This design comes from an exercise in tuning for small area on the open sky130 flow, not from production work. At most, simulation tests tie the RTL to the original design; equivalence was not proved. The series may have gaps, and a smaller design here may also do less where the tests do not look. No functional check of the RTL was part of run 10. The flow treats the clock pin as an ideal source, which a real chip does not have.

Figure 1. Sequential cells grouped by signal name (run 1).
Other sequential cells in the stronger grey, the rest of the logic in the fainter grey.
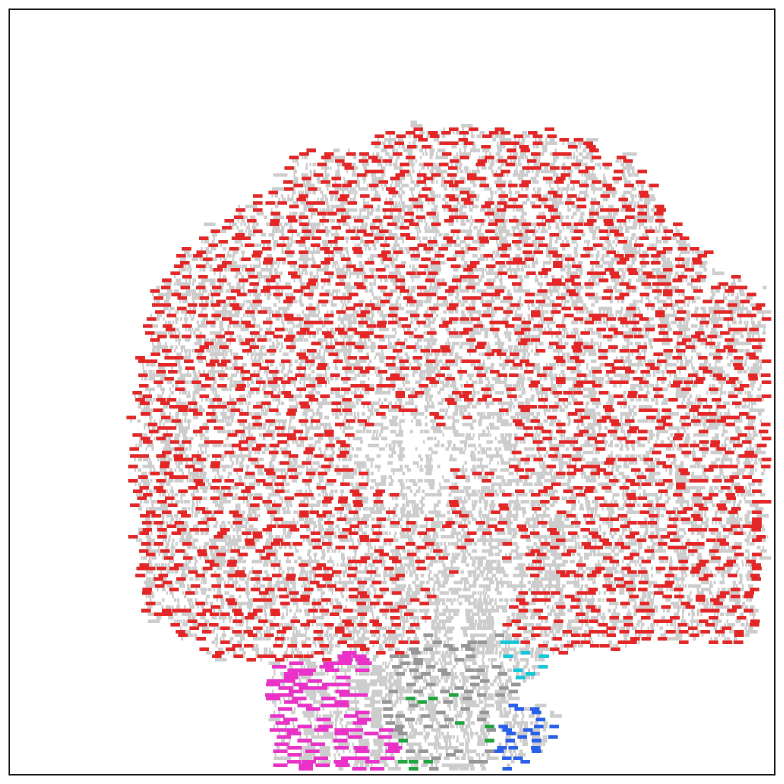
Figure 2. Metal 3 (run 1).
Bar = 200 um.
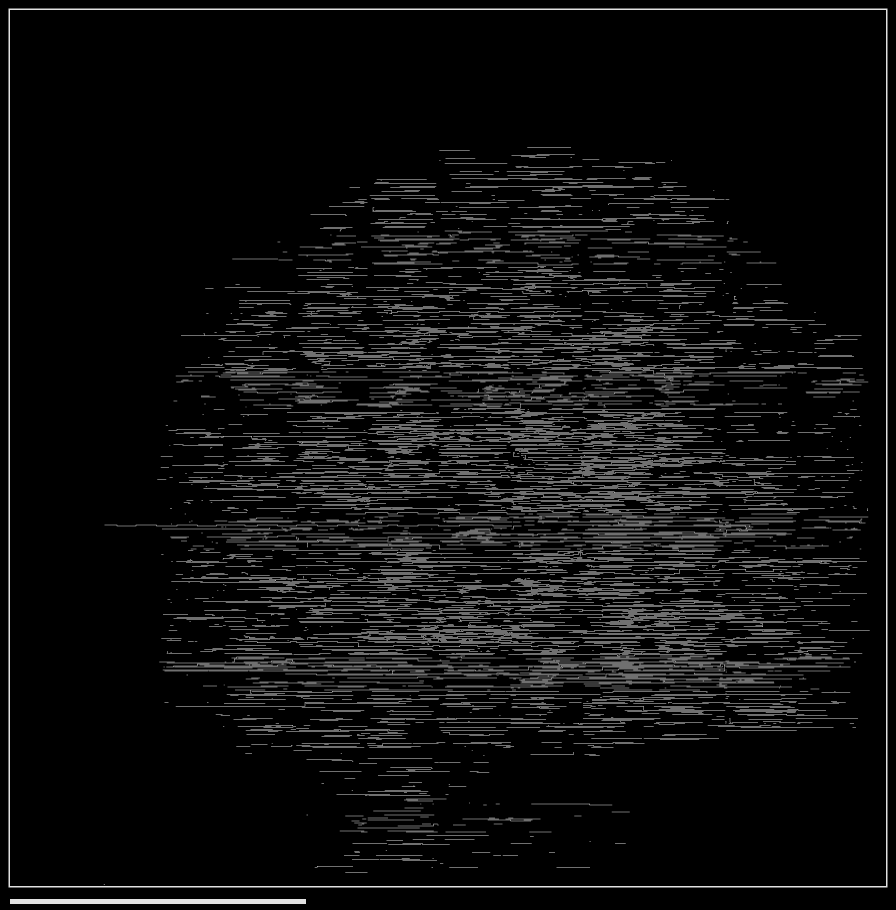
Figure 3. A small window of the routed layout (run 1).
Window x 271 to 321, y 271 to 321 um. Cells in grey, sequential cells in the stronger grey; small squares are vias.
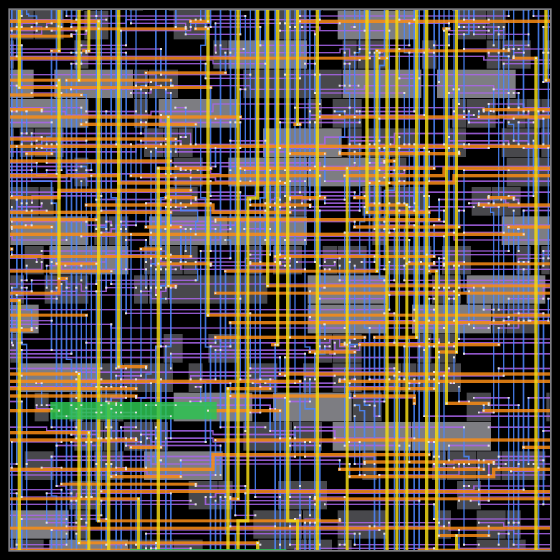
[config.mk]
export PLATFORM = sky130hd
export DESIGN_NAME = chip8
export DESIGN_NICKNAME = chip8
export VERILOG_FILES = /design/flow/design.v
export SDC_FILE = /design/flow/constraint.sdc
export NUM_CORES = 4
export LEC_CHECK = 0
export CAP_MARGIN = 20
export CORE_MARGIN = 2
export CORE_UTILIZATION = 30
export SLEW_MARGIN = 20
[constraint.sdc]
create_clock -name core_clock -period 10.0 [get_ports {clk}]
set_input_delay 2.0000 -clock core_clock [delete_from_list [all_inputs] [get_ports {clk}]]
set_output_delay 2.0000 -clock core_clock [all_outputs]
set_load 0.01 [all_outputs]
[design.v]
module Display (
    input clk,
    input rst,
    output uart_tx,
    input [63:0] screen_row,  
    output [4:0] row_sel,
    input set,
    output busy
);
    localparam DELAY_FRAMES = 15;
    localparam TX_STATE_IDLE = 0;
    localparam TX_STATE_START_BIT = 1;
    localparam TX_STATE_WRITE = 2;
    localparam TX_STATE_STOP_BIT = 3;
    localparam START_BYTE = 8'hAA;
    localparam END_BYTE = 8'h55;
    localparam ESCAPE_BYTE = 8'hEC;
    localparam PH_START = 0;
    localparam PH_DATA = 1;
    localparam PH_END = 2;
    reg [3:0] txState;
    reg txPinRegister;
    reg [24:0] txCounter;
    reg [7:0] data_out;
    reg [8:0] byteCounter;
    reg [2:0] txBitNumber;
    reg escaped;
    reg [1:0] phase;
    assign row_sel = byteCounter[7:3];
    wire [7:0] tempData = screen_row[byteCounter[2:0] * 8 +: 8];
    assign uart_tx = txPinRegister;
    assign busy = set | (txState != TX_STATE_IDLE);
    always @(posedge clk) begin
        if (rst) begin
            txState <= TX_STATE_IDLE;
            txPinRegister <= 1;
            txCounter <= 0;
            data_out <= 0;
            byteCounter <= 0;
            txBitNumber <= 0;
            escaped <= 0;
            phase <= PH_START;
        end else begin
        case (txState)
            TX_STATE_IDLE: begin
                txPinRegister <= 1;
                if (set) begin
                    txState <= TX_STATE_START_BIT;
                    byteCounter <= 0;
                    escaped <= 0;
                    phase <= PH_START;
                    data_out <= START_BYTE;
                    txCounter <= 0;
                end
            end
            TX_STATE_START_BIT: begin
                txPinRegister <= 0;
                if (txCounter >= DELAY_FRAMES) begin
                    txState <= TX_STATE_WRITE;
                    txBitNumber <= 0;
                    txCounter <= 0;
                end else begin
                    txCounter <= txCounter + 1;
                end
            end
            TX_STATE_WRITE: begin
                txPinRegister <= data_out[txBitNumber];
                if (txCounter >= DELAY_FRAMES) begin
                    if (txBitNumber == 3'b111) begin
                        txState <= TX_STATE_STOP_BIT;
                    end else begin
                        txBitNumber <= txBitNumber + 1;
                    end
                    txCounter <= 0;
                end else begin
                    txCounter <= txCounter + 1;
                end
            end
            TX_STATE_STOP_BIT: begin
                txPinRegister <= 1;
                if (txCounter >= DELAY_FRAMES) begin
                    txCounter <= 0;
                    if (phase == PH_END) begin
                        txState <= TX_STATE_IDLE;
                    end else if (byteCounter == 256) begin
                        data_out <= END_BYTE;
                        phase <= PH_END;
                        txState <= TX_STATE_START_BIT;
                    end else begin
                        phase <= PH_DATA;
                        if (escaped) begin
                            data_out <= tempData;
                            escaped <= 0;
                            byteCounter <= byteCounter + 1;
                        end else begin
                            case (tempData)
                                START_BYTE, END_BYTE, ESCAPE_BYTE: begin
                                    escaped <= 1;
                                    data_out <= ESCAPE_BYTE;
                                end
                                default: begin
                                    data_out <= tempData;
                                    byteCounter <= byteCounter + 1;
                                end
                            endcase
                        end
                        txState <= TX_STATE_START_BIT;
                    end
                end else begin
                    txCounter <= txCounter + 1;
                end
            end
            default: txState <= TX_STATE_IDLE;
        endcase
        end
    end
endmodule
module chip8 (
    input clk,
    input rst,
    output [11:0] mem_addr,
    input [7:0] mem_rdata,
    output uart_tx
);
    reg [2047:0] screen;   
    reg display_set;
    wire display_busy;
    wire [4:0] display_row;
    Display display (
        .clk(clk),
        .rst(rst),
        .uart_tx(uart_tx),
        .screen_row(cur),
        .row_sel(display_row),
        .set(display_set),
        .busy(display_busy)
    );
    localparam S_FETCH0 = 0;
    localparam S_FETCH1 = 1;
    localparam S_FETCH2 = 2;
    localparam S_EXEC = 3;
    localparam S_DRAW0 = 4;
    localparam S_DRAW1 = 5;
    localparam S_SHOW = 6;
    localparam S_WAIT = 7;
    reg [2:0] state;
    reg [11:0] PC;
    reg [7:0] V [0:15];
    reg [11:0] I;
    reg [11:0] addr;
    reg [7:0] hi;
    reg [3:0] N;
    reg [3:0] r;
    reg [5:0] x;
    reg [4:0] y;
    assign mem_addr = addr;
    wire [3:0] instr = hi[7:4];
    wire [3:0] X = hi[3:0];
    wire [3:0] Y = mem_rdata[7:4];
    wire [7:0] NN = mem_rdata;
    wire [11:0] NNN = {hi[3:0], mem_rdata};
    wire [7:0] b = mem_rdata;
    wire [7:0] b_rev = {b[0], b[1], b[2], b[3], b[4], b[5], b[6], b[7]};
    wire [63:0] mask = {56'd0, b_rev} << x;
    wire [5:0] row = y + r;
    wire [4:0] rsel = (state == S_WAIT) ? display_row : row[4:0];
    wire [63:0] cur = screen[rsel * 64 +: 64];
    wire collide = (row < 32) && ((cur & mask) != 0);
    integer k;
    always @(posedge clk) begin
        if (rst) begin
            state <= S_FETCH0;
            PC <= 12'h200;
            I <= 0;
            addr <= 0;
            hi <= 0;
            N <= 0;
            r <= 0;
            x <= 0;
            y <= 0;
            screen <= 0;
            display_set <= 0;
            for (k = 0; k < 16; k = k + 1) V[k] <= 0;
        end else begin
            display_set <= 0;
            case (state)
                S_FETCH0: begin
                    addr <= PC;
                    state <= S_FETCH1;
                end
                S_FETCH1: begin
                    addr <= PC + 1;
                    state <= S_FETCH2;
                end
                S_FETCH2: begin
                    hi <= mem_rdata;
                    state <= S_EXEC;
                end
                S_EXEC: begin
                    PC <= PC + 2;
                    state <= S_FETCH0;
                    case (instr)
                        'h0: begin
                            if (NN[3:0] == 0) screen <= 0;
                            state <= S_SHOW;
                        end
                        'h1: PC <= NNN;
                        'h6: V[X] <= NN;
                        'h7: V[X] <= V[X] + NN;
                        'hA: I <= NNN;
                        'hD: begin
                            x <= V[X][5:0];
                            y <= V[Y][4:0];
                            V[15] <= 0;
                            N <= NN[3:0];
                            r <= 0;
                            addr <= I;
                            state <= (NN[3:0] == 0) ? S_SHOW : S_DRAW0;
                        end
                        default: ;
                    endcase
                end
                S_DRAW0: begin
                    state <= S_DRAW1;
                end
                S_DRAW1: begin
                    if (row < 32) screen[row[4:0] * 64 +: 64] <= cur ^ mask;
                    if (collide) V[15] <= 1;
                    addr <= addr + 1;
                    r <= r + 1;
                    state <= (r + 1 == N) ? S_SHOW : S_DRAW0;
                end
                S_SHOW: begin
                    display_set <= 1;
                    state <= S_WAIT;
                end
                S_WAIT: begin
                    if (!display_busy) state <= S_FETCH0;
                end
            endcase
        end
    end
endmodule
[run.sh]
#!/bin/bash
# synth_recipe.tcl (not shown) runs the flow's synth.tcl, then flattens the netlist and writes it again
# the make line also repeats each setting of config.mk as NAME=value (left out here)
make -C /OpenROAD-flow-scripts/flow DESIGN_CONFIG=/design/flow/config.mk WORK_HOME=/design/flow/orfs CLKGATE_MAP_FILE= SYNTH_SCRIPT=/design/flow/synth_recipe.tcl finish
==> impl_results.md, run 1 <==
* CP Depth at 15
* Routed WL per cell at 29.6 um
* Ys async rst share at 0%
* CP Class: flip-flop to flip-flop
* Total gr overflow at 0
* Syn. warnings at 2
* Slowest CP cell: buf_4
* Worst r2r src: state[2]
* Cells along the critical path: and3_4, buf_4, o21ai_4, buf_12, buf_12, nor2_1, a32oi_1, a311oi_1, o21ai_0, ha_1, nor4_1, nand4_1, nor4_1, nor3_1, nand3b_1
* R2R setup slack at 1.84 ns
* Gr usage total at 26.1%
* Sequential Area at 46300 um2
* Worst-path clk slew at 0.06 ns
* Skew final at 0.102 ns
* WL final at 479 mm
* CTS buffer count at 239
* Cell Area, Synth at 104000 um2
* Final Net Count at 11530
* Clock sink count at 2266
* # hold bufs at CTS at 0
* Synth cell types at 110
* FILL cells at 35680
* Vias per inst at 6.20
* Hold path startpoint: display.txCounter[18]
* Worst skew pair latency at 0.97 ns
* GP Congestion at 0.994
* Arrival time at the worst endpoint at 8.79 ns
* Initial antenna violation count at 16
* Max H-tree Level at 4
* Status: complete, no violations
* Die area at 350000 um2
* Final Hold Viols at 0
* Syn Area/Cell at 8.42 um2
* CTS resizes at 0
* Startpoint Class: flip-flop
* Hold Crit Depth at 2
Back to the opening pictures, Figure 1:
Magenta is `V`, sequential cells 96, where bottom middle. Cyan is `display.byteCounter`, sequential cells 9. Green is `I`, sequential cells 12, where bottom middle. Blue is `display.txCounter`, sequential cells 25. Red is `screen`, sequential cells 2048.
Another 76 sequential cells are not coloured.

Back to the opening pictures, Figure 2:
The layer holds 13% of the routed length. The wires run mostly horizontal. 1166 nets have wire on it.

Back to the opening pictures, Figure 3:
Orange is metal 3. Purple is metal 1. Yellow is metal 4. Green is metal 5. Blue is metal 2.
Sequential cells in the window: 26. 147 logic cells have their middle in the window. Netlist names of flops here include `screen` (26). Most frequent: nor2_1 (32), a22oi_1 (26), dfxtp_1 (26).

[run 1: cell usage after synthesis (37+ instances only)]
master / instances / area share (%)
buf_2: 236 / 1.1
o21ai_0: 83 / 0.40
nand3_1: 510 / 2.5
nor3_1: 38 / 0.18
a22oi_1: 2121 / 15
and3_1: 135 / 0.82
o211ai_1: 42 / 0.30
nor4_1: 55 / 0.33
clkbuf_1: 1032 / 3.7
a221oi_1: 59 / 0.50
a32oi_1: 63 / 0.53
edfxtp_1: 96 / 2.8
nand4_1: 94 / 0.57
a211oi_1: 151 / 1.1
nand2_1: 1366 / 5.0
o211a_1: 37 / 0.36
ha_1: 89 / 1.1
buf_4: 68 / 0.49
and2_1: 113 / 0.68
inv_1: 44 / 0.16
mux4_2: 97 / 2.1
mux2i_1: 353 / 3.4
nor2_1: 2399 / 8.7
a21oi_1: 252 / 1.2
a31oi_1: 123 / 0.74
dfxtp_1: 2170 / 42
[run 1: kinds of logic (layout without fill, tap and decap cells)]
family / Yosys count / count (layout) / synth area share [%]
compound gates: 3169 / 3169 / 22.6
xor+xnor: 30 / 30 / 0.268
fa+ha+maj: 91 / 91 / 1.11
buf+inv: 1443 / 763 / 5.93
flops: 2266 / 2266 / 44.7
mux: 484 / 484 / 5.89
other cells: 0 / 11 / 0
simple gates: 4817 / 4817 / 19.5
[run 1: worst reg2reg max path, stage by stage, from the launching register on]
cell and delay (ns):
dfxtp_1 0.80, and3_4 0.49, buf_4 0.85, o21ai_4 0.36, buf_12 0.32, buf_12 0.31
nor2_1 0.76, a32oi_1 0.34, a311oi_1 0.73, o21ai_0 0.28, ha_1 0.26, nor4_1 0.59
nand4_1 0.16, nor4_1 0.83, nor3_1 0.31, nand3b_1 0.41
[run 1: metal layers]
metal | vias to the layer above | part of all wire, % | global-route usage [%]
met5 | - | 0.024 | 0
met4 | 18 | 7.3 | 16.5
met3 | 1741 | 13 | 7.33
met2 | 7417 | 42 | 38.2
met1 | 48895 | 38 | 33.9
li1 | 42347 | - | -
[run 1: metrics by stage]
stage / std cells / instance area [um2]
floorplan: 12300 / 104000
global placement: 15741 / 107000
detailed placement: 15743 / 107000
CTS: 16175 / 115000
global route: 16178 / 115000
finish: 16188 / 115000
[run 1: final cells by class]
class	instances	share of cell area [%]
well taps	4557	4.97
multi-input cells	8591	45.2
clock inverters	71	0.897
diodes	11	0.0240
inverters	50	0.163
repair buffers	281	2.30
flip-flops and latches	2266	40.3
clock buffers	361	6.13
[run 1: cell usage in the layout, fill, tap and decap left out, types with 42 or more instances in the layout]
cell type  Yosys  routed
a211oi_1     151     150
o211ai_1      42      42
a32oi_1       63      63
nor4_1        55      52
clkbuf_1    1032      63
nand4_1       94      94
clkbuf_16      0     241
and2_1       113     112
dfxtp_1     2170    2167
nand3_1      510     509
a22oi_1     2121    2121
ha_1          89      88
nand2_1     1366    1334
a21oi_1      252     246
mux2i_1      353     352
edfxtp_1      96      96
mux4_2        97      97
clkbuf_8       0      56
a31oi_1      123     119
a221oi_1      59      59
and3_1       135     133
o21ai_0       83      83
buf_4         68     223
inv_1         44      44
nor2_1      2399    2355
[run 1: sequential cells by signal, summed over array words and instances, names as in the netlist, 5 cells and up, named ones only]
signal	count
V	96
y	5
PC	12
display.byteCounter	9
addr	12
display.data_out	8
screen	2048
display.txCounter	25
I	12
x	6
hi	8
[run 1: how the worst max path moves through the flow]
stage	from	endpoint	slack (ns)
after floorplan	mem_rdata[4]	V[15][0]	5.10
after global placement	state[2]	V[15][1]	2.48
after detailed placement	state[2]	V[15][4]	2.46
after CTS	state[2]	V[15][4]	2.43
after global routing	state[2]	V[15][4]	2.12
final	state[2]	V[15][4]	1.84
==> run 2: a larger rewrite; changed files in full <==
==> design.v <==
module Display (
    input clk,
    input rst,
    output uart_tx,
    input head,           
    input [3:0] t16,      
    input [7:0] knext,    
    input set,
    output busy
);
    localparam F_IDLE = 3'd0;
    localparam F_AA = 3'd1;     
    localparam F_BW = 3'd2;     
    localparam F_CAP = 3'd3;    
    localparam F_RDY = 3'd4;    
    localparam F_55 = 3'd5;     
    localparam F_END = 3'd6;    
    localparam C_D = 2'd0;      
    localparam C_AA = 2'd1;
    localparam C_55 = 2'd2;
    localparam C_EC = 2'd3;
    reg [2:0] fs;
    reg [7:0] d;
    reg [7:0] sendk;
    reg escd;
    reg [3:0] bc;     
    reg [1:0] csrc;
    reg tx;
    assign uart_tx = tx;
    assign busy = (fs != F_IDLE);
    wire edge16 = (t16 == 4'd15);
    wire slot_end = (t16[2:0] == 3'd7);
    wire ready = edge16 && ((bc == 4'd0) || (bc == 4'd10));
    wire [2:0] bi = bc[2:0] - 3'd1;    
    wire [7:0] ec = 8'hEC;
    wire cbit = (csrc == C_D) ? d[0] :
                (csrc == C_AA) ? bi[0] :
                (csrc == C_55) ? !bi[0] : ec[bi];
    wire special = (d == 8'hAA) || (d == 8'h55) || (d == 8'hEC);
    wire cap = (fs == F_CAP);
    wire shift = cap || (edge16 && (csrc == C_D) && (bc >= 4'd1) && (bc <= 4'd8));
    wire go = ready && ((fs == F_AA) || (fs == F_RDY) || (fs == F_55));
    always @(posedge clk) begin
        if (shift) d <= {head, d[7:1]};
    end
    always @(posedge clk) begin
        if (rst) begin
            fs <= F_IDLE;
            sendk <= 0;
            escd <= 0;
            bc <= 0;
            csrc <= C_D;
            tx <= 1;
        end else begin
            if (go) begin
                tx <= 0;
                bc <= 1;
            end else if (edge16 && bc != 0) begin
                if (bc == 4'd10) begin
                    bc <= 0;
                end else begin
                    tx <= (bc == 4'd9) ? 1'b1 : cbit;
                    bc <= bc + 1;
                end
            end
            case (fs)
                F_IDLE: if (set) fs <= F_AA;
                F_AA: if (go) begin
                    csrc <= C_AA;
                    fs <= F_BW;
                end
                F_BW: if (slot_end && knext == sendk) fs <= F_CAP;
                F_CAP: if (slot_end) fs <= F_RDY;
                F_RDY: if (go) begin
                    if (special && !escd) begin
                        csrc <= C_EC;
                        escd <= 1;
                    end else begin
                        csrc <= C_D;
                        escd <= 0;
                        sendk <= sendk + 1;
                        fs <= (sendk == 8'd255) ? F_55 : F_BW;
                    end
                end
                F_55: if (go) begin
                    csrc <= C_55;
                    fs <= F_END;
                end
                F_END: if (edge16 && bc == 4'd10) fs <= F_IDLE;
                default: fs <= F_IDLE;
            endcase
        end
    end
endmodule
module chip8 (
    input clk,
    input rst,
    output [11:0] mem_addr,
    input [7:0] mem_rdata,
    output uart_tx
);
    localparam S_F0 = 4'd0;      
    localparam S_F1 = 4'd1;      
    localparam S_EX = 4'd2;      
    localparam S_VW = 4'd3;      
    localparam S_VOP = 4'd4;     
    localparam S_DXW = 4'd5;     
    localparam S_DXL = 4'd6;     
    localparam S_DYW = 4'd7;     
    localparam S_DYL = 4'd8;     
    localparam S_RW = 4'd9;      
    localparam S_ROT = 4'd10;    
    localparam S_VFW = 4'd11;    
    localparam S_VFL = 4'd12;    
    localparam S_SHOW = 4'd13;   
    localparam S_WAIT = 4'd14;   
    reg [3:0] state;
    reg [11:0] PC;
    reg [11:0] I;
    reg [7:0] hi;
    reg [3:0] N;
    reg [5:0] x;
    reg [4:0] y;
    reg coll;
    reg carry;
    reg vclr;
    reg [3:0] t16;
    reg [7:0] kreg;
    wire [2:0] j = t16[2:0];
    wire [7:0] knext = kreg + 8'd61;
    wire slot_end = (j == 3'd7);
    reg [2047:0] scr;
    reg [127:0] vr;
    wire shead = scr[0];
    wire vhead = vr[0];
    wire [3:0] op = hi[7:4];
    wire [3:0] X = hi[3:0];
    wire [3:0] Y = mem_rdata[7:4];
    wire [5:0] dr = {1'b0, kreg[7:3]} - {1'b0, y};
    wire [6:0] dc = {1'b0, kreg[2:0], j} - {1'b0, x};
    wire inrow = !dr[5] && (dr[4:0] < {1'b0, N});
    wire incol = !dc[6] && (dc[5:3] == 3'd0);
    wire [7:0] kn1 = slot_end ? knext : kreg;
    wire [3:0] ra = kn1[6:3] - y[3:0];
    wire rot = (state == S_RW) || (state == S_ROT);
    assign mem_addr = rot ? (I + {8'd0, ra}) : PC;
    wire [2:0] bsel = (state == S_ROT) ? ~dc[2:0] : j;
    wire rbit = mem_rdata[bsel];
    wire draw = (state == S_ROT) && op[3];
    wire sbit = draw && inrow && incol && rbit;
    wire clear = (state == S_ROT) && !op[3];
    wire snew = !clear && (shead ^ sbit);
    wire vop = (state == S_VOP);
    wire cin = carry && (j != 3'd0);
    wire vsum = op[0] ? (vhead ^ rbit ^ cin) : rbit;   
    wire vnew = vclr ? 1'b0 :
                vop ? vsum :
                (state == S_VFL) ? (coll && (j == 3'd0)) :
                vhead;
    wire [3:0] want = (state == S_DYW) ? Y : (state == S_VFW) ? 4'hF : X;
    wire hit = slot_end && (knext[3:0] == want);
    wire hit0 = slot_end && (knext == 8'd0);
    wire display_busy;
    Display display (
        .clk(clk),
        .rst(rst),
        .uart_tx(uart_tx),
        .head(shead),
        .t16(t16),
        .knext(knext),
        .set(state == S_SHOW),
        .busy(display_busy)
    );
    always @(posedge clk) begin
        scr <= {snew, scr[2047:1]};
        vr <= {vnew, vr[127:1]};
    end
    always @(posedge clk) begin
        if (rst) begin
            t16 <= 0;
            kreg <= 0;
            state <= S_ROT;
            vclr <= 1;
            hi <= 0;
            PC <= 12'h200;
            I <= 0;
            N <= 0;
            x <= 0;
            y <= 0;
            coll <= 0;
            carry <= 0;
        end else begin
            t16 <= t16 + 1;
            if (slot_end) kreg <= knext;
            if (draw && inrow && incol && rbit && shead) coll <= 1;
            carry <= (vhead & rbit) | (vhead & cin) | (rbit & cin);
            case (state)
                S_F0: begin
                    PC <= PC + 1;
                    state <= S_F1;
                end
                S_F1: begin
                    hi <= mem_rdata;
                    state <= S_EX;
                end
                S_EX: begin
                    state <= S_F0;
                    case (op)
                        4'h0: begin
                            PC <= PC + 1;
                            state <= (mem_rdata[3:0] == 0) ? S_RW : S_SHOW;
                        end
                        4'h1: PC <= {X, mem_rdata};
                        4'h6, 4'h7: state <= S_VW;
                        4'hA: begin
                            I <= {X, mem_rdata};
                            PC <= PC + 1;
                        end
                        4'hD: begin
                            N <= mem_rdata[3:0];
                            coll <= 0;
                            state <= S_DXW;
                        end
                        default: PC <= PC + 1;
                    endcase
                end
                S_VW: if (hit) state <= S_VOP;
                S_VOP: if (slot_end) begin
                    PC <= PC + 1;
                    state <= S_F0;
                end
                S_DXW: if (hit) state <= S_DXL;
                S_DXL: begin
                    if (j < 6) x <= {vhead, x[5:1]};
                    if (slot_end) state <= S_DYW;
                end
                S_DYW: if (hit) state <= S_DYL;
                S_DYL: begin
                    if (j < 5) y <= {vhead, y[4:1]};
                    if (slot_end) begin
                        PC <= PC + 1;
                        state <= S_RW;
                    end
                end
                S_RW: if (hit0) state <= S_ROT;
                S_ROT: if (hit0) begin
                    vclr <= 0;
                    state <= vclr ? S_F0 : op[3] ? S_VFW : S_SHOW;
                end
                S_VFW: if (hit) state <= S_VFL;
                S_VFL: if (slot_end) state <= S_SHOW;
                S_SHOW: state <= S_WAIT;
                S_WAIT: if (!display_busy) state <= S_F0;
                default: state <= S_F0;
            endcase
        end
    end
endmodule
==> config.mk <==
export PLATFORM = sky130hd
export DESIGN_NAME = chip8
export DESIGN_NICKNAME = chip8
export VERILOG_FILES = /design/flow/design.v
export SDC_FILE = /design/flow/constraint.sdc
export NUM_CORES = 4
export LEC_CHECK = 0
export CAP_MARGIN = 20
export CORE_MARGIN = 2
export CORE_UTILIZATION = 65
export CTS_BUF_LIST = sky130_fd_sc_hd__clkbuf_4
export SLEW_MARGIN = 20
Figure 4. A small window of the routed layout (run 2).
Window x 115 to 165, y 115 to 165 um. Cells in grey, sequential cells in the stronger grey; small squares are vias.
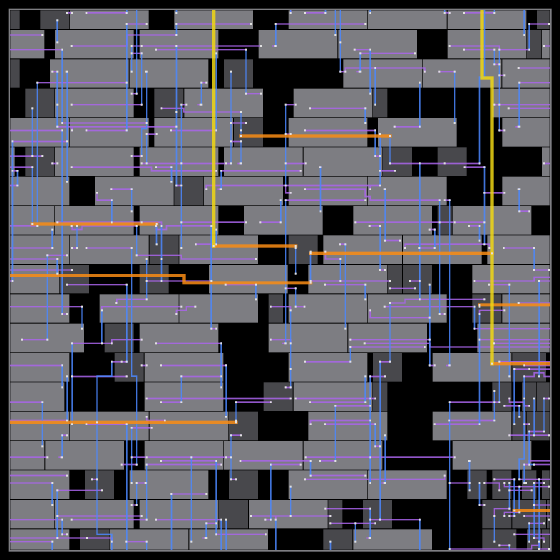
Orange is metal 3. Yellow is metal 4. Purple is metal 1. Blue is metal 2.
Netlist names of flops here include `scr` (88), `display.sendk` (3). Sequential cells in the window: 91. Most frequent: dfxtp_1 (91), clkbuf_4 (26), clkinv_1 (7). 136 logic cells have their middle in the window.

Figure 5. Cell sizes after repair (run 2).
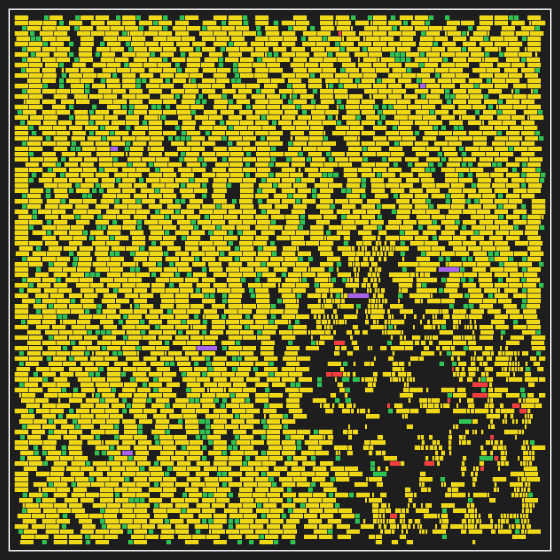
Red is _2 cells, cells 17, share 0.45%. Green is _3 and _4 cells, cells 747, share 20%, most used clkbuf_4. Purple is _6 and larger, cells 6, share 0.16%, most used bufinv_16. Yellow is _0 and _1 cells, cells 2970, share 79%, most used dfxtp_1.

==> impl_results.md, run 2 <==
* Final Net Count at 3450 (was 11530)
* Post-synth top area share at 91.3% (was 42.0%)
* Startpoint Class: flip-flop (unchanged)
* Design area at 56900 um2 (was 115000 um2)
* Ranking of synthesized cells by area: dfxtp_1, ha_1, a21oi_1, nor2_1, nand2_1 (was dfxtp_1, a22oi_1, nor2_1, nand2_1, clkbuf_1)
* Max H-tree Level at 5 (was 4)
* Largest area contributor in the netlist: dfxtp_1 (unchanged)
* Dpl cell area at 50800 um2 (was 107000 um2)
* Worst r2r src: state[1] (was state[2])
* Max-Cap Viols at 0 (unchanged)
* Final Hold Viols at 0 (unchanged)
* Commonest non-fill, non-tap cells in the layout: dfxtp_1, clkbuf_4, nor2_1 (was nor2_1, dfxtp_1, a22oi_1)
* Max clock buf depth at 4 (was 3)
* CTS resizes at 0 (unchanged)
* Total gr overflow at 0 (unchanged)
* Routed WL per cell at 13.4 um (was 29.6 um)
* Arrival time at the worst endpoint at 5.77 ns (was 8.79 ns)
* Worst skew pair latency at 1.17 ns (was 0.97 ns)
* Setup TNS at 0 ns (unchanged)
* Worst-path clk slew at 0.07 ns (was 0.06 ns)
* Count leader, synth: dfxtp_1 (was nor2_1)
* Die area at 78500 um2 (was 350000 um2)
* CP Class: flip-flop to output port (was flip-flop to flip-flop)
* Initial antenna violation count at 2 (was 16)
* Largest regs: scr x2048, vr x128 (was screen x2048, V x96, display.txCounter x25)
* Commonest non-fill, non-tap cell in the layout: dfxtp_1 (was nor2_1)
* Syn Area/Cell at 16.9 um2 (was 8.42 um2)
* Cell Area, Synth at 49600 um2 (was 104000 um2)
* Synth cell types at 66 (was 110)
* Hold path startpoint: scr[1455] (was display.txCounter[18])
* Vias per inst at 4.40 (was 6.20)
* Gr usage total at 16.9% (was 26.1%)
* Syn. warnings at 2 (unchanged)
* Clock sink count at 2269 (was 2266)
* Max reg flops at 2048 (unchanged)
* Critical Path Source: t16[1] (was state[2])
* CTS buffer count at 490 (was 239)
* GP Congestion at 0.795 (was 0.994)
* Status: complete, no violations (unchanged)
* Commonest cells in the netlist: dfxtp_1, nor2_1, a21oi_1, nand2_1, inv_1 (was nor2_1, dfxtp_1, a22oi_1, nand2_1, clkbuf_1)
* Layout overhead on the synthesized area at 14.7% (was 10.9%)
* DP Wirelength at 31.2 mm (was 259 mm)
* # hold bufs at CTS at 0 (unchanged)
* Skew final at 0.110 ns (was 0.102 ns)
* Top reg by flops: scr (was screen)
* WL final at 63.3 mm (was 479 mm)
* Mapped Cells at 2929 (was 12300)
* Ys async rst share at 0% (unchanged)
## run 2: cell types whose count changed after synthesis, sizes merged, moves of 347 or more
| cell | previous run | this run |
|---|---|---|
| nor2 | 2401 | 100 |
| a22oi | 2123 | 1 |
| buf | 361 | 14 |
| clkbuf | 1032 | 28 |
| nand3 | 514 | 20 |
| nand2 | 1366 | 78 |
## run 2: logic make-up after synthesis
group	Yosys count	synth area share (%)
flip-flops	2269	91.8
AND/OR/NAND/NOR	284	2.67
AO/OA/AOI/OAI	174	2.17
buffers and inverters	80	0.641
XOR/XNOR	54	0.997
adder cells (fa/ha/maj)	38	1.04
multiplexers	30	0.664
## run 2: worst max-delay path: stages, from the launching register on
cell and delay (ns):
dfxtp_1 0.44, ha_1 0.24, ha_1 0.63, nand2_1 0.13, xor2_1 0.30, inv_1 0.08, ha_1 0.28, a21o_1 0.15
a21oi_1 0.17, xnor2_1 0.10, xnor2_1 0.28, ha_1 0.33, nor2b_1 0.14, o21ai_0 0.44, nor2_1 0.13, xnor2_1 0.15
a21oi_1 0.14, clkdlybuf4s50_1 0.55
## run 2: area by class of cell
| class | count | area, um2 |
|---|---|---|
| clock inverter | 97 | 504 |
| antenna | 3 | 7.51 |
| inverter | 38 | 143 |
| clock buffer | 733 | 5500 |
| timing repair buffer | 23 | 223 |
| sequential | 2269 | 45500 |
| tap | 978 | 1220 |
| multi-input combinational | 580 | 3750 |
| fill | 4459 | 18800 |
## run 2: worst paths after layout
path,depth (start not counted),slack (ns),end
worst max-delay path,17,2.23,mem_addr[11]
worst min-delay path,0,0.22,scr[1454]
worst max register to register,11,6.04,vr[127]
worst min register to register,0,0.22,scr[1454]
## run 2: layer usage
metal	vias to the layer above	share of wire [%]	GRT usage (%)
li1	10572	-	-
met1	9703	51	23.8
met2	369	43	23.2
met3	124	3.7	4.93
met4	0	2.4	9.94
met5	-	0	0
## run 2: through the flow
step	instances
after floorplan	2929
after global placement	3888
after detailed placement	3888
after CTS	4718
after global routing	4721
final	4721
--- run 3 (diff from run 2) ---
--- a/config.mk
+++ b/config.mk
@@ -8,5 +8,4 @@
 export CAP_MARGIN = 20
 export CORE_MARGIN = 2
 export CORE_UTILIZATION = 65
-export CTS_BUF_LIST = sky130_fd_sc_hd__clkbuf_4
 export SLEW_MARGIN = 20
Figure 6. Sequential cells grouped by signal name (run 3).
Other sequential cells in the stronger grey, the rest of the logic in the fainter grey.
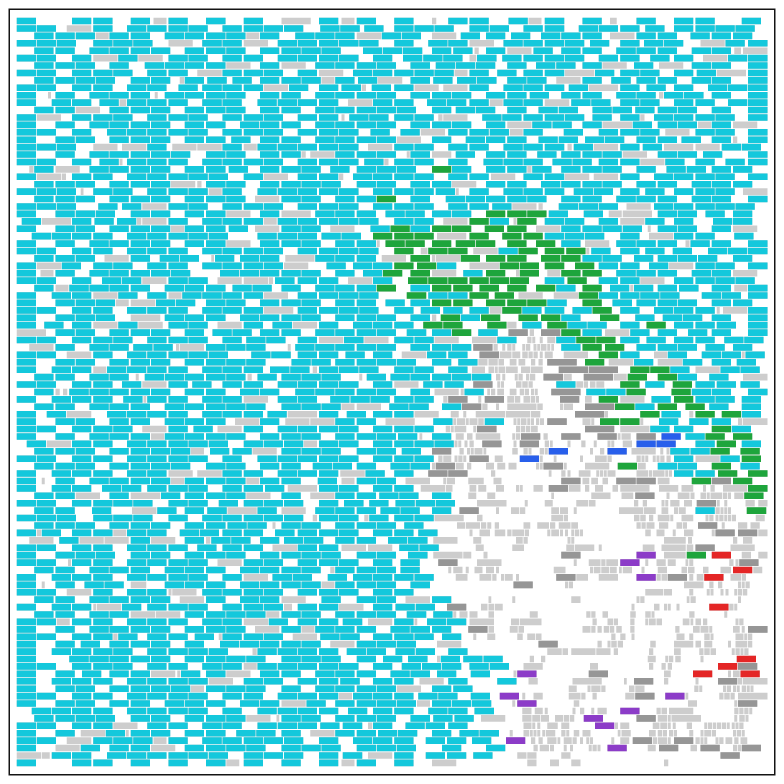
Cyan is `scr`, sequential cells 2048, where widely spread. Purple is `I`, sequential cells 12, where bottom right. Green is `vr`, sequential cells 128. Red is `hi`, sequential cells 8, where bottom right. Blue is `x`, sequential cells 6, where right middle.

Figure 7. Metal 3 (run 3).
Bar = 100 um.
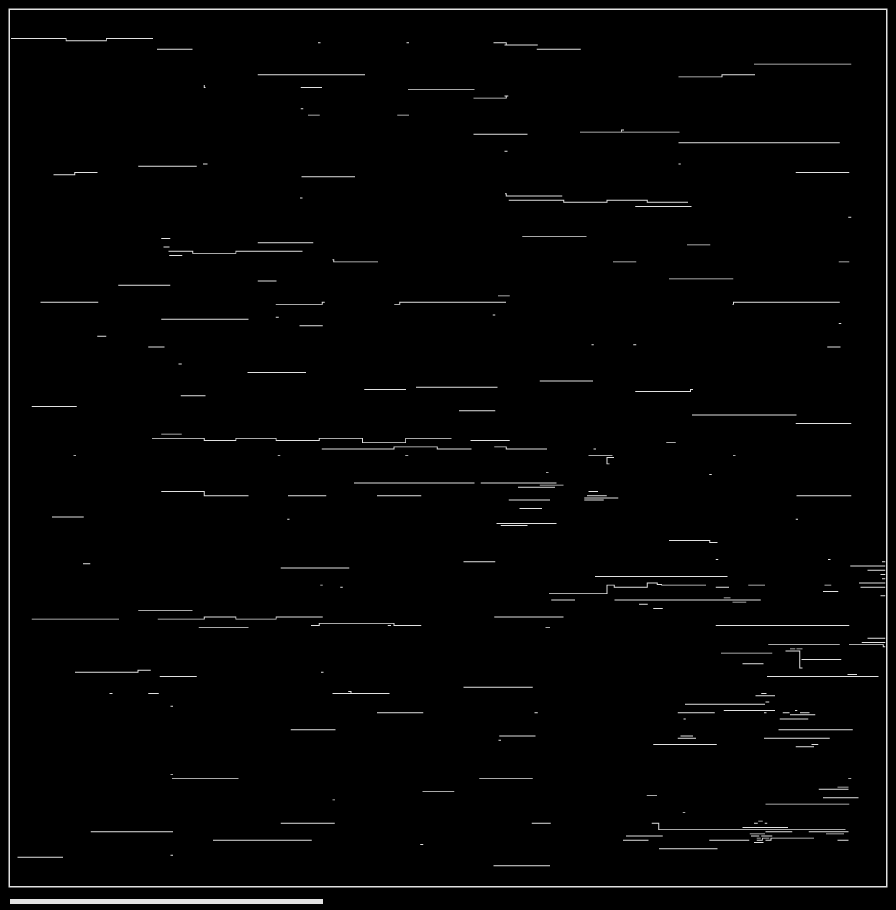
The wires run mostly horizontal. The layer carries 2730 um of wire.

==> impl_results.md, run 3 <==
* Arrival time at the worst endpoint at 5.41 ns (was 5.77 ns)
* Cell Area, Synth at 49600 um2 (unchanged)
* Post-synth top area share at 91.3% (unchanged)
* Startpoint Class: flip-flop (unchanged)
* Synth cell types at 66 (unchanged)
* Met2 usage at 33.9% (was 23.2%)
* Skew final at 0.0484 ns (was 0.110 ns)
* CTS resizes at 0 (unchanged)
* Largest area contributor in the netlist: dfxtp_1 (unchanged)
* Commonest cells in the netlist: dfxtp_1, nor2_1, a21oi_1, nand2_1, inv_1 (unchanged)
* Count leader, synth: dfxtp_1 (unchanged)
* # diodes at 0 (was 3)
* Syn Area/Cell at 16.9 um2 (unchanged)
* Commonest non-fill, non-tap cell in the layout: dfxtp_1 (unchanged)
* Initial antenna violation count at 3 (was 2)
* Max-Cap Viols at 0 (unchanged)
* Largest family of logic cells by synthesized area: simple AND/OR/NAND/NOR gates (unchanged)
* Worst-path clk slew at 0.06 ns (was 0.07 ns)
* XOR/XNOR Fraction of Synth Area at 0.997% (unchanged)
* Total gr overflow at 0 (unchanged)
* Max clock buf depth at 3 (was 4)
* GP Congestion at 0.795 (unchanged)
* Status: complete, no violations (unchanged)
* Clock sink count at 2269 (unchanged)
* Commonest non-fill, non-tap cells in the layout: dfxtp_1, clkbuf_16, nor2_1 (was dfxtp_1, clkbuf_4, nor2_1)
* Mux cell area share after synthesis at 0.664% (unchanged)
* WL final at 77.6 mm (was 63.3 mm)
* Routed WL per cell at 18.3 um (was 13.4 um)
* Syn. warnings at 2 (unchanged)
* CP Class: flip-flop to output port (unchanged)
* Design area at 57500 um2 (was 56900 um2)
* Max H-tree Level at 4 (was 5)
* CTS buffer count at 187 (was 490)
* Max reg flops at 2048 (unchanged)
* Post-synthesis compound-gate area fraction at 2.17% (unchanged)
* Dpl cell area at 50800 um2 (unchanged)
* Setup TNS at 0 ns (unchanged)
* Met3 Use GR at 3.90% (was 4.93%)
* Final Net Count at 3147 (was 3450)
* DP Wirelength at 31.2 mm (unchanged)
* Final Hold Viols at 0 (unchanged)
* Die area at 78500 um2 (unchanged)
* M1 GR Usage at 28.0% (was 23.8%)
* Layer with the highest usage: met2 (was met1)
[run 3: per-stage QoR]
stage | util, % | setup WS, ns | instances | hold WS [ns]
floorplan | - | 4.46 | 2929 | 0.310
global placement | 67.2 | 3.33 | 3888 | 0.310
detailed placement | 67.2 | 3.27 | 3888 | 0.312
CTS | 75.9 | 2.42 | 4233 | 0.291
global route | 75.9 | 2.13 | 4233 | 0.299
finish | 75.9 | 2.59 | 4233 | 0.289
[run 3: metal layers]
metal  up-vias  part of all wire, %
li1       9681                    -
met1      9452                   46
met2       371                   48
met3       133                  3.5
met4         0                  2.0
met5         -                    0
[run 3: cells by family (layout without fill, tap and decap cells)]
kind of cell | Yosys count | count (layout)
AOI/OAI and AO/OA | 174 | 174
DFF | 2269 | 2269
and+or+nand+nor | 284 | 284
adders and majority gates | 38 | 38
muxes | 30 | 30
buffers and inverters | 80 | 406
xor gates and xnor gates | 54 | 54
[run 3: worst max-delay path, cell delays in order (launching register included)]
cell and delay, ns:
dfxtp_1 0.43, ha_1 0.25, ha_1 0.60, nand2_1 0.13, xor2_1 0.30, inv_1 0.08
ha_1 0.28, a21o_1 0.15, a21oi_1 0.16, xnor2_1 0.10, xnor2_1 0.30, ha_1 0.33
nor2b_1 0.14, o21ai_0 0.44, nor2_1 0.13, xnor2_1 0.15, a21oi_1 0.14, clkdlybuf4s50_1 0.55
[run 3: cell type report]
cell class	count	area, um2	share of cell area (%)
well taps	978	1220	2.13
clock buffers	268	5450	9.47
multi-input cells	580	3750	6.53
flip-flops and latches	2269	45500	79.2
inverters	38	143	0.248
clock inverters	77	1190	2.07
repair buffers	23	223	0.387
[run 3: worst paths after layout]
| kind | start | endpoint | slack, ns | depth (start not counted) |
|---|---|---|---|---|
| setup / recovery | t16[1] | mem_addr[11] | 2.59 | 17 |
| hold / removal | vr[109] | vr[108] | 0.29 | 0 |
| setup reg to reg | state[1] | vr[127] | 6.01 | 11 |
| hold reg to reg | vr[109] | vr[108] | 0.29 | 0 |
--- run 4 (diff from run 3) ---
--- a/config.mk
+++ b/config.mk
@@ -8,4 +8,5 @@
 export CAP_MARGIN = 20
 export CORE_MARGIN = 2
 export CORE_UTILIZATION = 65
+export CTS_BUF_LIST = sky130_fd_sc_hd__clkbuf_8
 export SLEW_MARGIN = 20
Figure 8. Clock nets (run 4).
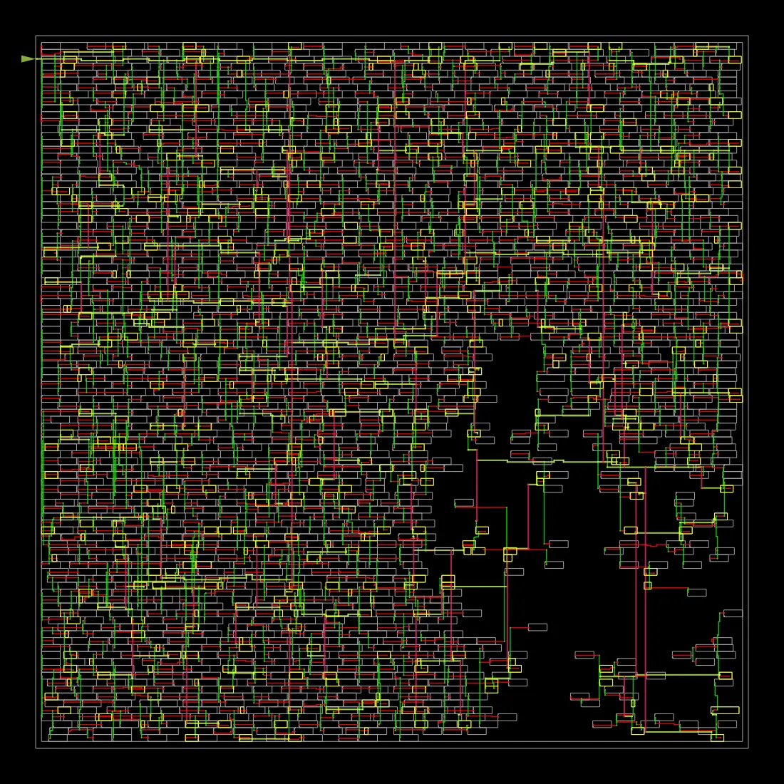
clock sink count: 2269
clock buffers: 407
worst skew pair latency: 0.93 ns
CTS buffer count: 321

Figure 9. A small window of the routed layout (run 4).
Window x 115 to 165, y 115 to 165 um. Cells in grey, sequential cells in the stronger grey; small squares are vias.
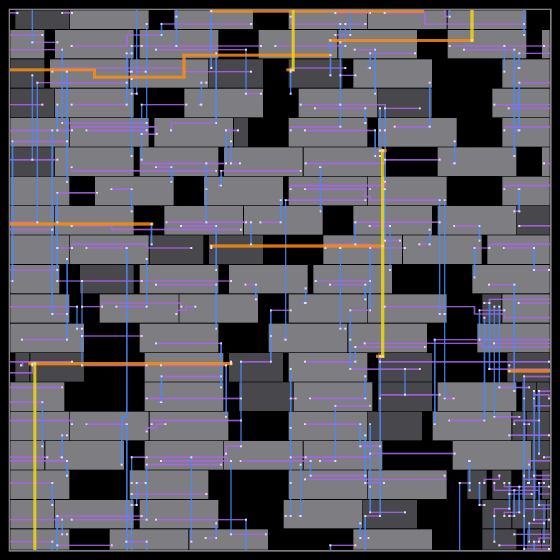
Yellow is metal 4. Orange is metal 3. Blue is metal 2. Purple is metal 1.
Netlist names of flops here include `scr` (87), `display.sendk` (3). 123 logic cells have their middle in the window. Most frequent: dfxtp_1 (90), clkbuf_8 (19). Sequential cells in the window: 90.

==> impl_results.md, run 4 <==
* Core area at 75700 um2 (unchanged)
* GP Congestion at 0.795 (unchanged)
* Largest area contributor in the netlist: dfxtp_1 (unchanged)
* # IOs at 23 (unchanged)
* Skew final at 0.0725 ns (was 0.0484 ns)
* Synth cell types at 66 (unchanged)
* Status: complete, no violations (unchanged)
* Syn. warnings at 2 (unchanged)
* Vias per inst at 4.49 (was 4.64)
* Max clock buf depth at 4 (was 3)
* Placement Rows at 101 (unchanged)
* Total gr overflow at 0 (unchanged)
* Max-Cap Viols at 0 (unchanged)
* Place WS at 3.27 ns (unchanged)
* DP Wirelength at 31.2 mm (unchanged)
* Setup TNS at 0 ns (unchanged)
* FILL cells at 4133 (was 3857)
* Commonest cells in the netlist: dfxtp_1, nor2_1, a21oi_1, nand2_1, inv_1 (unchanged)
* Startpoint Class: flip-flop (unchanged)
* Gr usage total at 17.2% (was 20.7%)
* Routed WL per cell at 14.7 um (was 18.3 um)
* WL final at 64.9 mm (was 77.6 mm)
* Top reg by flops: scr (unchanged)
* Largest regs: scr x2048, vr x128 (unchanged)
* Mapped Cells at 2929 (unchanged)
* Count leader, synth: dfxtp_1 (unchanged)
* Final setup margin at 2.45 ns (was 2.59 ns)
* Setup Buffers After CTS at 0 (unchanged)
* Multi-input logic area at 3750 um2 (unchanged)
* Syn Area/Cell at 16.9 um2 (unchanged)
* Ys async rst share at 0% (unchanged)
* Sequential Area at 45500 um2 (unchanged)
* Final Net Count at 3281 (was 3147)
* Post-Place Cells at 3888 (unchanged)
* CP Class: flip-flop to output port (unchanged)
* Max H-tree Level at 5 (was 4)
* Layout Cells excl Fill at 4421 (was 4233)
* Commonest non-fill, non-tap cells in the layout: dfxtp_1, clkbuf_8, inv_1 (was dfxtp_1, clkbuf_16, nor2_1)
* Layout overhead on the synthesized area at 15.2% (was 16.0%)
* Post-synth top area share at 91.3% (unchanged)
* Cell Area, Synth at 49600 um2 (unchanged)
* Die area at 78500 um2 (unchanged)
* Initial antenna violation count at 1 (was 3)
* # hold bufs at CTS at 0 (unchanged)
* CTS resizes at 0 (unchanged)
* Commonest non-fill, non-tap cell in the layout: dfxtp_1 (unchanged)
* Arrival time at the worst endpoint at 5.55 ns (was 5.41 ns)
* Util after Layout at 75.4% (was 75.9%)
* Final Hold Viols at 0 (unchanged)
* Ranking of synthesized cells by area: dfxtp_1, ha_1, a21oi_1, nor2_1, nand2_1 (unchanged)
* Max reg flops at 2048 (unchanged)
* Worst-path clk slew at 0.06 ns (about the same)
[run 4: worst max-delay path, stage by stage (launching register included)]
cell and delay (ns):
dfxtp_1 0.44, ha_1 0.24, ha_1 0.63, nand2_1 0.13, xor2_1 0.30, inv_1 0.08
ha_1 0.28, a21o_1 0.15, a21oi_1 0.17, xnor2_1 0.10, xnor2_1 0.30, ha_1 0.33
nor2b_1 0.14, o21ai_0 0.43, nor2_1 0.10, xnor2_1 0.14, a21oi_1 0.16, clkdlybuf4s50_1 0.56
[run 4: cell type report]
cell class	count	area share, %
Clock buffer	407	9.81
Timing Repair Buffer	23	0.390
Clock inverter	124	1.09
Antenna cell	2	0.00877
Multi-Input combinational cell	580	6.58
Sequential cell	2269	79.7
Tap cell	978	2.14
Inverter	38	0.250
[run 4: final timing paths]
kind                            slack [ns]  cells after the start  startpoint           to
worst max-delay path                  2.45                     17      t16[1]  mem_addr[7]
worst min-delay path                  0.27                      0   scr[1048]    scr[1047]
worst max register to register        6.04                     11    state[1]      vr[127]
worst min register to register        0.27                      0   scr[1048]    scr[1047]
[run 4: cells by family after synthesis]
| logic type | share of synthesized area, % |
|---|---|
| buf+inv | 0.641 |
| mux | 0.664 |
| simple gates | 2.67 |
| xor+xnor | 0.997 |
| flops | 91.8 |
| fa+ha+maj | 1.04 |
| compound gates | 2.17 |
[run 4: metal layers]
metal	track usage, %	vias up	share of wire [%]
li1	-	9980	-
met1	24.5	9327	50
met2	24.6	383	43
met3	4.26	176	3.8
met4	9.16	0	3.2
met5	0	-	0
[run 4: metrics by stage]
stage | hold slack (ns) | area [um2]
final | 0.274 | 57100
after global routing | 0.277 | 57100
after CTS | 0.267 | 57100
after detailed placement | 0.312 | 50800
after global placement | 0.310 | 50800
after floorplan | 0.310 | 49600
--- run 5 (diff from run 4) ---
--- a/config.mk
+++ b/config.mk
@@ -8,5 +8,7 @@
 export CAP_MARGIN = 20
 export CORE_MARGIN = 2
 export CORE_UTILIZATION = 65
-export CTS_BUF_LIST = sky130_fd_sc_hd__clkbuf_8
+export CTS_BUF_LIST = sky130_fd_sc_hd__clkbuf_16
+export CTS_CLUSTER_DIAMETER = 100
+export CTS_CLUSTER_SIZE = 32
 export SLEW_MARGIN = 20
Figure 10. A small window of the routed layout (run 5).
Window x 115 to 165, y 115 to 165 um. Cells in grey, sequential cells in the stronger grey; small squares are vias.
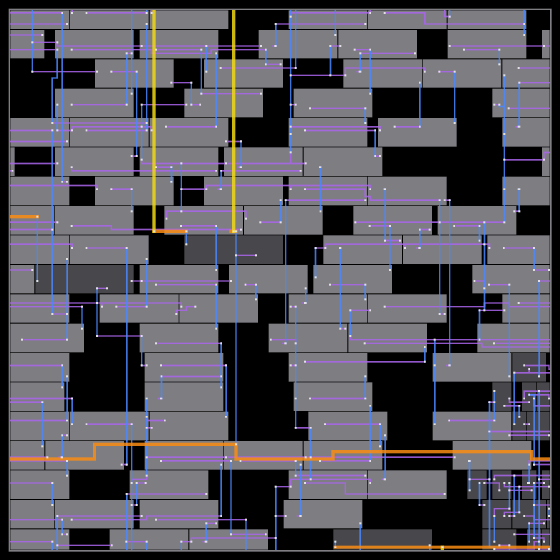
Orange is metal 3. Yellow is metal 4. Purple is metal 1. Blue is metal 2.
105 logic cells have their middle in the window. Sequential cells in the window: 90. Most frequent: dfxtp_1 (90), xnor2_1 (3), clkbuf_16 (3). Netlist names of flops here include `scr` (87), `display.sendk` (3).

Figure 11. Clock nets (run 5).
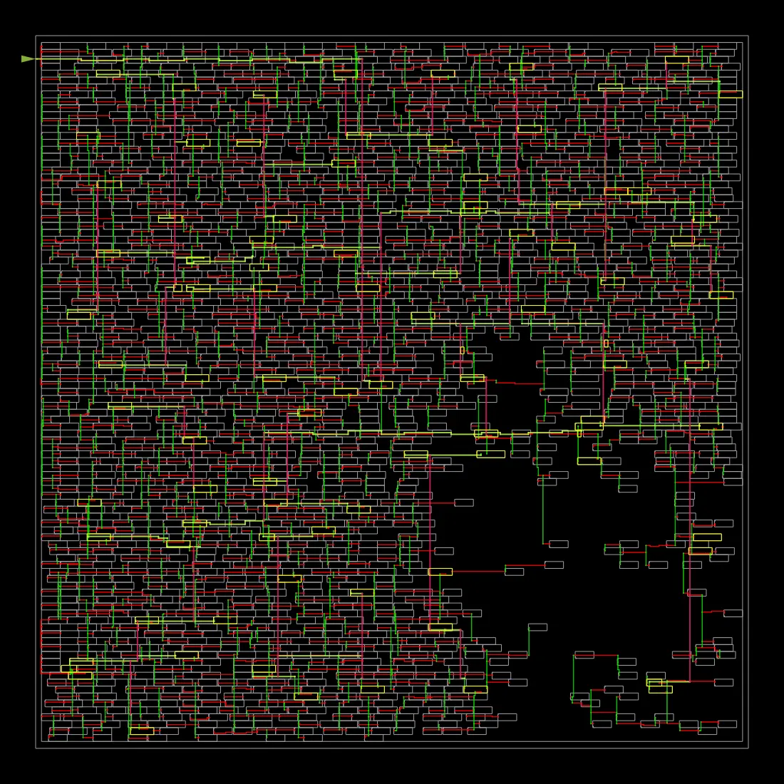
Seq cells: 2269
CTS buffer count: 81
worst skew pair latency: 0.67 ns

==> impl_results.md, run 5 <==
* Max H-tree Level at 3 (was 5)
* Final Net Count at 3041 (was 3281)
* Ranking of synthesized cells by area: dfxtp_1, ha_1, a21oi_1, nor2_1, nand2_1 (unchanged)
* Initial antenna violation count at 0 (was 1)
* Arrival time at the worst endpoint at 5.40 ns (was 5.55 ns)
* Max clock buf depth at 3 (was 4)
* Skew final at 0.0186 ns (was 0.0725 ns)
* Slew Limit Fails at 0 (unchanged)
* Routed WL per cell at 14.9 um (was 14.7 um)
* Commonest non-fill, non-tap cells in the layout: dfxtp_1, nor2_1, clkbuf_16 (was dfxtp_1, clkbuf_8, inv_1)
* Number of global-route vias before repair at 18322 (was 21414)
* # hold bufs at CTS at 0 (unchanged)
* # diodes at 0 (was 2)
* Syn. warnings at 2 (unchanged)
* Clock sink count at 2269 (unchanged)
* Worst-path clk slew at 0.12 ns (was 0.06 ns)
* WL final at 59.3 mm (was 64.9 mm)
* Gr usage total at 15.4% (was 17.2%)
* Cell Area, Synth at 49600 um2 (unchanged)
* Setup TNS at 0 ns (unchanged)
* Place WS at 3.27 ns (unchanged)
* Top reg by flops: scr (unchanged)
* Max-Cap Viols at 0 (unchanged)
* Startpoint Class: flip-flop (unchanged)
* Core area at 75700 um2 (unchanged)
* Hold Slack at 0.320 ns (was 0.274 ns)
* Chip Height at 280 um (unchanged)
* Max reg flops at 2048 (unchanged)
* Largest regs: scr x2048, vr x128 (unchanged)
* Commonest non-fill, non-tap cell in the layout: dfxtp_1 (unchanged)
* Count leader, synth: dfxtp_1 (unchanged)
* Post-synth top area share at 91.3% (unchanged)
* Synth cell types at 66 (unchanged)
* DP Wirelength at 31.2 mm (unchanged)
* Status: complete, no violations (unchanged)
* Vias per inst at 4.55 (was 4.49)
* Final setup violation count at 0 (unchanged)
* Total gr overflow at 0 (unchanged)
* Layout overhead on the synthesized area at 7.14% (was 15.2%)
* Die area at 78500 um2 (unchanged)
* FILL cells at 4747 (was 4133)
* Syn Area/Cell at 16.9 um2 (unchanged)
* Commonest cells in the netlist: dfxtp_1, nor2_1, a21oi_1, nand2_1, inv_1 (unchanged)
* Ys async rst share at 0% (unchanged)
* GP Congestion at 0.795 (unchanged)
* Largest area contributor in the netlist: dfxtp_1 (unchanged)
* Final Hold Viols at 0 (unchanged)
* Setup Buffers After CTS at 0 (unchanged)
* Placement Rows at 101 (unchanged)
* Fin crit share at 74.0% (was 75.5%)
* Final setup margin at 2.60 ns (was 2.45 ns)
* Mapped Cells at 2929 (unchanged)
* CTS resizes at 0 (unchanged)
* CTS tree: built (unchanged)
* # IOs at 23 (unchanged)
* CP Class: flip-flop to output port (unchanged)
[run 5: cell counts after synthesis]
Identical to the previous run, type by type.
[run 5: per-layer routing]
layer	vias up	routed length (um)	GRT usage, %
met3	100	1900	2.72
met1	8507	31600	23.9
li1	9313	-	-
met2	182	24300	22.0
met5	-	0	0
met4	0	1440	4.70
[run 5: critical path, cell delays in order, from the launching register on]
cell             delay, ns
dfxtp_1               0.45
ha_1                  0.24
ha_1                  0.64
nand2_1               0.13
xor2_1                0.30
inv_1                 0.08
ha_1                  0.28
a21o_1                0.15
a21oi_1               0.16
xnor2_1               0.10
xnor2_1               0.30
ha_1                  0.33
nor2b_1               0.14
o21ai_0               0.44
nor2_1                0.10
xnor2_1               0.15
a21oi_1               0.16
clkdlybuf4s50_1       0.57
[run 5: per-stage QoR]
stage,util (%),instance area [um2],std cells
6_report,70.1,53100,3982
5_1_grt,70.1,53100,3982
4_1_cts,70.1,53100,3982
3_5_place_dp,67.2,50800,3888
3_3_place_gp,67.2,50800,3888
2_1_floorplan,-,49600,2929
[run 5: logic make-up (layout without fill, tap and decap cells)]
group           count (synthesis)  count (layout)  share of synthesized area (%)
flops                        2269            2269                           91.8
simple gates                  284             284                           2.67
compound gates                174             174                           2.17
buf+inv                        80             155                          0.641
xor+xnor                       54              54                          0.997
fa+ha+maj                      38              38                           1.04
mux                            30              30                          0.664
[run 5: worst paths after layout]
path | startpoint | end | slack (ns) | cells after the start
worst max register to register | state[1] | vr[127] | 6.02 | 11
worst max-delay path | t16[1] | mem_addr[7] | 2.60 | 17
worst min-delay path | scr[1649] | scr[1648] | 0.32 | 0
worst min register to register | scr[1649] | scr[1648] | 0.32 | 0
[run 5: area by class of cell]
class / instances / area [um2] / area share (%)
clock buffers: 82 / 2050 / 3.86
well taps: 978 / 1220 / 2.30
inverters: 38 / 143 / 0.269
repair buffers: 23 / 223 / 0.419
flip-flops and latches: 2269 / 45500 / 85.7
multi-input cells: 580 / 3750 / 7.07
clock inverters: 12 / 199 / 0.375
--- run 6 (diff from run 5) ---
--- a/config.mk
+++ b/config.mk
@@ -7,7 +7,7 @@
 export LEC_CHECK = 0
 export CAP_MARGIN = 20
 export CORE_MARGIN = 2
-export CORE_UTILIZATION = 65
+export CORE_UTILIZATION = 80
 export CTS_BUF_LIST = sky130_fd_sc_hd__clkbuf_16
 export CTS_CLUSTER_DIAMETER = 100
 export CTS_CLUSTER_SIZE = 32
==> impl_results.md, run 6 <==
* Status: did not finish (was complete, no violations)
* Failed at: clock tree synthesis (4_1_cts)
* Error msg: [ERROR DPL-0033] detailed placement checks failed during check placement.
* Port buffer count at 22 (unchanged)
* Register area share after synthesis at 91.8% (unchanged)
* Most used DFF post-synth: dfxtp_1 (unchanged)
* Syn nets at 2977 (unchanged)
* #FFs+latches synth at 2269 (unchanged)
* Largest area contributor in the netlist: dfxtp_1 (unchanged)
* Max H-tree Level at 3 (unchanged)
* Placement Rows at 91 (was 101)
* Post-synth top area share at 91.3% (unchanged)
* GP Congestion at 0.856 (was 0.795)
* Starting Density at 80.6% (was 65.5%)
* Number of synthesized flops with an enable pin at 8 (unchanged)
* Syn Area/Cell at 16.9 um2 (unchanged)
* DP Wirelength at 53.2 mm (was 31.2 mm)
* Chip Height at 253 um (was 280 um)
* Syn. warnings at 2 (unchanged)
* Place WS at 2.76 ns (was 3.27 ns)
* CTS buffer count at 80 (was 81)
* CTS root buf: clkbuf_16 (unchanged)
* Commonest cells in the netlist: dfxtp_1, nor2_1, a21oi_1, nand2_1, inv_1 (unchanged)
* CTS resizes at 0 (unchanged)
* Ranking of synthesized cells by area: dfxtp_1, ha_1, a21oi_1, nor2_1, nand2_1 (unchanged)
* Cell Area, Synth at 49600 um2 (unchanged)
* Clock sink count at 2269 (unchanged)
* Ys async rst share at 0% (unchanged)
* # hold bufs at CTS at 0 (unchanged)
* Die width at 253 um (was 280 um)
* Count leader, synth: dfxtp_1 (unchanged)
* # IOs at 23 (unchanged)
* Synth cell types at 66 (unchanged)
* Mapped Cells at 2929 (unchanged)
* Setup Buffers After CTS at 0 (unchanged)
* Max clock buf depth at 3 (unchanged)
-- run 6: cell counts after synthesis --
No cell type changed its count.
-- run 6: metrics by stage --
stage / hold slack (ns) / instances / area [um2] / utilization [%]
3_5_place_dp: 0.312 / 3700 / 50600 / 82.3
3_3_place_gp: 0.311 / 3700 / 50600 / 82.3
2_1_floorplan: 0.310 / 2929 / 49600 / -
-- run 6: cells by family after synthesis --
group                      count (synthesis)  synth area share, %
and+or+nand+nor                          284                 2.67
DFF                                     2269                 91.8
muxes                                     30                0.664
AOI/OAI and AO/OA                        174                 2.17
xor gates and xnor gates                  54                0.997
buffers and inverters                     80                0.641
adders and majority gates                 38                 1.04
-- run 6: worst min path at each step --
stage / startpoint / endpoint / slack, ns / cells past startpoint
2_1_floorplan: scr[1] / scr[0] / 0.31 / 0
3_3_place_gp: scr[45] / scr[44] / 0.31 / 0
3_5_place_dp: scr[1273] / scr[1272] / 0.31 / 0
## Run 7: files that changed since run 6, shown whole
==> design.v <==
module Display (
    input clk,
    input rst,
    output uart_tx,
    input head,           
    input [3:0] t16,      
    input [7:0] knext,    
    input set,
    output busy
);
    localparam F_IDLE = 3'd0;
    localparam F_AA = 3'd1;     
    localparam F_BW = 3'd2;     
    localparam F_CAP = 3'd3;    
    localparam F_RDY = 3'd4;    
    localparam F_55 = 3'd5;     
    localparam C_D = 2'd0;      
    localparam C_AA = 2'd1;
    localparam C_55 = 2'd2;
    localparam C_EC = 2'd3;
    reg [2:0] fs;
    reg [7:0] d;
    reg [7:0] sendk;
    reg [3:0] bc;
    reg [1:0] ch;     
    wire [2:0] bi = bc[2:0];
    wire [7:0] ec = 8'hEC;
    wire cbit = (ch == C_D) ? d[0] :
                (ch == C_AA) ? bi[0] :
                (ch == C_55) ? !bi[0] : ec[bi];
    assign uart_tx = bc[3] ? cbit : (bc != 4'd7);
    assign busy = (fs != F_IDLE);
    wire edge16 = (t16 == 4'd15);
    wire slot_end = (t16[2:0] == 3'd7);
    wire special = (d == 8'hAA) || (d == 8'h55) || (d == 8'hEC);
    wire shift = (fs == F_CAP) || (edge16 && (ch == C_D) && bc[3]);
    wire go = edge16 && (bc == 4'd0) && ((fs == F_AA) || (fs == F_RDY) || (fs == F_55));
    always @(posedge clk) begin
        if (shift) d <= {head, d[7:1]};
    end
    always @(posedge clk) begin
        if (rst) begin
            fs <= F_IDLE;
            sendk <= 0;
            bc <= 0;
            ch <= C_D;
        end else begin
            if (go) bc <= 4'd7;
            else if (edge16 && bc != 0) bc <= bc + 1;
            case (fs)
                F_IDLE: if (set) fs <= F_AA;
                F_AA: if (go) begin
                    ch <= C_AA;
                    fs <= F_BW;
                end
                F_BW: if (slot_end && knext == sendk) fs <= F_CAP;
                F_CAP: if (slot_end) fs <= F_RDY;
                F_RDY: if (go) begin
                    if (special && ch != C_EC) begin
                        ch <= C_EC;
                    end else begin
                        ch <= C_D;
                        sendk <= sendk + 1;
                        fs <= (sendk == 8'd255) ? F_55 : F_BW;
                    end
                end
                F_55: if (go) begin
                    ch <= C_55;
                    fs <= F_IDLE;
                end
                default: fs <= F_IDLE;
            endcase
        end
    end
endmodule
module chip8 (
    input clk,
    input rst,
    output [11:0] mem_addr,
    input [7:0] mem_rdata,
    output uart_tx
);
    localparam S_F0 = 4'd0;      
    localparam S_F1 = 4'd1;      
    localparam S_EX = 4'd2;      
    localparam S_VW = 4'd3;      
    localparam S_VOP = 4'd4;     
    localparam S_DXW = 4'd5;     
    localparam S_DXL = 4'd6;     
    localparam S_DYW = 4'd7;     
    localparam S_DYL = 4'd8;     
    localparam S_RW = 4'd9;      
    localparam S_ROT = 4'd10;    
    localparam S_VFW = 4'd11;    
    localparam S_VFL = 4'd12;    
    localparam S_SHOW = 4'd13;   
    localparam S_WAIT = 4'd14;   
    reg [3:0] state;
    reg [11:0] PC;
    reg [11:0] I;
    reg [7:0] hi;
    reg [5:0] x;
    reg [4:0] y;
    reg cf;          
    reg vclr;
    reg [3:0] t16;
    reg [7:0] kreg;
    wire [2:0] j = t16[2:0];
    wire [7:0] knext = kreg + 8'd61;
    wire slot_end = (j == 3'd7);
    reg [2047:0] scr;
    reg [127:0] vr;
    wire shead = scr[0];
    wire vhead = vr[0];
    wire [3:0] op = hi[7:4];
    wire [3:0] X = hi[3:0];
    wire [3:0] Y = mem_rdata[7:4];
    wire [5:0] dr = {1'b0, kreg[7:3]} - {1'b0, y};
    wire [6:0] dc = {1'b0, kreg[2:0], j} - {1'b0, x};
    wire inrow = !dr[5] && (dr[4:0] < {1'b0, X});    
    wire incol = !dc[6] && (dc[5:3] == 3'd0);
    wire [7:0] kn1 = slot_end ? knext : kreg;
    wire [3:0] ra = kn1[6:3] - y[3:0];
    wire rot = (state == S_RW) || (state == S_ROT);
    assign mem_addr = rot ? (I + {8'd0, ra}) : PC;
    wire [2:0] bsel = (state == S_ROT) ? ~dc[2:0] : j;
    wire rbit = mem_rdata[bsel];
    wire draw = (state == S_ROT) && op[3] && !vclr;
    wire sbit = draw && inrow && incol && rbit;
    wire clear = (state == S_ROT) && (!op[3] || vclr);
    wire snew = !clear && (shead ^ sbit);
    wire vop = (state == S_VOP);
    wire cin = cf && (j != 3'd0);
    wire vsum = op[0] ? (vhead ^ rbit ^ cin) : rbit;   
    wire vnew = vclr ? 1'b0 :
                vop ? vsum :
                (state == S_VFL) ? (cf && (j == 3'd0)) :
                vhead;
    wire [3:0] want = (state == S_DYW) ? Y : (state == S_VFW) ? 4'hF : X;
    wire hit = slot_end && (knext[3:0] == want);
    wire hit0 = slot_end && (knext == 8'd0);
    wire display_busy;
    Display display (
        .clk(clk),
        .rst(rst),
        .uart_tx(uart_tx),
        .head(shead),
        .t16(t16),
        .knext(knext),
        .set(state == S_SHOW),
        .busy(display_busy)
    );
    always @(posedge clk) begin
        scr <= {snew, scr[2047:1]};
        vr <= {vnew, vr[127:1]};
    end
    always @(posedge clk) begin
        t16 <= t16 + 1;
        if (slot_end) kreg <= knext;
        if (rst) begin
            state <= S_RW;
            vclr <= 1;
            PC <= 12'h200;
            I <= 0;
        end else begin
            if (vop) cf <= (vhead & rbit) | (vhead & cin) | (rbit & cin);
            if (sbit && shead) cf <= 1;
            case (state)
                S_F0: begin
                    PC <= PC + 1;
                    state <= S_F1;
                end
                S_F1: begin
                    hi <= mem_rdata;
                    state <= S_EX;
                end
                S_EX: begin
                    state <= S_F0;
                    case (op)
                        4'h0: begin
                            PC <= PC + 1;
                            state <= (mem_rdata[3:0] == 0) ? S_RW : S_SHOW;
                        end
                        4'h1: PC <= {X, mem_rdata};
                        4'h6, 4'h7: state <= S_VW;
                        4'hA: begin
                            I <= {X, mem_rdata};
                            PC <= PC + 1;
                        end
                        4'hD: state <= S_DXW;
                        default: PC <= PC + 1;
                    endcase
                end
                S_VW: if (hit) state <= S_VOP;
                S_VOP: if (slot_end) begin
                    PC <= PC + 1;
                    state <= S_F0;
                end
                S_DXW: if (hit) state <= S_DXL;
                S_DXL: begin
                    if (j < 6) x <= {vhead, x[5:1]};
                    if (slot_end) state <= S_DYW;
                end
                S_DYW: if (hit) state <= S_DYL;
                S_DYL: begin
                    if (j < 5) y <= {vhead, y[4:1]};
                    if (slot_end) begin
                        PC <= PC + 1;
                        hi[3:0] <= mem_rdata[3:0];   
                        cf <= 0;
                        state <= S_RW;
                    end
                end
                S_RW: if (hit0) state <= S_ROT;
                S_ROT: if (hit0) begin
                    vclr <= 0;
                    state <= vclr ? S_F0 : op[3] ? S_VFW : S_SHOW;
                end
                S_VFW: if (hit) state <= S_VFL;
                S_VFL: if (slot_end) state <= S_SHOW;
                S_SHOW: state <= S_WAIT;
                S_WAIT: if (!display_busy) state <= S_F0;
                default: state <= S_F0;
            endcase
        end
    end
endmodule
==> config.mk <==
export PLATFORM = sky130hd
export DESIGN_NAME = chip8
export DESIGN_NICKNAME = chip8
export VERILOG_FILES = /design/flow/design.v
export SDC_FILE = /design/flow/constraint.sdc
export NUM_CORES = 4
export LEC_CHECK = 0
export CAP_MARGIN = 20
export CORE_MARGIN = 2
export CORE_UTILIZATION = 65
export CTS_BUF_LIST = sky130_fd_sc_hd__clkbuf_16
export CTS_CLUSTER_DIAMETER = 70
export CTS_CLUSTER_SIZE = 36
export SLEW_MARGIN = 20
Figure 12. Metal 3 (run 7).
Bar = 100 um.
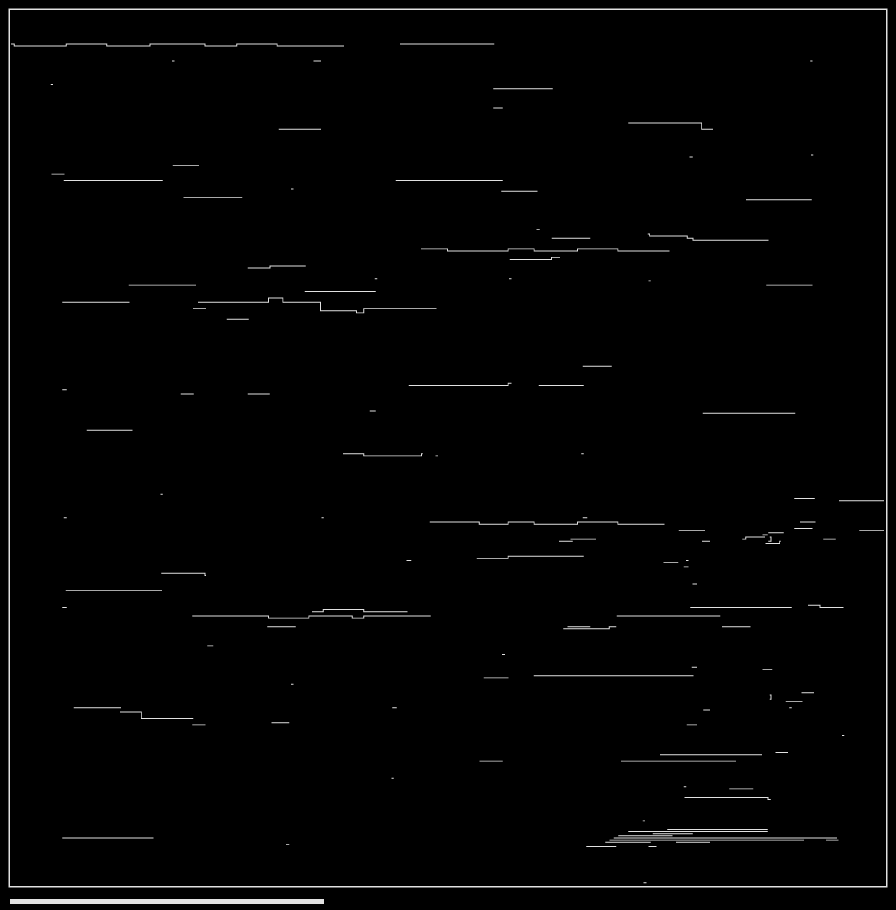
The wires run mostly horizontal. The layer carries 1850 um of wire. The layer holds 3.3% of the routed length.

Figure 13. Sequential cells grouped by signal name (run 7).
Other sequential cells in the stronger grey, the rest of the logic in the fainter grey.
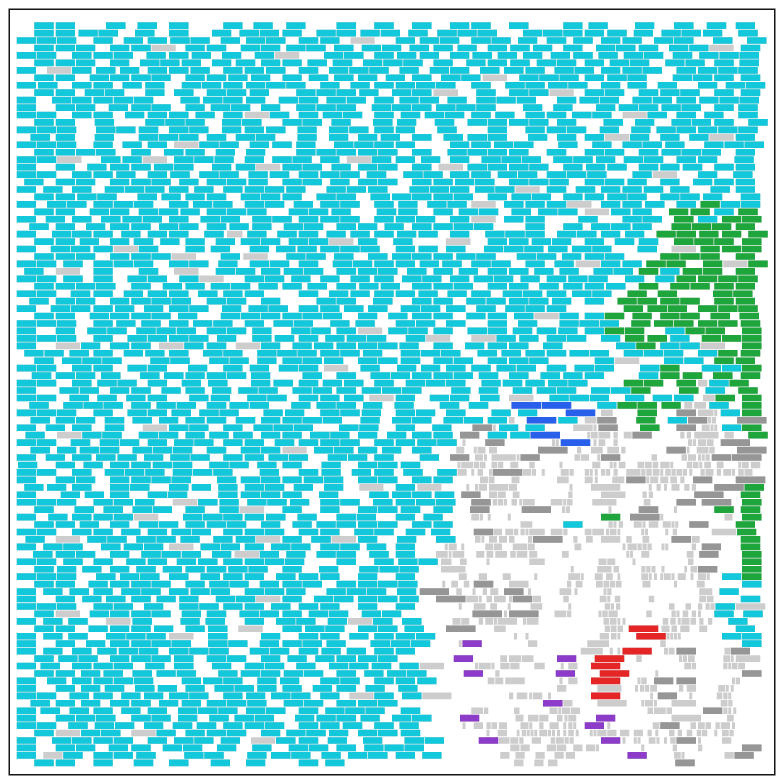
Green is `vr`, sequential cells 128. Blue is `x`, sequential cells 6. Cyan is `scr`, sequential cells 2048, where widely spread. Red is `hi`, sequential cells 8, where bottom right. Purple is `I`, sequential cells 12, where bottom right.
Another 60 sequential cells are not coloured.

==> impl_results.md, run 7 <==
* Worst path buffer plus inverter count at 4
* Count leader, synth: dfxtp_1 (unchanged)
* Final Hold Viols at 0
* Simple-Gate Fraction of Synth Area at 2.22% (was 2.67%)
* Commonest non-fill, non-tap cells in the layout: dfxtp_1, clkbuf_16, nor2_1
* Layout overhead on the synthesized area at 7.20%
* Critical Path Source: t16[1]
* Gr usage total at 14.9%
* Port buffer count at 22 (unchanged)
* Syn nets at 2854 (was 2977)
* Hold Crit Depth at 0
* Core area at 74700 um2
* GP Congestion at 0.791 (was 0.856)
* Slowest CP cell: ha_1
* Max reg flops at 2048
* CTS buffer count at 76 (was 80)
* Top delay family on crit path: adder cells
* Post-synthesis compound-gate area fraction at 1.99% (was 2.17%)
* Worst skew pair latency at 0.66 ns
* Mapped Cells at 2807 (was 2929)
* Skew final at 0.0263 ns
* Status: complete, no violations (was did not finish)
* CTS tree: built
* Startpoint Class: flip-flop
* Cells along the critical path: ha_1, ha_1, inv_1, nor4_1, xor2_1, inv_1, fa_1, inv_1, ha_1, a21o_1, a21oi_1, nor2b_1, o21ai_0, nor2_1, xnor2_1, a21oi_1, clkdlybuf4s50_1
* Largest family of logic cells by synthesized area: simple AND/OR/NAND/NOR gates (unchanged)
* # hold bufs at CTS at 0 (unchanged)
* Starting Density at 65.8% (was 80.6%)
* Setup Buffers After CTS at 0 (unchanged)
* Max-Cap Viols at 0
* Setup TNS at 0 ns
* Post-synth top area share at 90.8% (was 91.3%)
* CTS root buf: clkbuf_16 (unchanged)
* Arrival time at the worst endpoint at 5.71 ns
* Fin crit share at 77.1%
* Vias per inst at 4.50
* Reg2reg path depth at 10
* Hold path startpoint: scr[2043]
* FILL cells at 4672
* R2R setup slack at 6.49 ns
* Syn Area/Cell at 17.5 um2 (was 16.9 um2)
* CP Class: flip-flop to output port
* Syn. warnings at 2 (unchanged)
* Number of global-route vias before repair at 17737
* Total gr overflow at 0
* Slew Limit Fails at 0
* Synth cell types at 72 (was 66)
* Commonest cells in the netlist: dfxtp_1, nor2_1, nand2_1, inv_1, a21oi_1 (was dfxtp_1, nor2_1, a21oi_1, nand2_1, inv_1)
* Largest area contributor in the netlist: dfxtp_1 (unchanged)
* Die width at 279 um (was 253 um)
## run 7: worst register-to-register path, delay by kind of cell (launching register included)
family                   cells  cell delay [ns]
AO/OA/AOI/OAI                3             0.53
adder cells (fa/ha/maj)      1             0.25
buffers and inverters        1             0.25
flip-flops                   1             0.72
multiplexers                 2             0.89
AND/OR/NAND/NOR              3             0.63
## run 7: per-layer routing
| layer | part of all wire (%) | global-route usage (%) |
|---|---|---|
| met5 | 0.014 | 0 |
| met4 | 2.7 | 4.47 |
| met3 | 3.2 | 2.81 |
| met2 | 40 | 20.9 |
| met1 | 55 | 23.7 |
## run 7: through the flow
step	hold WS [ns]	instances	utilization [%]	setup slack (ns)	instance area (um2)
floorplan	0.310	2807	-	4.32	49200
detailed placement	0.312	3772	67.6	2.92	50500
global route	0.322	3865	70.6	1.87	52700
CTS	0.315	3865	70.6	2.19	52700
global placement	0.310	3772	67.6	2.99	50500
finish	0.312	3865	70.6	2.29	52700
## run 7: kinds of logic (layout without fill, tap and decap cells)
family,count (synthesis),count (layout)
AOI/OAI and AO/OA,149,149
adders and majority gates,37,37
buffers and inverters,70,159
muxes,23,23
xor gates and xnor gates,47,47
DFF,2262,2262
and+or+nand+nor,219,219
## run 7: worst max-delay path by stage
stage,to,slack [ns],depth (start not counted)
2_1_floorplan,mem_addr[11],4.32,17
3_3_place_gp,mem_addr[11],2.99,17
3_5_place_dp,mem_addr[11],2.92,17
4_1_cts,mem_addr[11],2.19,17
5_1_grt,mem_addr[11],1.87,17
6_report,mem_addr[11],2.29,17
## run 7: area by class of cell
type                       count  area [um2]  area share [%]
clock buffer                  80        2000            3.80
clock inverter                13         258           0.489
inverter                      42         158           0.299
multi-input combinational    475        3260            6.18
sequential                  2262       45600            86.5
tap                          969        1210            2.30
timing repair buffer          24         235           0.446
--- run 8 (diff from run 7) ---
--- a/config.mk
+++ b/config.mk
@@ -9,6 +9,6 @@
 export CORE_MARGIN = 2
 export CORE_UTILIZATION = 65
 export CTS_BUF_LIST = sky130_fd_sc_hd__clkbuf_16
-export CTS_CLUSTER_DIAMETER = 70
-export CTS_CLUSTER_SIZE = 36
+export CTS_CLUSTER_DIAMETER = 100
+export CTS_CLUSTER_SIZE = 32
 export SLEW_MARGIN = 20
Figure 14. Sequential cells grouped by signal name (run 8).
Other sequential cells in the stronger grey, the rest of the logic in the fainter grey.
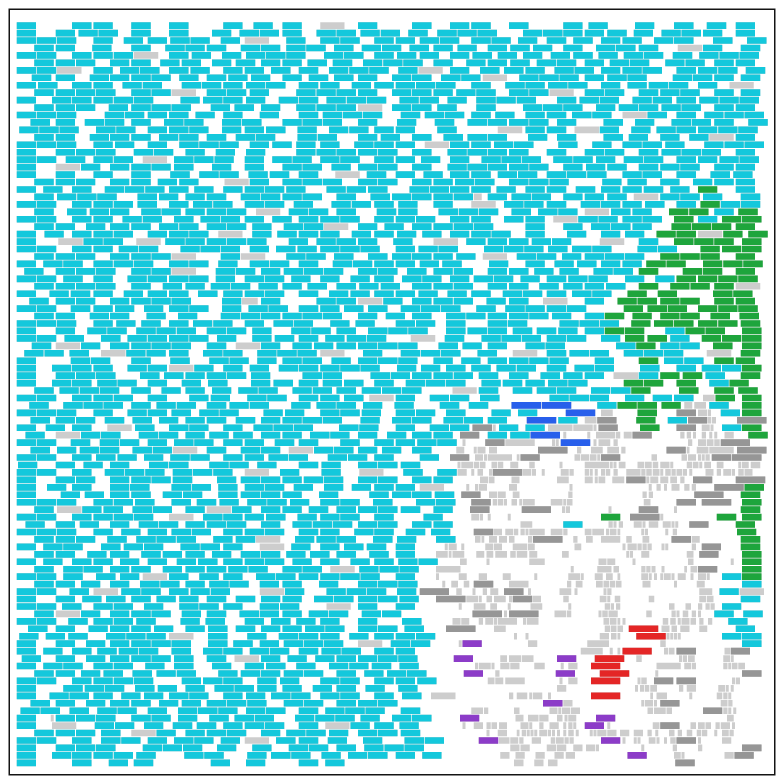
Red is `hi`, sequential cells 8, where bottom right. Purple is `I`, sequential cells 12, where bottom right. Green is `vr`, sequential cells 128. Blue is `x`, sequential cells 6. Cyan is `scr`, sequential cells 2048, where widely spread.
Another 60 sequential cells are not coloured.

Figure 15. Cell sizes after repair (run 8).
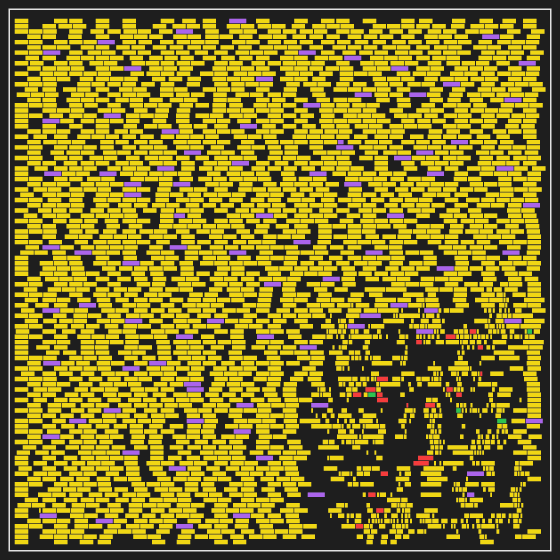
Green is _3 and _4 cells, cells 4, share 0.14%, most used buf_4. Purple is _6 and larger, cells 88, share 3.0%, most used clkbuf_16. Red is _2 cells, cells 20, share 0.69%, most used mux2_2. Yellow is _0 and _1 cells, cells 2784, share 96%, most used dfxtp_1.

==> impl_results.md, run 8 <==
* Status: complete, no violations (unchanged)
* Gr usage total at 14.9% (about the same)
* Commonest non-fill, non-tap cell in the layout: dfxtp_1 (unchanged)
* Placement Rows at 100 (unchanged)
* Ranking of synthesized cells by area: dfxtp_1, edfxtp_1, ha_1, nor2_1, xnor2_1 (unchanged)
* Post-Synth Adder-Cell Area at 1.02% (unchanged)
* Mux cell area share after synthesis at 0.529% (unchanged)
* FILL cells at 4659 (was 4672)
* Post-synthesis compound-gate area fraction at 1.99% (unchanged)
* Initial antenna violation count at 1 (was 2)
* Max-Cap Viols at 0 (unchanged)
* # diodes at 0 (unchanged)
* CP Class: flip-flop to output port (unchanged)
* Worst skew pair latency at 0.68 ns (was 0.66 ns)
* Count leader, synth: dfxtp_1 (unchanged)
* CTS resizes at 0 (unchanged)
* XOR/XNOR Fraction of Synth Area at 0.867% (unchanged)
* DP Wirelength at 29.5 mm (unchanged)
* Port buffer count at 22 (unchanged)
* Chip Height at 279 um (unchanged)
* Die width at 279 um (unchanged)
* CTS tree: built (unchanged)
* Final setup violation count at 0 (unchanged)
* Cell Area, Synth at 49200 um2 (unchanged)
* # hold bufs at CTS at 0 (unchanged)
* # IOs at 23 (unchanged)
* Slew Limit Fails at 0 (unchanged)
* CTS root buf: clkbuf_16 (unchanged)
* Largest family of logic cells by synthesized area: simple AND/OR/NAND/NOR gates (unchanged)
* Register area share after synthesis at 92.7% (unchanged)
* Syn. warnings at 2 (unchanged)
* Syn Area/Cell at 17.5 um2 (unchanged)
* Commonest cells in the netlist: dfxtp_1, nor2_1, nand2_1, inv_1, a21oi_1 (unchanged)
* Max clock buf depth at 3 (unchanged)
* WL final at 56.6 mm (was 57.1 mm)
* Arrival time at the worst endpoint at 5.81 ns (was 5.71 ns)
* CTS buffer count at 80 (was 76)
* Number of global-route vias before repair at 17804 (was 17737)
* Top reg by flops: scr (unchanged)
* Starting Density at 65.8% (unchanged)
* Fin crit share at 78.1% (was 77.1%)
* Ys async rst share at 0% (unchanged)
* Max reg flops at 2048 (unchanged)
* Startpoint Class: flip-flop (unchanged)
* Setup TNS at 0 ns (unchanged)
* Layout overhead on the synthesized area at 7.04% (was 7.20%)
* Clock sink count at 2262 (unchanged)
* Commonest non-fill, non-tap cells in the layout: dfxtp_1, clkbuf_16, nor2_1 (unchanged)
* Dpl cell area at 50500 um2 (unchanged)
* Largest regs: scr x2048, vr x128 (unchanged)
* Vias per inst at 4.53 (was 4.50)
* Total gr overflow at 0 (unchanged)
* Post-synth top area share at 90.8% (unchanged)
-- run 8: cell families after synthesis --
group / Yosys count
flops: 2262
simple gates: 219
compound gates: 149
buf+inv: 70
xor+xnor: 47
fa+ha+maj: 37
mux: 23
-- run 8: layout make-up --
cell class,instances,area (um2),share of cell area (%)
sequential,2262,45600,86.6
clock inverter,10,105,0.200
tap,969,1210,2.30
inverter,42,158,0.299
timing repair buffer,24,235,0.447
clock buffer,83,2080,3.95
multi-input combinational,475,3260,6.19
-- run 8: worst paths after layout --
check | to | depth (start not counted) | startpoint
worst min-delay path | scr[49] | 0 | scr[50]
worst max register to register | cf | 10 | state[3]
worst min register to register | scr[49] | 0 | scr[50]
worst max-delay path | mem_addr[11] | 17 | t16[1]
-- run 8: worst max-delay path, cell delays in order, from the launching register on --
cell and delay (ns):
dfxtp_1 0.44, ha_1 0.21, ha_1 0.61, inv_1 0.30, nor4_1 0.36, xor2_1 0.28
inv_1 0.10, fa_1 0.51, inv_1 0.07, ha_1 0.26, a21o_1 0.18, a21oi_1 0.23
nor2b_1 0.07, o21ai_0 0.48, nor2_1 0.16, xnor2_1 0.17, a21oi_1 0.16, clkdlybuf4s50_1 0.55
-- run 8: per-layer routing --
layer | vias up | part of all wire (%) | track usage (%)
met4 | 2 | 2.5 | 4.18
li1 | 8970 | - | -
met1 | 8251 | 54 | 23.5
met3 | 96 | 3.5 | 3.00
met2 | 207 | 40 | 20.9
met5 | - | 0.014 | 0
-- run 8: per-stage QoR --
step / std cells / util (%)
after floorplan: 2807 / -
after global placement: 3772 / 67.6
after detailed placement: 3772 / 67.6
after CTS: 3865 / 70.5
after global routing: 3865 / 70.5
final: 3865 / 70.5
--- run 9 (diff from run 8) ---
==> flow/run.sh (new file) <==
#!/bin/bash
# Standard layout with two changes: port buffers use the smallest buffer cell,
# and clock tree synthesis builds larger leaf clusters of clkbuf_16 without
# dummy loads.
set -euo pipefail
export BUFFER_PORTS_ARGS="-buffer_cell sky130_fd_sc_hd__buf_1"
export CTS_ARGS="-sink_clustering_enable -repair_clock_nets -buf_list sky130_fd_sc_hd__clkbuf_16 -sink_clustering_size 32 -sink_clustering_max_diameter 100 -dont_use_dummy_load"
bash standard.sh > standard.log 2>&1
==> standard.sh (new file) <==
#!/bin/bash
# synth_recipe.tcl (not shown) runs the flow's synth.tcl, then flattens the netlist and writes it again
# the make line also repeats each setting of config.mk as NAME=value (left out here)
make -C /OpenROAD-flow-scripts/flow DESIGN_CONFIG=/design/flow/config.mk WORK_HOME=/design/flow/orfs CLKGATE_MAP_FILE= SYNTH_SCRIPT=/design/flow/synth_recipe.tcl "${@:-finish}"
--- a/config.mk
+++ b/config.mk
@@ -8,7 +8,4 @@
 export CAP_MARGIN = 20
 export CORE_MARGIN = 2
 export CORE_UTILIZATION = 65
-export CTS_BUF_LIST = sky130_fd_sc_hd__clkbuf_16
-export CTS_CLUSTER_DIAMETER = 100
-export CTS_CLUSTER_SIZE = 32
 export SLEW_MARGIN = 20
removed: run.sh
Figure 16. Sequential cells grouped by signal name (run 9).
Other sequential cells in the stronger grey, the rest of the logic in the fainter grey.
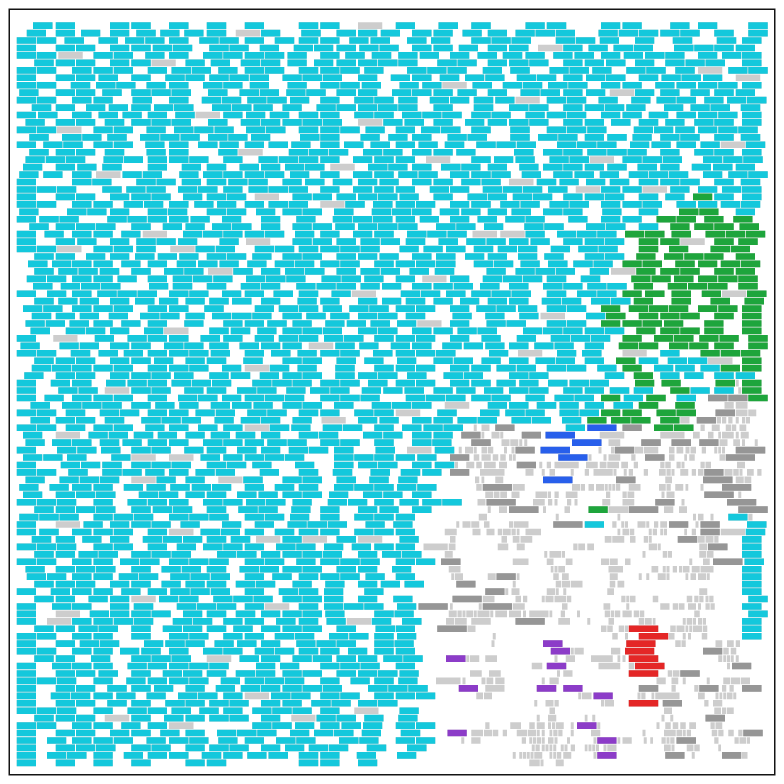
Red is `hi`, sequential cells 8, where bottom right. Green is `vr`, sequential cells 128, where right middle. Purple is `I`, sequential cells 12, where bottom right. Cyan is `scr`, sequential cells 2048, where widely spread. Blue is `x`, sequential cells 6, where right middle.
Another 60 sequential cells are not coloured.

Figure 17. Cell sizes after repair (run 9).
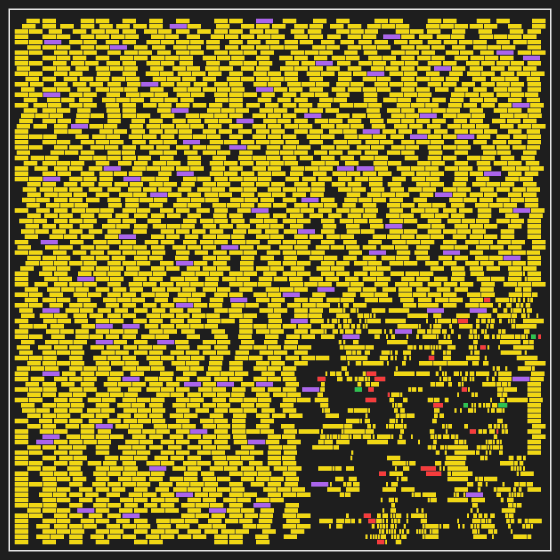
Purple is _6 and larger, cells 80, share 2.8%, most used clkbuf_16. Red is _2 cells, cells 21, share 0.73%, most used mux2_2. Green is _3 and _4 cells, cells 4, share 0.14%, most used buf_4. Yellow is _0 and _1 cells, cells 2778, share 96%, most used dfxtp_1.

==> impl_results.md, run 9 <==
* Status: complete, no violations (unchanged)
* Gr usage total at 14.9% (about the same)
* Final setup margin at 2.56 ns (was 2.19 ns)
* Layout Cells excl Fill at 3852 (was 3865)
* Hold Slack at 0.297 ns (was 0.313 ns)
* Vias per inst at 4.50 (was 4.53)
* Skew final at 0.0469 ns (was 0.0337 ns)
* Ranking of synthesized cells by area: dfxtp_1, edfxtp_1, ha_1, nor2_1, xnor2_1 (unchanged)
* Top reg by flops: scr (unchanged)
* GP Congestion at 0.802 (was 0.791)
* Synth cell types at 72 (unchanged)
* Setup TNS at 0 ns (unchanged)
* Ys async rst share at 0% (unchanged)
* Wire length on met1 at 31.2 mm (was 30.6 mm)
* Uppermost routed layer: met4 (was met5)
* Mapped Cells at 2807 (unchanged)
* Layout overhead on the synthesized area at 6.40% (was 7.04%)
* #FFs+latches synth at 2262 (unchanged)
* Final Net Count at 2932 (unchanged)
* Count leader, synth: dfxtp_1 (unchanged)
* Arrival time at the worst endpoint at 5.44 ns (was 5.81 ns)
* Register area share after synthesis at 92.7% (unchanged)
* CTS resizes at 0 (unchanged)
* # hold bufs at CTS at 0 (unchanged)
* Met2 Routed Length at 21.8 mm (was 22.6 mm)
* Commonest non-fill, non-tap cell in the layout: dfxtp_1 (unchanged)
* Largest area contributor in the netlist: dfxtp_1 (unchanged)
* Final setup violation count at 0 (unchanged)
## run 9: layout make-up
type	count	area (um2)
multi-input cells	475	3260
repair buffers	24	98.8
inverters	42	158
fillers	4657	22400
clock buffers	80	2000
flip-flops and latches	2262	45600
well taps	969	1210
## run 9: stage by stage
stage	cell area, um2
2_1_floorplan	49200
4_1_cts	52300
5_1_grt	52300
3_3_place_gp	50300
6_report	52300
3_5_place_dp	50300
## run 9: cell families (layout without fill, tap and decap cells)
family	Yosys count	count (layout)	synth area share, %
flip-flops	2262	2262	92.7
adder cells (fa/ha/maj)	37	37	1.02
AO/OA/AOI/OAI	149	149	1.99
buffers and inverters	70	146	0.656
XOR/XNOR	47	47	0.868
AND/OR/NAND/NOR	219	219	2.22
multiplexers	23	23	0.529
## run 9: path summary, 6_finish.rpt
check / slack (ns) / from / end / cells after the start
min: 0.30 / scr[67] / scr[66] / 0
min reg2reg: 0.30 / scr[67] / scr[66] / 0
max: 2.56 / t16[1] / mem_addr[9] / 17
max reg2reg: 6.31 / state[3] / cf / 10
## run 9: routing by layer
metal	vias up	GRT usage [%]
li1	8956	-
met3	104	2.79
met1	8100	23.7
met2	178	20.7
met5	-	0
met4	0	4.56
## run 9: critical path, stage by stage (launching register included)
cell     delay (ns)
dfxtp_1        0.45
ha_1           0.21
ha_1           0.62
inv_1          0.30
nor4_1         0.41
xor2_1         0.27
inv_1          0.09
fa_1           0.51
inv_1          0.07
ha_1           0.27
a21o_1         0.17
a21oi_1        0.24
nor2b_1        0.07
o21ai_0        0.47
nor2_1         0.13
xnor2_1        0.15
a21oi_1        0.17
buf_1          0.19
--- run 10 (changed files replaced; the others as in run 9) ---
==> design.v <==
module Display (
    input clk,
    input rst,
    output uart_tx,
    input [3:0] t16,      
    input go,             
    input [1:0] gch,      
    input d0,             
    output ready,         
    output dshift,        
    output esc            
);
    localparam C_D = 2'd0;
    localparam C_AA = 2'd1;
    localparam C_55 = 2'd2;
    localparam C_EC = 2'd3;
    reg [3:0] bc;
    reg [1:0] ch;
    wire [2:0] bi = bc[2:0];
    wire [7:0] ec = 8'hEC;
    wire cbit = (ch == C_D) ? d0 :
                (ch == C_AA) ? bi[0] :
                (ch == C_55) ? !bi[0] : ec[bi];
    assign uart_tx = bc[3] ? cbit : (bc != 4'd7);
    wire edge16 = (t16 == 4'd15);
    assign ready = edge16 && (bc == 4'd0);
    assign dshift = edge16 && (ch == C_D) && bc[3];
    assign esc = (ch == C_EC);
    always @(posedge clk) begin
        if (rst) begin
            bc <= 0;
            ch <= C_D;
        end else if (go) begin
            bc <= 4'd7;
            ch <= gch;
        end else if (edge16 && bc != 0) begin
            bc <= bc + 1;
        end
    end
endmodule
module chip8 (
    input clk,
    input rst,
    output [11:0] mem_addr,
    input [7:0] mem_rdata,
    output uart_tx
);
    localparam S_F0 = 5'd0;      
    localparam S_F1 = 5'd1;      
    localparam S_EX = 5'd2;      
    localparam S_VW = 5'd3;      
    localparam S_VOP = 5'd4;     
    localparam S_DXW = 5'd5;     
    localparam S_DXL = 5'd6;     
    localparam S_DYW = 5'd7;     
    localparam S_DYL = 5'd8;     
    localparam S_RW = 5'd9;      
    localparam S_ROT = 5'd10;    
    localparam S_VFW = 5'd11;    
    localparam S_VFL = 5'd12;    
    localparam S_AA = 5'd13;     
    localparam S_BW = 5'd14;     
    localparam S_CAP = 5'd15;    
    localparam S_RDY = 5'd16;    
    localparam S_55 = 5'd17;     
    localparam C_D = 2'd0;
    localparam C_AA = 2'd1;
    localparam C_55 = 2'd2;
    localparam C_EC = 2'd3;
    reg [4:0] state;
    reg [11:0] PC;
    reg [11:0] I;
    reg [7:0] hi;
    reg [5:0] x;
    reg [4:0] y;
    reg cf;          
    reg vclr;
    reg [3:0] t16;
    reg [7:0] kreg;
    wire [2:0] j = t16[2:0];
    wire [7:0] knext = kreg + 8'd61;
    wire slot_end = (j == 3'd7);
    reg [2047:0] scr;
    reg [127:0] vr;
    wire shead = scr[0];
    wire vhead = vr[0];
    wire [3:0] op = hi[7:4];
    wire [3:0] X = hi[3:0];
    wire [3:0] Y = mem_rdata[7:4];
    wire [5:0] dr = {1'b0, kreg[7:3]} - {1'b0, y};
    wire [6:0] dc = {1'b0, kreg[2:0], j} - {1'b0, x};
    wire inrow = !dr[5] && (dr[4:0] < {1'b0, X});    
    wire incol = !dc[6] && (dc[5:3] == 3'd0);
    wire [7:0] kn1 = slot_end ? knext : kreg;
    wire [3:0] ra = kn1[6:3] - y[3:0];
    wire rot = (state == S_RW) || (state == S_ROT);
    assign mem_addr = rot ? (I + {8'd0, ra}) : PC;
    wire [2:0] bsel = (state == S_ROT) ? ~dc[2:0] : j;
    wire rbit = mem_rdata[bsel];
    wire draw = (state == S_ROT) && op[3] && !vclr;
    wire sbit = draw && inrow && incol && rbit;
    wire clear = (state == S_ROT) && (!op[3] || vclr);
    wire snew = !clear && (shead ^ sbit);
    wire vop = (state == S_VOP);
    wire cin = cf && (j != 3'd0);
    wire vsum = op[0] ? (vhead ^ rbit ^ cin) : rbit;   
    wire vnew = vclr ? 1'b0 :
                vop ? vsum :
                (state == S_VFL) ? (cf && (j == 3'd0)) :
                vhead;
    wire [3:0] want = (state == S_DYW) ? Y : (state == S_VFW) ? 4'hF : X;
    wire hit = slot_end && (knext[3:0] == want);
    wire hit0 = slot_end && (knext == 8'd0);
    wire [7:0] sendk = {y, x[2:0]};
    wire special = (hi == 8'hAA) || (hi == 8'h55) || (hi == 8'hEC);
    wire ready, dshift, esc;
    wire go = ready && ((state == S_AA) || (state == S_RDY) || (state == S_55));
    wire [1:0] gch = (state == S_AA) ? C_AA :
                     (state == S_55) ? C_55 :
                     (special && !esc) ? C_EC : C_D;
    Display display (
        .clk(clk),
        .rst(rst),
        .uart_tx(uart_tx),
        .t16(t16),
        .go(go),
        .gch(gch),
        .d0(hi[0]),
        .ready(ready),
        .dshift(dshift),
        .esc(esc)
    );
    always @(posedge clk) begin
        scr <= {snew, scr[2047:1]};
        vr <= {vnew, vr[127:1]};
    end
    always @(posedge clk) begin
        t16 <= t16 + 1;
        if (slot_end) kreg <= knext;
        if (state == S_CAP || dshift) hi <= {shead, hi[7:1]};
        if (rst) begin
            state <= S_RW;
            vclr <= 1;
            PC <= 12'h200;
            I <= 0;
        end else begin
            if (vop) cf <= (vhead & rbit) | (vhead & cin) | (rbit & cin);
            if (sbit && shead) cf <= 1;
            case (state)
                S_F0: begin
                    PC <= PC + 1;
                    state <= S_F1;
                end
                S_F1: begin
                    hi <= mem_rdata;
                    state <= S_EX;
                end
                S_EX: begin
                    state <= S_F0;
                    case (op)
                        4'h0: begin
                            PC <= PC + 1;
                            state <= (mem_rdata[3:0] == 0) ? S_RW : S_AA;
                        end
                        4'h1: PC <= {X, mem_rdata};
                        4'h6, 4'h7: state <= S_VW;
                        4'hA: begin
                            I <= {X, mem_rdata};
                            PC <= PC + 1;
                        end
                        4'hD: state <= S_DXW;
                        default: PC <= PC + 1;
                    endcase
                end
                S_VW: if (hit) state <= S_VOP;
                S_VOP: if (slot_end) begin
                    PC <= PC + 1;
                    state <= S_F0;
                end
                S_DXW: if (hit) state <= S_DXL;
                S_DXL: begin
                    if (j < 6) x <= {vhead, x[5:1]};
                    if (slot_end) state <= S_DYW;
                end
                S_DYW: if (hit) state <= S_DYL;
                S_DYL: begin
                    if (j < 5) y <= {vhead, y[4:1]};
                    if (slot_end) begin
                        PC <= PC + 1;
                        hi[3:0] <= mem_rdata[3:0];   
                        cf <= 0;
                        state <= S_RW;
                    end
                end
                S_RW: if (hit0) state <= S_ROT;
                S_ROT: if (hit0) begin
                    vclr <= 0;
                    state <= vclr ? S_F0 : op[3] ? S_VFW : S_AA;
                end
                S_VFW: if (hit) state <= S_VFL;
                S_VFL: if (slot_end) state <= S_AA;
                S_AA: begin
                    x[2:0] <= 0;
                    y <= 0;
                    if (go) state <= S_BW;
                end
                S_BW: if (slot_end && knext == sendk) state <= S_CAP;
                S_CAP: if (slot_end) state <= S_RDY;
                S_RDY: if (go && gch == C_D) begin
                    {y, x[2:0]} <= sendk + 1;
                    state <= (sendk == 8'd255) ? S_55 : S_BW;
                end
                S_55: if (go) state <= S_F0;
                default: state <= S_F0;
            endcase
        end
    end
endmodule
Figure 18. Metal 3 (run 10).
Bar = 100 um.
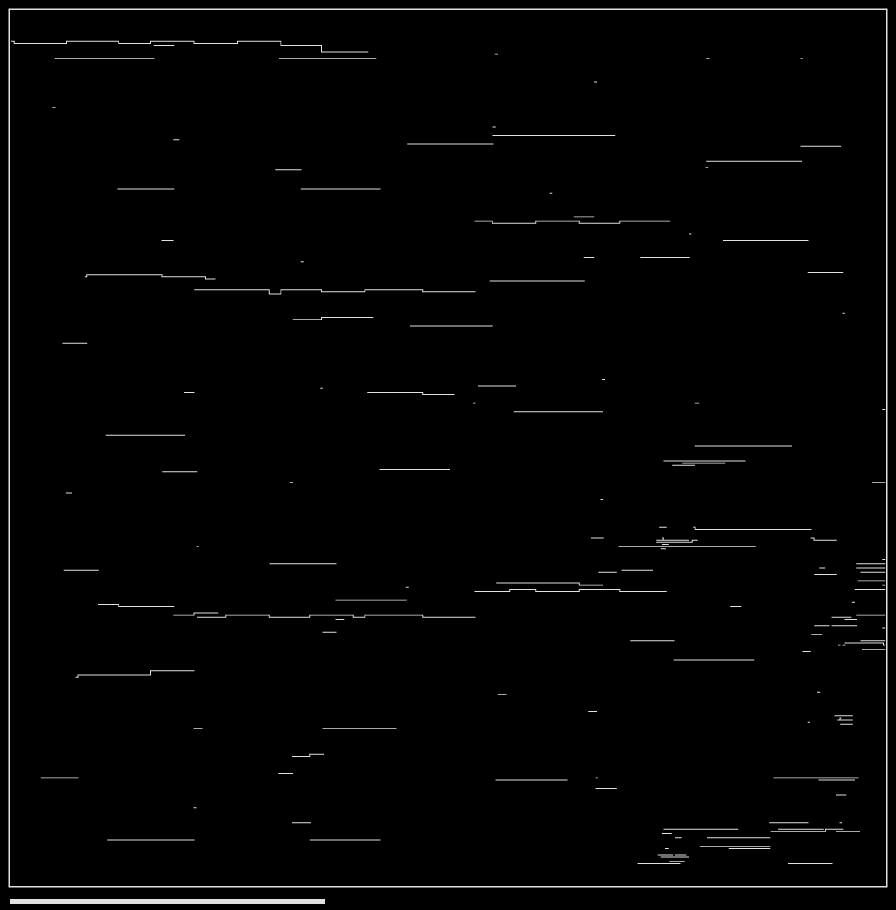
The layer holds 3.3% of the routed length. The wires run mostly horizontal. The layer carries 1940 um of wire.

Figure 19. Sequential cells grouped by signal name (run 10).
Other sequential cells in the stronger grey, the rest of the logic in the fainter grey.
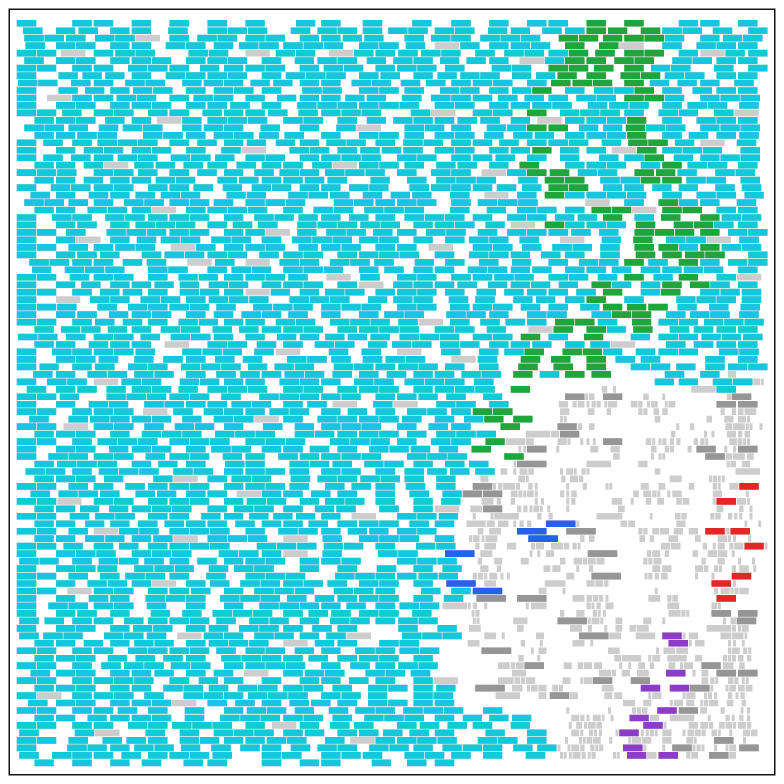
Purple is `I`, sequential cells 12, where bottom right. Cyan is `scr`, sequential cells 2048, where widely spread. Green is `vr`, sequential cells 128. Blue is `x`, sequential cells 6. Red is `hi`, sequential cells 8.

==> impl_results.md, run 10 <==
* Place WS at 3.34 ns (was 3.21 ns)
* #FFs+latches synth at 2244 (was 2262)
* Arrival time at the worst endpoint at 5.29 ns (was 5.44 ns)
* Die width at 278 um (was 279 um)
* Count leader, synth: dfxtp_1 (unchanged)
* # IOs at 23 (unchanged)
* DP Wirelength at 30.4 mm (was 29.8 mm)
* R2R setup slack at 6.06 ns (was 6.31 ns)
* Vias per inst at 4.54 (was 4.50)
* Register area share after synthesis at 92.3% (was 92.7%)
* Met2 usage at 21.9% (was 20.7%)
* Worst skew pair latency at 0.63 ns (was 0.65 ns)
* Syn. warnings at 2 (unchanged)
* Worst Hold End: scr[423] (was scr[66])
* GP Congestion at 0.810 (was 0.802)
* Final setup margin at 2.71 ns (was 2.56 ns)
* Die area at 77400 um2 (was 77900 um2)
* Core area at 74400 um2 (was 74700 um2)
* Util after Layout at 69.9% (was 70.1%)
* Final Hold Viols at 0 (unchanged)
* Synth cell types at 71 (was 72)
* Ys async rst share at 0% (unchanged)
* Port buffer count at 22 (unchanged)
* WL final at 58.2 mm (was 56.4 mm)
* Status: complete, no violations (unchanged)
* Post-synth top area share at 91.3% (was 90.8%)
* Fin crit share at 72.9% (was 74.4%)
* CP Class: flip-flop to output port (unchanged)
* Slew Limit Fails at 0 (unchanged)
* FF-to-FF End: vr[127] (was cf)
* Commonest non-fill, non-tap cell in the layout: dfxtp_1 (unchanged)
* Max clock buf depth at 3 (unchanged)
* Largest area contributor in the netlist: dfxtp_1 (unchanged)
* Syn Area/Cell at 17.3 um2 (was 17.5 um2)
* Total gr overflow at 0 (unchanged)
* Placement Rows at 100 (unchanged)
* Setup Buffers After CTS at 0 (unchanged)
* # diodes at 0 (unchanged)
* Hold Crit Depth at 0 (unchanged)
* Commonest non-fill, non-tap cells in the layout: dfxtp_1, clkbuf_16, nand2_1 (was dfxtp_1, clkbuf_16, nor2_1)
* Max reg flops at 2048 (unchanged)
run 10: cell count changes after synthesis, sizes merged, moves of 5 or more:
cell / before / now
a211oi: 10 / 2
a21o: 5 / 12
and3: 18 / 11
buf: 7 / 12
edfxtp: 32 / 16
mux2i: 17 / 35
nand2: 57 / 78
nand2b: 11 / 5
nand3: 9 / 19
nor2: 70 / 59
o21ai: 31 / 52
o22ai: 7 / 1
o31ai: 2 / 9
run 10: logic make-up after synthesis:
| logic type | after synthesis | share of synthesized area (%) |
|---|---|---|
| compound gates | 161 | 2.16 |
| xor+xnor | 47 | 0.873 |
| fa+ha+maj | 37 | 1.02 |
| buf+inv | 75 | 0.671 |
| flops | 2244 | 92.3 |
| mux | 39 | 0.809 |
| simple gates | 229 | 2.21 |
run 10: worst max path at each step:
stage / start / to / slack (ns) / cells past startpoint
after floorplan: t16[1] / mem_addr[11] / 4.40 / 16
after global placement: t16[1] / mem_addr[11] / 3.45 / 16
after CTS: t16[1] / mem_addr[11] / 2.62 / 16
after detailed placement: t16[1] / mem_addr[11] / 3.34 / 16
after global routing: t16[1] / mem_addr[11] / 2.27 / 16
final: t16[1] / mem_addr[11] / 2.71 / 16
run 10: final cells by class:
cell class / instances / area (um2) / share of cell area (%)
clock buffer: 81 / 2030 / 3.89
timing repair buffer: 25 / 105 / 0.202
sequential: 2244 / 45100 / 86.6
tap: 969 / 1210 / 2.33
multi-input combinational: 513 / 3470 / 6.66
inverter: 42 / 158 / 0.303
run 10: metrics by stage:
step,cell area (um2),instances,hold slack [ns]
floorplan,48900,2832,0.310
global placement,50000,3792,0.311
detailed placement,50000,3793,0.312
CTS,52100,3874,0.300
global route,52100,3874,0.304
finish,52100,3874,0.301
run 10: layer usage:
layer  up-vias  part of all wire, %
li1       9026                    -
met1      8228                   54
met2       211                   40
met3       108                  3.3
met4         0                  2.7
met5         -                    0
run 10: critical path, cell delays in order, from the launching register on:
cell and delay, ns:
dfxtp_1 0.47, ha_1 0.24, ha_1 0.64, and2_1 0.24
xor2_1 0.26, inv_1 0.10, fa_1 0.51, inv_1 0.07
ha_1 0.28, a21o_1 0.15, a21oi_1 0.22, nor2b_1 0.07
o21ai_0 0.47, nor2_1 0.17, xnor2_1 0.17, o21ai_0 0.41
buf_1 0.21
--- run 11 (diff from run 10) ---
--- a/design.v
+++ b/design.v
@@ -63,6 +63,8 @@
     localparam S_CAP = 5'd15;    
     localparam S_RDY = 5'd16;    
     localparam S_55 = 5'd17;     
+    localparam S_ZW = 5'd18;     
+    localparam S_ZROT = 5'd19;   
     localparam C_D = 2'd0;
     localparam C_AA = 2'd1;
     localparam C_55 = 2'd2;
@@ -74,7 +76,6 @@
     reg [5:0] x;
     reg [4:0] y;
     reg cf;          
-    reg vclr;
     reg [3:0] t16;
     reg [7:0] kreg;
     wire [2:0] j = t16[2:0];
@@ -94,17 +95,18 @@
     wire [7:0] kn1 = slot_end ? knext : kreg;
     wire [3:0] ra = kn1[6:3] - y[3:0];
     wire rot = (state == S_RW) || (state == S_ROT);
+    wire zero = (state == S_ZW) || (state == S_ZROT);
     assign mem_addr = rot ? (I + {8'd0, ra}) : PC;
     wire [2:0] bsel = (state == S_ROT) ? ~dc[2:0] : j;
     wire rbit = mem_rdata[bsel];
-    wire draw = (state == S_ROT) && op[3] && !vclr;
+    wire draw = (state == S_ROT) && op[3];
     wire sbit = draw && inrow && incol && rbit;
-    wire clear = (state == S_ROT) && (!op[3] || vclr);
+    wire clear = ((state == S_ROT) && !op[3]) || (state == S_ZROT);
     wire snew = !clear && (shead ^ sbit);
     wire vop = (state == S_VOP);
     wire cin = cf && (j != 3'd0);
     wire vsum = op[0] ? (vhead ^ rbit ^ cin) : rbit;   
-    wire vnew = vclr ? 1'b0 :
+    wire vnew = zero ? 1'b0 :
                 vop ? vsum :
                 (state == S_VFL) ? (cf && (j == 3'd0)) :
                 vhead;
@@ -139,8 +141,7 @@
         if (slot_end) kreg <= knext;
         if (state == S_CAP || dshift) hi <= {shead, hi[7:1]};
         if (rst) begin
-            state <= S_RW;
-            vclr <= 1;
+            state <= S_ZW;
             PC <= 12'h200;
             I <= 0;
         end else begin
@@ -193,10 +194,9 @@
                     end
                 end
                 S_RW: if (hit0) state <= S_ROT;
-                S_ROT: if (hit0) begin
-                    vclr <= 0;
-                    state <= vclr ? S_F0 : op[3] ? S_VFW : S_AA;
-                end
+                S_ROT: if (hit0) state <= op[3] ? S_VFW : S_AA;
+                S_ZW: if (hit0) state <= S_ZROT;
+                S_ZROT: if (hit0) state <= S_F0;
                 S_VFW: if (hit) state <= S_VFL;
                 S_VFL: if (slot_end) state <= S_AA;
                 S_AA: begin
==> flow/run.sh (replaced) <==
#!/bin/bash
# Standard layout with two changes: port buffers use the smallest buffer cell,
# and clock tree synthesis builds larger leaf clusters of clkbuf_16 without
# dummy loads.
set -euo pipefail
export BUFFER_PORTS_ARGS="-buffer_cell sky130_fd_sc_hd__buf_1"
export CTS_ARGS="-sink_clustering_enable -repair_clock_nets -buf_list sky130_fd_sc_hd__clkbuf_16 -sink_clustering_size 36 -sink_clustering_max_diameter 50 -dont_use_dummy_load"
bash standard.sh > standard.log 2>&1
--- a/config.mk
+++ b/config.mk
@@ -8,4 +8,5 @@
 export CAP_MARGIN = 20
 export CORE_MARGIN = 2
 export CORE_UTILIZATION = 65
+export PLACE_DENSITY = 0.75
 export SLEW_MARGIN = 20
Figure 20. A small window of the routed layout (run 11).
Window x 114 to 164, y 114 to 164 um. Cells in grey, sequential cells in the stronger grey; small squares are vias.
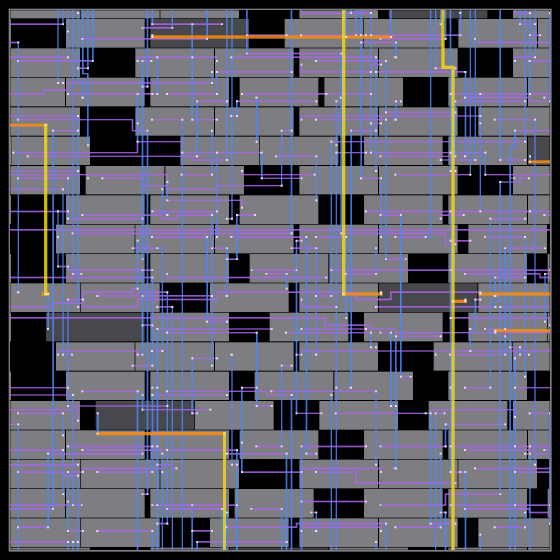
Blue is metal 2. Purple is metal 1. Yellow is metal 4. Orange is metal 3.
Sequential cells in the window: 94. Netlist names of flops here include `scr` (94). Most frequent: dfxtp_1 (94), clkbuf_16 (4). 98 logic cells have their middle in the window.

Figure 21. Cell sizes after repair (run 11).
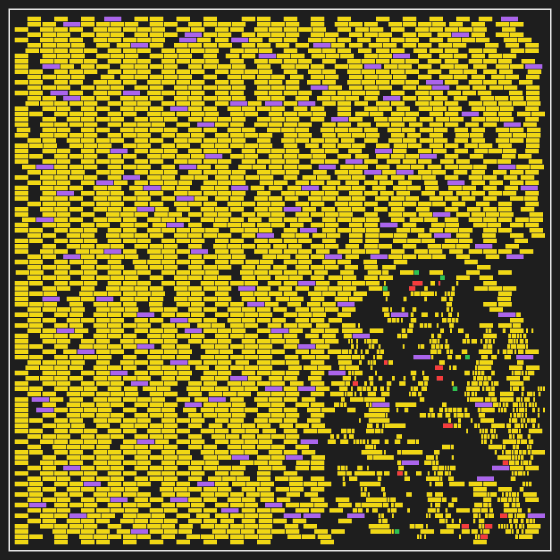
Yellow is _0 and _1 cells, cells 2805, share 95%, most used dfxtp_1. Red is _2 cells, cells 14, share 0.48%, most used mux2_2. Green is _3 and _4 cells, cells 6, share 0.20%, most used buf_4. Purple is _6 and larger, cells 118, share 4.0%, most used clkbuf_16.

==> impl_results.md, run 11 <==
* Status: complete, no violations (unchanged)
* Commonest non-fill, non-tap cells in the layout: dfxtp_1, clkbuf_16, nor2_1 (was dfxtp_1, clkbuf_16, nand2_1)
* GP Congestion at 0.821 (was 0.810)
* Count leader, synth: dfxtp_1 (unchanged)
* M1 GR Usage at 27.2% (was 24.4%)
* Die area at 77300 um2 (was 77400 um2)
* Syn. warnings at 2 (unchanged)
* Met3 Use GR at 3.26% (was 2.80%)
* Top delay family on crit path: adder cells (unchanged)
* Design area at 52900 um2 (was 52100 um2)
* Ranking of synthesized cells by area: dfxtp_1, edfxtp_1, ha_1, a21oi_1, nor2_1 (was dfxtp_1, edfxtp_1, ha_1, mux2i_1, nand2_1)
* Largest area contributor in the netlist: dfxtp_1 (unchanged)
* Dpl cell area at 50000 um2 (about the same)
* Hold Slack at 0.262 ns (was 0.301 ns)
* Layout overhead on the synthesized area at 8.53% (was 6.52%)
* Port buffer count at 22 (unchanged)
* # diodes at 0 (unchanged)
* Total gr overflow at 0 (unchanged)
* Final setup margin at 3.07 ns (was 2.71 ns)
* Syn nets at 2877 (was 2879)
* Largest regs: scr x2048, vr x128 (unchanged)
* Chip Height at 278 um (about the same)
* Worst-path clk slew at 0.07 ns (was 0.10 ns)
* CP Class: flip-flop to output port (unchanged)
* Slew Limit Fails at 0 (unchanged)
* Slowest CP cell: ha_1 (unchanged)
* Cell mode on critical path: ha_1 (unchanged)
* Cells along the critical path: ha_1, ha_1, and2_1, xor2_1, inv_1, fa_1, inv_1, ha_1, a21o_1, a21oi_1, nor2b_1, o21ai_0, nor2_1, xnor2_1, a21oi_1, buf_1 (was ha_1, ha_1, and2_1, xor2_1, inv_1, fa_1, inv_1, ha_1, a21o_1, a21oi_1, nor2b_1, o21ai_0, nor2_1, xnor2_1, o21ai_0, buf_1)
* Layer with the highest usage: met2 (was met1)
* Setup Buffers After CTS at 0 (unchanged)
* Number of synthesized flops with an enable pin at 16 (unchanged)
* Worst r2r src: state[1] (unchanged)
* Die width at 278 um (about the same)
* Max clock buf depth at 3 (unchanged)
* Skew final at 0.0883 ns (was 0.0663 ns)
* CTS resizes at 0 (unchanged)
* Max stage delay on crit path at 0.56 ns (was 0.64 ns)
* Core area at 74300 um2 (was 74400 um2)
* Worst path buffer plus inverter count at 3 (unchanged)
* Met2 usage at 32.3% (was 21.9%)
* CTS buffer count at 118 (was 81)
* Most used DFF post-synth: dfxtp_1 (unchanged)
* Final Hold Viols at 0 (unchanged)
* Initial antenna violation count at 1 (was 0)
* Synth cell types at 75 (was 71)
==> run 11: cells by family after synthesis <==
kind of cell	synth area share [%]
fa+ha+maj	1.02
mux	0.441
buf+inv	0.587
xor+xnor	0.872
flops	92.4
simple gates	2.42
compound gates	2.29
==> run 11: final cells by class <==
class / count / area (um2)
Sequential cell: 2243 / 45100
Timing Repair Buffer: 28 / 128
Multi-Input combinational cell: 514 / 3440
Tap cell: 969 / 1210
Inverter: 40 / 150
Clock buffer: 118 / 2950
Fill cell: 4260 / 21400
==> run 11: layer usage <==
metal	wire, um	vias to the layer above
met5	0	-
met4	1440	0
met3	2220	116
met2	34700	268
met1	33600	8894
li1	-	9146
==> run 11: final timing paths <==
kind	cells after the start	to	slack, ns
setup / recovery	16	mem_addr[9]	3.07
hold / removal	0	scr[6]	0.26
setup reg to reg	10	vr[127]	6.31
hold reg to reg	0	scr[6]	0.26
==> run 11: through the flow <==
step | std cells
after floorplan | 2831
after global placement | 3794
after detailed placement | 3794
after CTS | 3912
after global routing | 3912
final | 3912
--- run 12 (diff from run 11) ---
==> flow/run.sh (replaced) <==
#!/bin/bash
# Standard layout with two changes: port buffers use the smallest buffer cell,
# and clock tree synthesis builds larger leaf clusters of clkbuf_16 without
# dummy loads.
set -euo pipefail
export BUFFER_PORTS_ARGS="-buffer_cell sky130_fd_sc_hd__buf_1"
export CTS_ARGS="-sink_clustering_enable -repair_clock_nets -buf_list sky130_fd_sc_hd__clkbuf_16 -sink_clustering_size 34 -sink_clustering_max_diameter 80 -dont_use_dummy_load"
bash standard.sh > standard.log 2>&1
--- a/config.mk
+++ b/config.mk
@@ -8,5 +8,4 @@
 export CAP_MARGIN = 20
 export CORE_MARGIN = 2
 export CORE_UTILIZATION = 65
-export PLACE_DENSITY = 0.75
 export SLEW_MARGIN = 20
Figure 22. Metal 3 (run 12).
Bar = 100 um.
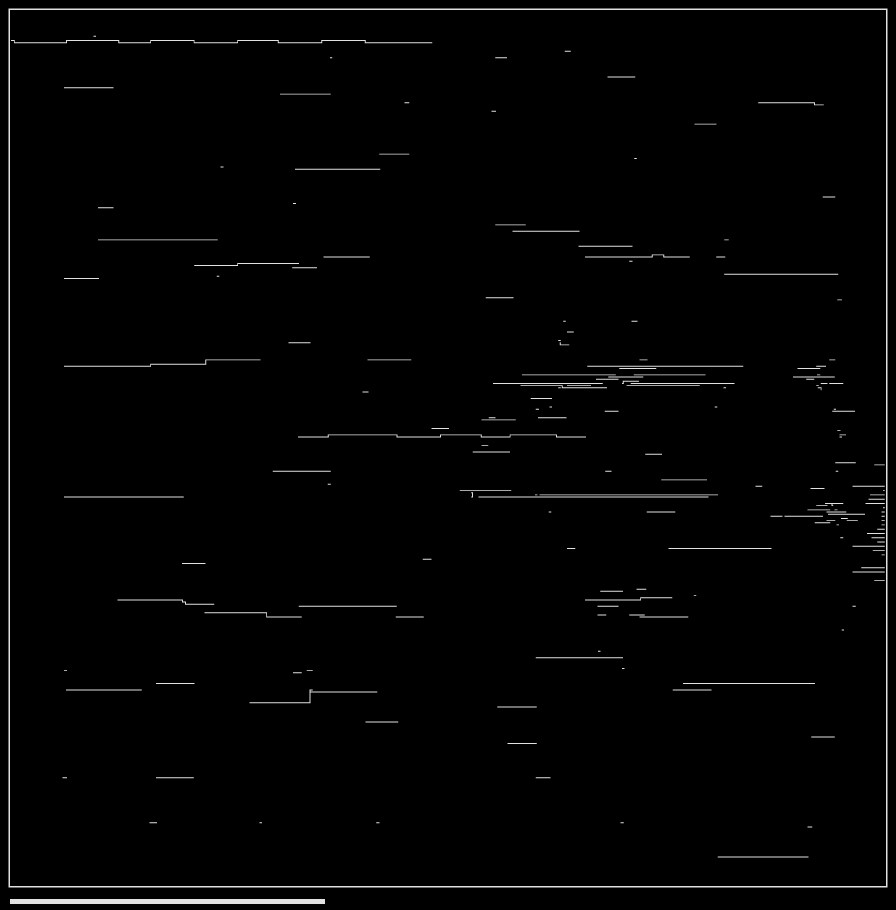
The layer holds 3.3% of the routed length. The layer carries 1900 um of wire. The wires run mostly horizontal. 91 nets have wire on it. The longest straight run is 72.7 um.

Figure 23. Sequential cells grouped by signal name (run 12).
Other sequential cells in the stronger grey, the rest of the logic in the fainter grey.
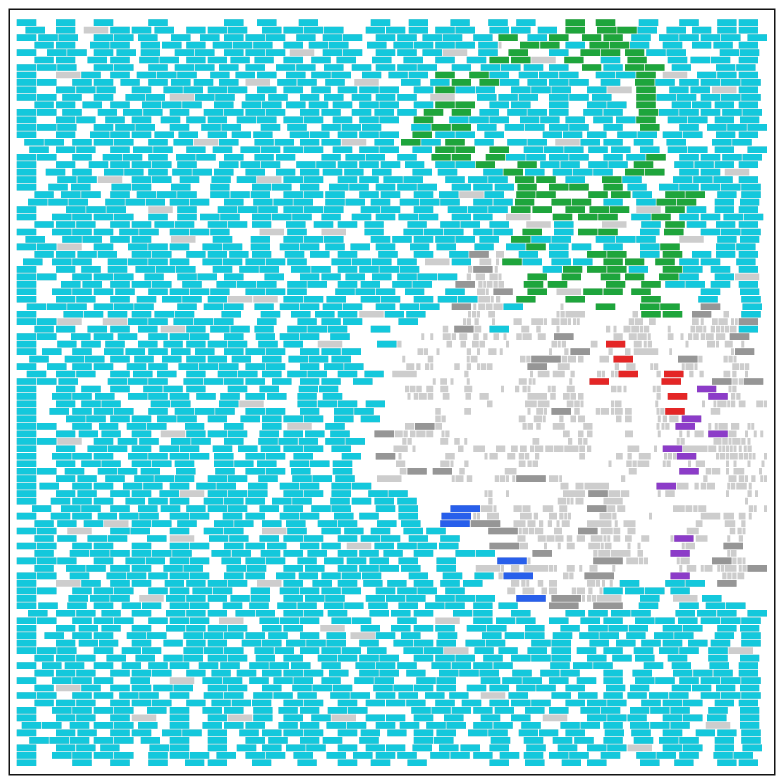
Green is `vr`, sequential cells 128, where top right. Blue is `x`, sequential cells 6. Cyan is `scr`, sequential cells 2048, where widely spread. Red is `hi`, sequential cells 8, where right middle. Purple is `I`, sequential cells 12, where right middle.
Another 41 sequential cells are not coloured.

==> impl_results.md, run 12 <==
* WL final at 58.2 mm (was 72.0 mm)
* Skew final at 0.0858 ns (was 0.0883 ns)
* Total gr overflow at 0 (unchanged)
* CTS buffer count at 77 (was 118)
* Status: complete, no violations (unchanged)
* Arrival time at the worst endpoint at 4.93 ns (about the same)
* FILL cells at 4722 (was 4260)
* Die area at 77300 um2 (unchanged)
* Ys async rst share at 0% (unchanged)
* Commonest non-fill, non-tap cell in the layout: dfxtp_1 (unchanged)
* Worst-path clk slew at 0.11 ns (was 0.07 ns)
* Starting Density at 65.6% (unchanged)
* Port buffer count at 22 (unchanged)
* Slew Limit Fails at 0 (unchanged)
* Worst Hold End: scr[1590] (was scr[6])
* R2R setup slack at 6.23 ns (was 6.31 ns)
* Initial antenna violation count at 0 (was 1)
* GP Congestion at 0.842 (was 0.821)
* Largest area contributor in the netlist: dfxtp_1 (unchanged)
* Sequential Area at 45100 um2 (unchanged)
* Cell Area, Synth at 48800 um2 (unchanged)
* Post-synth top area share at 91.4% (unchanged)
* Routed WL per cell at 15.0 um (was 18.4 um)
* Dpl cell area at 50000 um2 (about the same)
* FF-to-FF End: state[2] (was vr[127])
* Register area share after synthesis at 92.4% (unchanged)
* #FFs+latches synth at 2243 (unchanged)
* Setup Buffers After CTS at 0 (unchanged)
* Max clock buf depth at 3 (unchanged)
* Top reg by flops: scr (unchanged)
* # IOs at 23 (unchanged)
* Worst r2r src: state[1] (unchanged)
* Place WS at 3.71 ns (was 3.69 ns)
* CP Class: flip-flop to output port (unchanged)
* Syn Area/Cell at 17.2 um2 (unchanged)
* Count leader, synth: dfxtp_1 (unchanged)
* Layout overhead on the synthesized area at 6.41% (was 8.53%)
* # diodes at 0 (unchanged)
* Final Net Count at 2949 (was 2991)
==> run 12: cell count changes in the layout (fill, tap and decap cells not counted), sizes merged <==
cell | previous run | this run
clkbuf | 118 | 77
buf | 28 | 27
==> run 12: stage by stage <==
step / util (%) / hold WS, ns / std cells
2_1_floorplan: - / 0.310 / 2831
3_3_place_gp: 67.3 / 0.310 / 3793
3_5_place_dp: 67.3 / 0.312 / 3793
4_1_cts: 69.9 / 0.278 / 3870
5_1_grt: 69.9 / 0.282 / 3870
6_report: 69.9 / 0.282 / 3870
==> run 12: cell families after synthesis <==
| group | Yosys count | synth area share (%) |
|---|---|---|
| and+or+nand+nor | 234 | 2.42 |
| muxes | 21 | 0.441 |
| adders and majority gates | 37 | 1.02 |
| xor gates and xnor gates | 47 | 0.872 |
| DFF | 2243 | 92.4 |
| AOI/OAI and AO/OA | 175 | 2.29 |
| buffers and inverters | 74 | 0.587 |
==> run 12: final cells by class <==
| class | instances | share of cell area [%] |
|---|---|---|
| tap | 969 | 2.34 |
| timing repair buffer | 27 | 0.231 |
| multi-input combinational | 514 | 6.63 |
| inverter | 40 | 0.289 |
| sequential | 2243 | 86.8 |
| clock buffer | 77 | 3.71 |
==> run 12: critical path, stage by stage, from the launching register on <==
cell	delay [ns]
dfxtp_1	0.48
ha_1	0.24
ha_1	0.56
nand2_1	0.16
xnor2_1	0.27
ha_1	0.24
fa_1	0.43
inv_1	0.12
ha_1	0.24
a21o_1	0.18
a21oi_1	0.22
nor2b_1	0.07
o21ai_0	0.45
nor2_1	0.13
xnor2_1	0.18
a21oi_1	0.17
buf_1	0.16
==> run 12: how the worst max path moves through the flow <==
| stage | slack (ns) | cells after the start | to | from |
|---|---|---|---|---|
| floorplan | 4.43 | 16 | mem_addr[11] | t16[1] |
| global placement | 3.93 | 16 | mem_addr[11] | t16[1] |
| detailed placement | 3.71 | 16 | mem_addr[9] | t16[1] |
| CTS | 3.00 | 16 | mem_addr[9] | t16[1] |
| global route | 2.59 | 16 | mem_addr[11] | t16[1] |
| finish | 3.07 | 16 | mem_addr[9] | t16[1] |
==> run 12: layer usage <==
metal	track usage, %	vias up	routed length, um
li1	-	9049	-
met2	21.7	258	23200
met1	24.3	8329	31200
met4	5.78	0	1940
met3	2.38	123	1900
met5	0	-	0

separate check: timing with driven ports:
Ports are ideal in the flow. The routed layouts listed here were re-timed in OpenROAD.
Step 1, drivers: a clkbuf_16 drives clk and a buf_2 each remaining input, both assumed.
Step 2 adds t to the input delays and takes it off the output delays; t is the mean of the earliest and latest rising clock arrival at the registers after step 1. Input paths then give back, and output paths get back, about the clock's delay inside the block.
Three values: no drivers, after step 1, after step 2; two values: the first two.
run	t, ns	slack for setup (ns)	worst setup path at the end	worst register clock-pin slew, ns	worst data-port slew with drivers (ns)
run 1	1.028	1.843 / 1.843 / 1.843	register to register	0.07 / 0.07	0.09
run 2	1.161	2.234 / 2.174 / 3.335	register to output	0.08 / 0.08	0.04
run 3	0.819	2.589 / 2.520 / 3.339	register to output	0.09 / 0.09	0.04
run 4	0.924	2.445 / 2.384 / 3.309	register to output	0.07 / 0.07	0.04
run 5	0.720	2.597 / 2.536 / 3.256	register to output	0.12 / 0.12	0.04
run 7	0.710	2.287 / 2.225 / 2.935	register to output	0.12 / 0.12	0.04
run 8	0.718	2.194 / 2.131 / 2.848	register to output	0.12 / 0.12	0.04
run 9	0.699	2.564 / 2.499 / 3.198	register to output	0.12 / 0.12	0.05
run 10	0.675	2.713 / 2.652 / 3.327	register to output	0.11 / 0.11	0.04
run 11	0.718	3.066 / 3.001 / 3.719	register to output	0.11 / 0.11	0.03
run 12	0.682	3.075 / 3.011 / 3.693	register to output	0.11 / 0.11	0.04
After both steps every run listed still meets setup and hold.
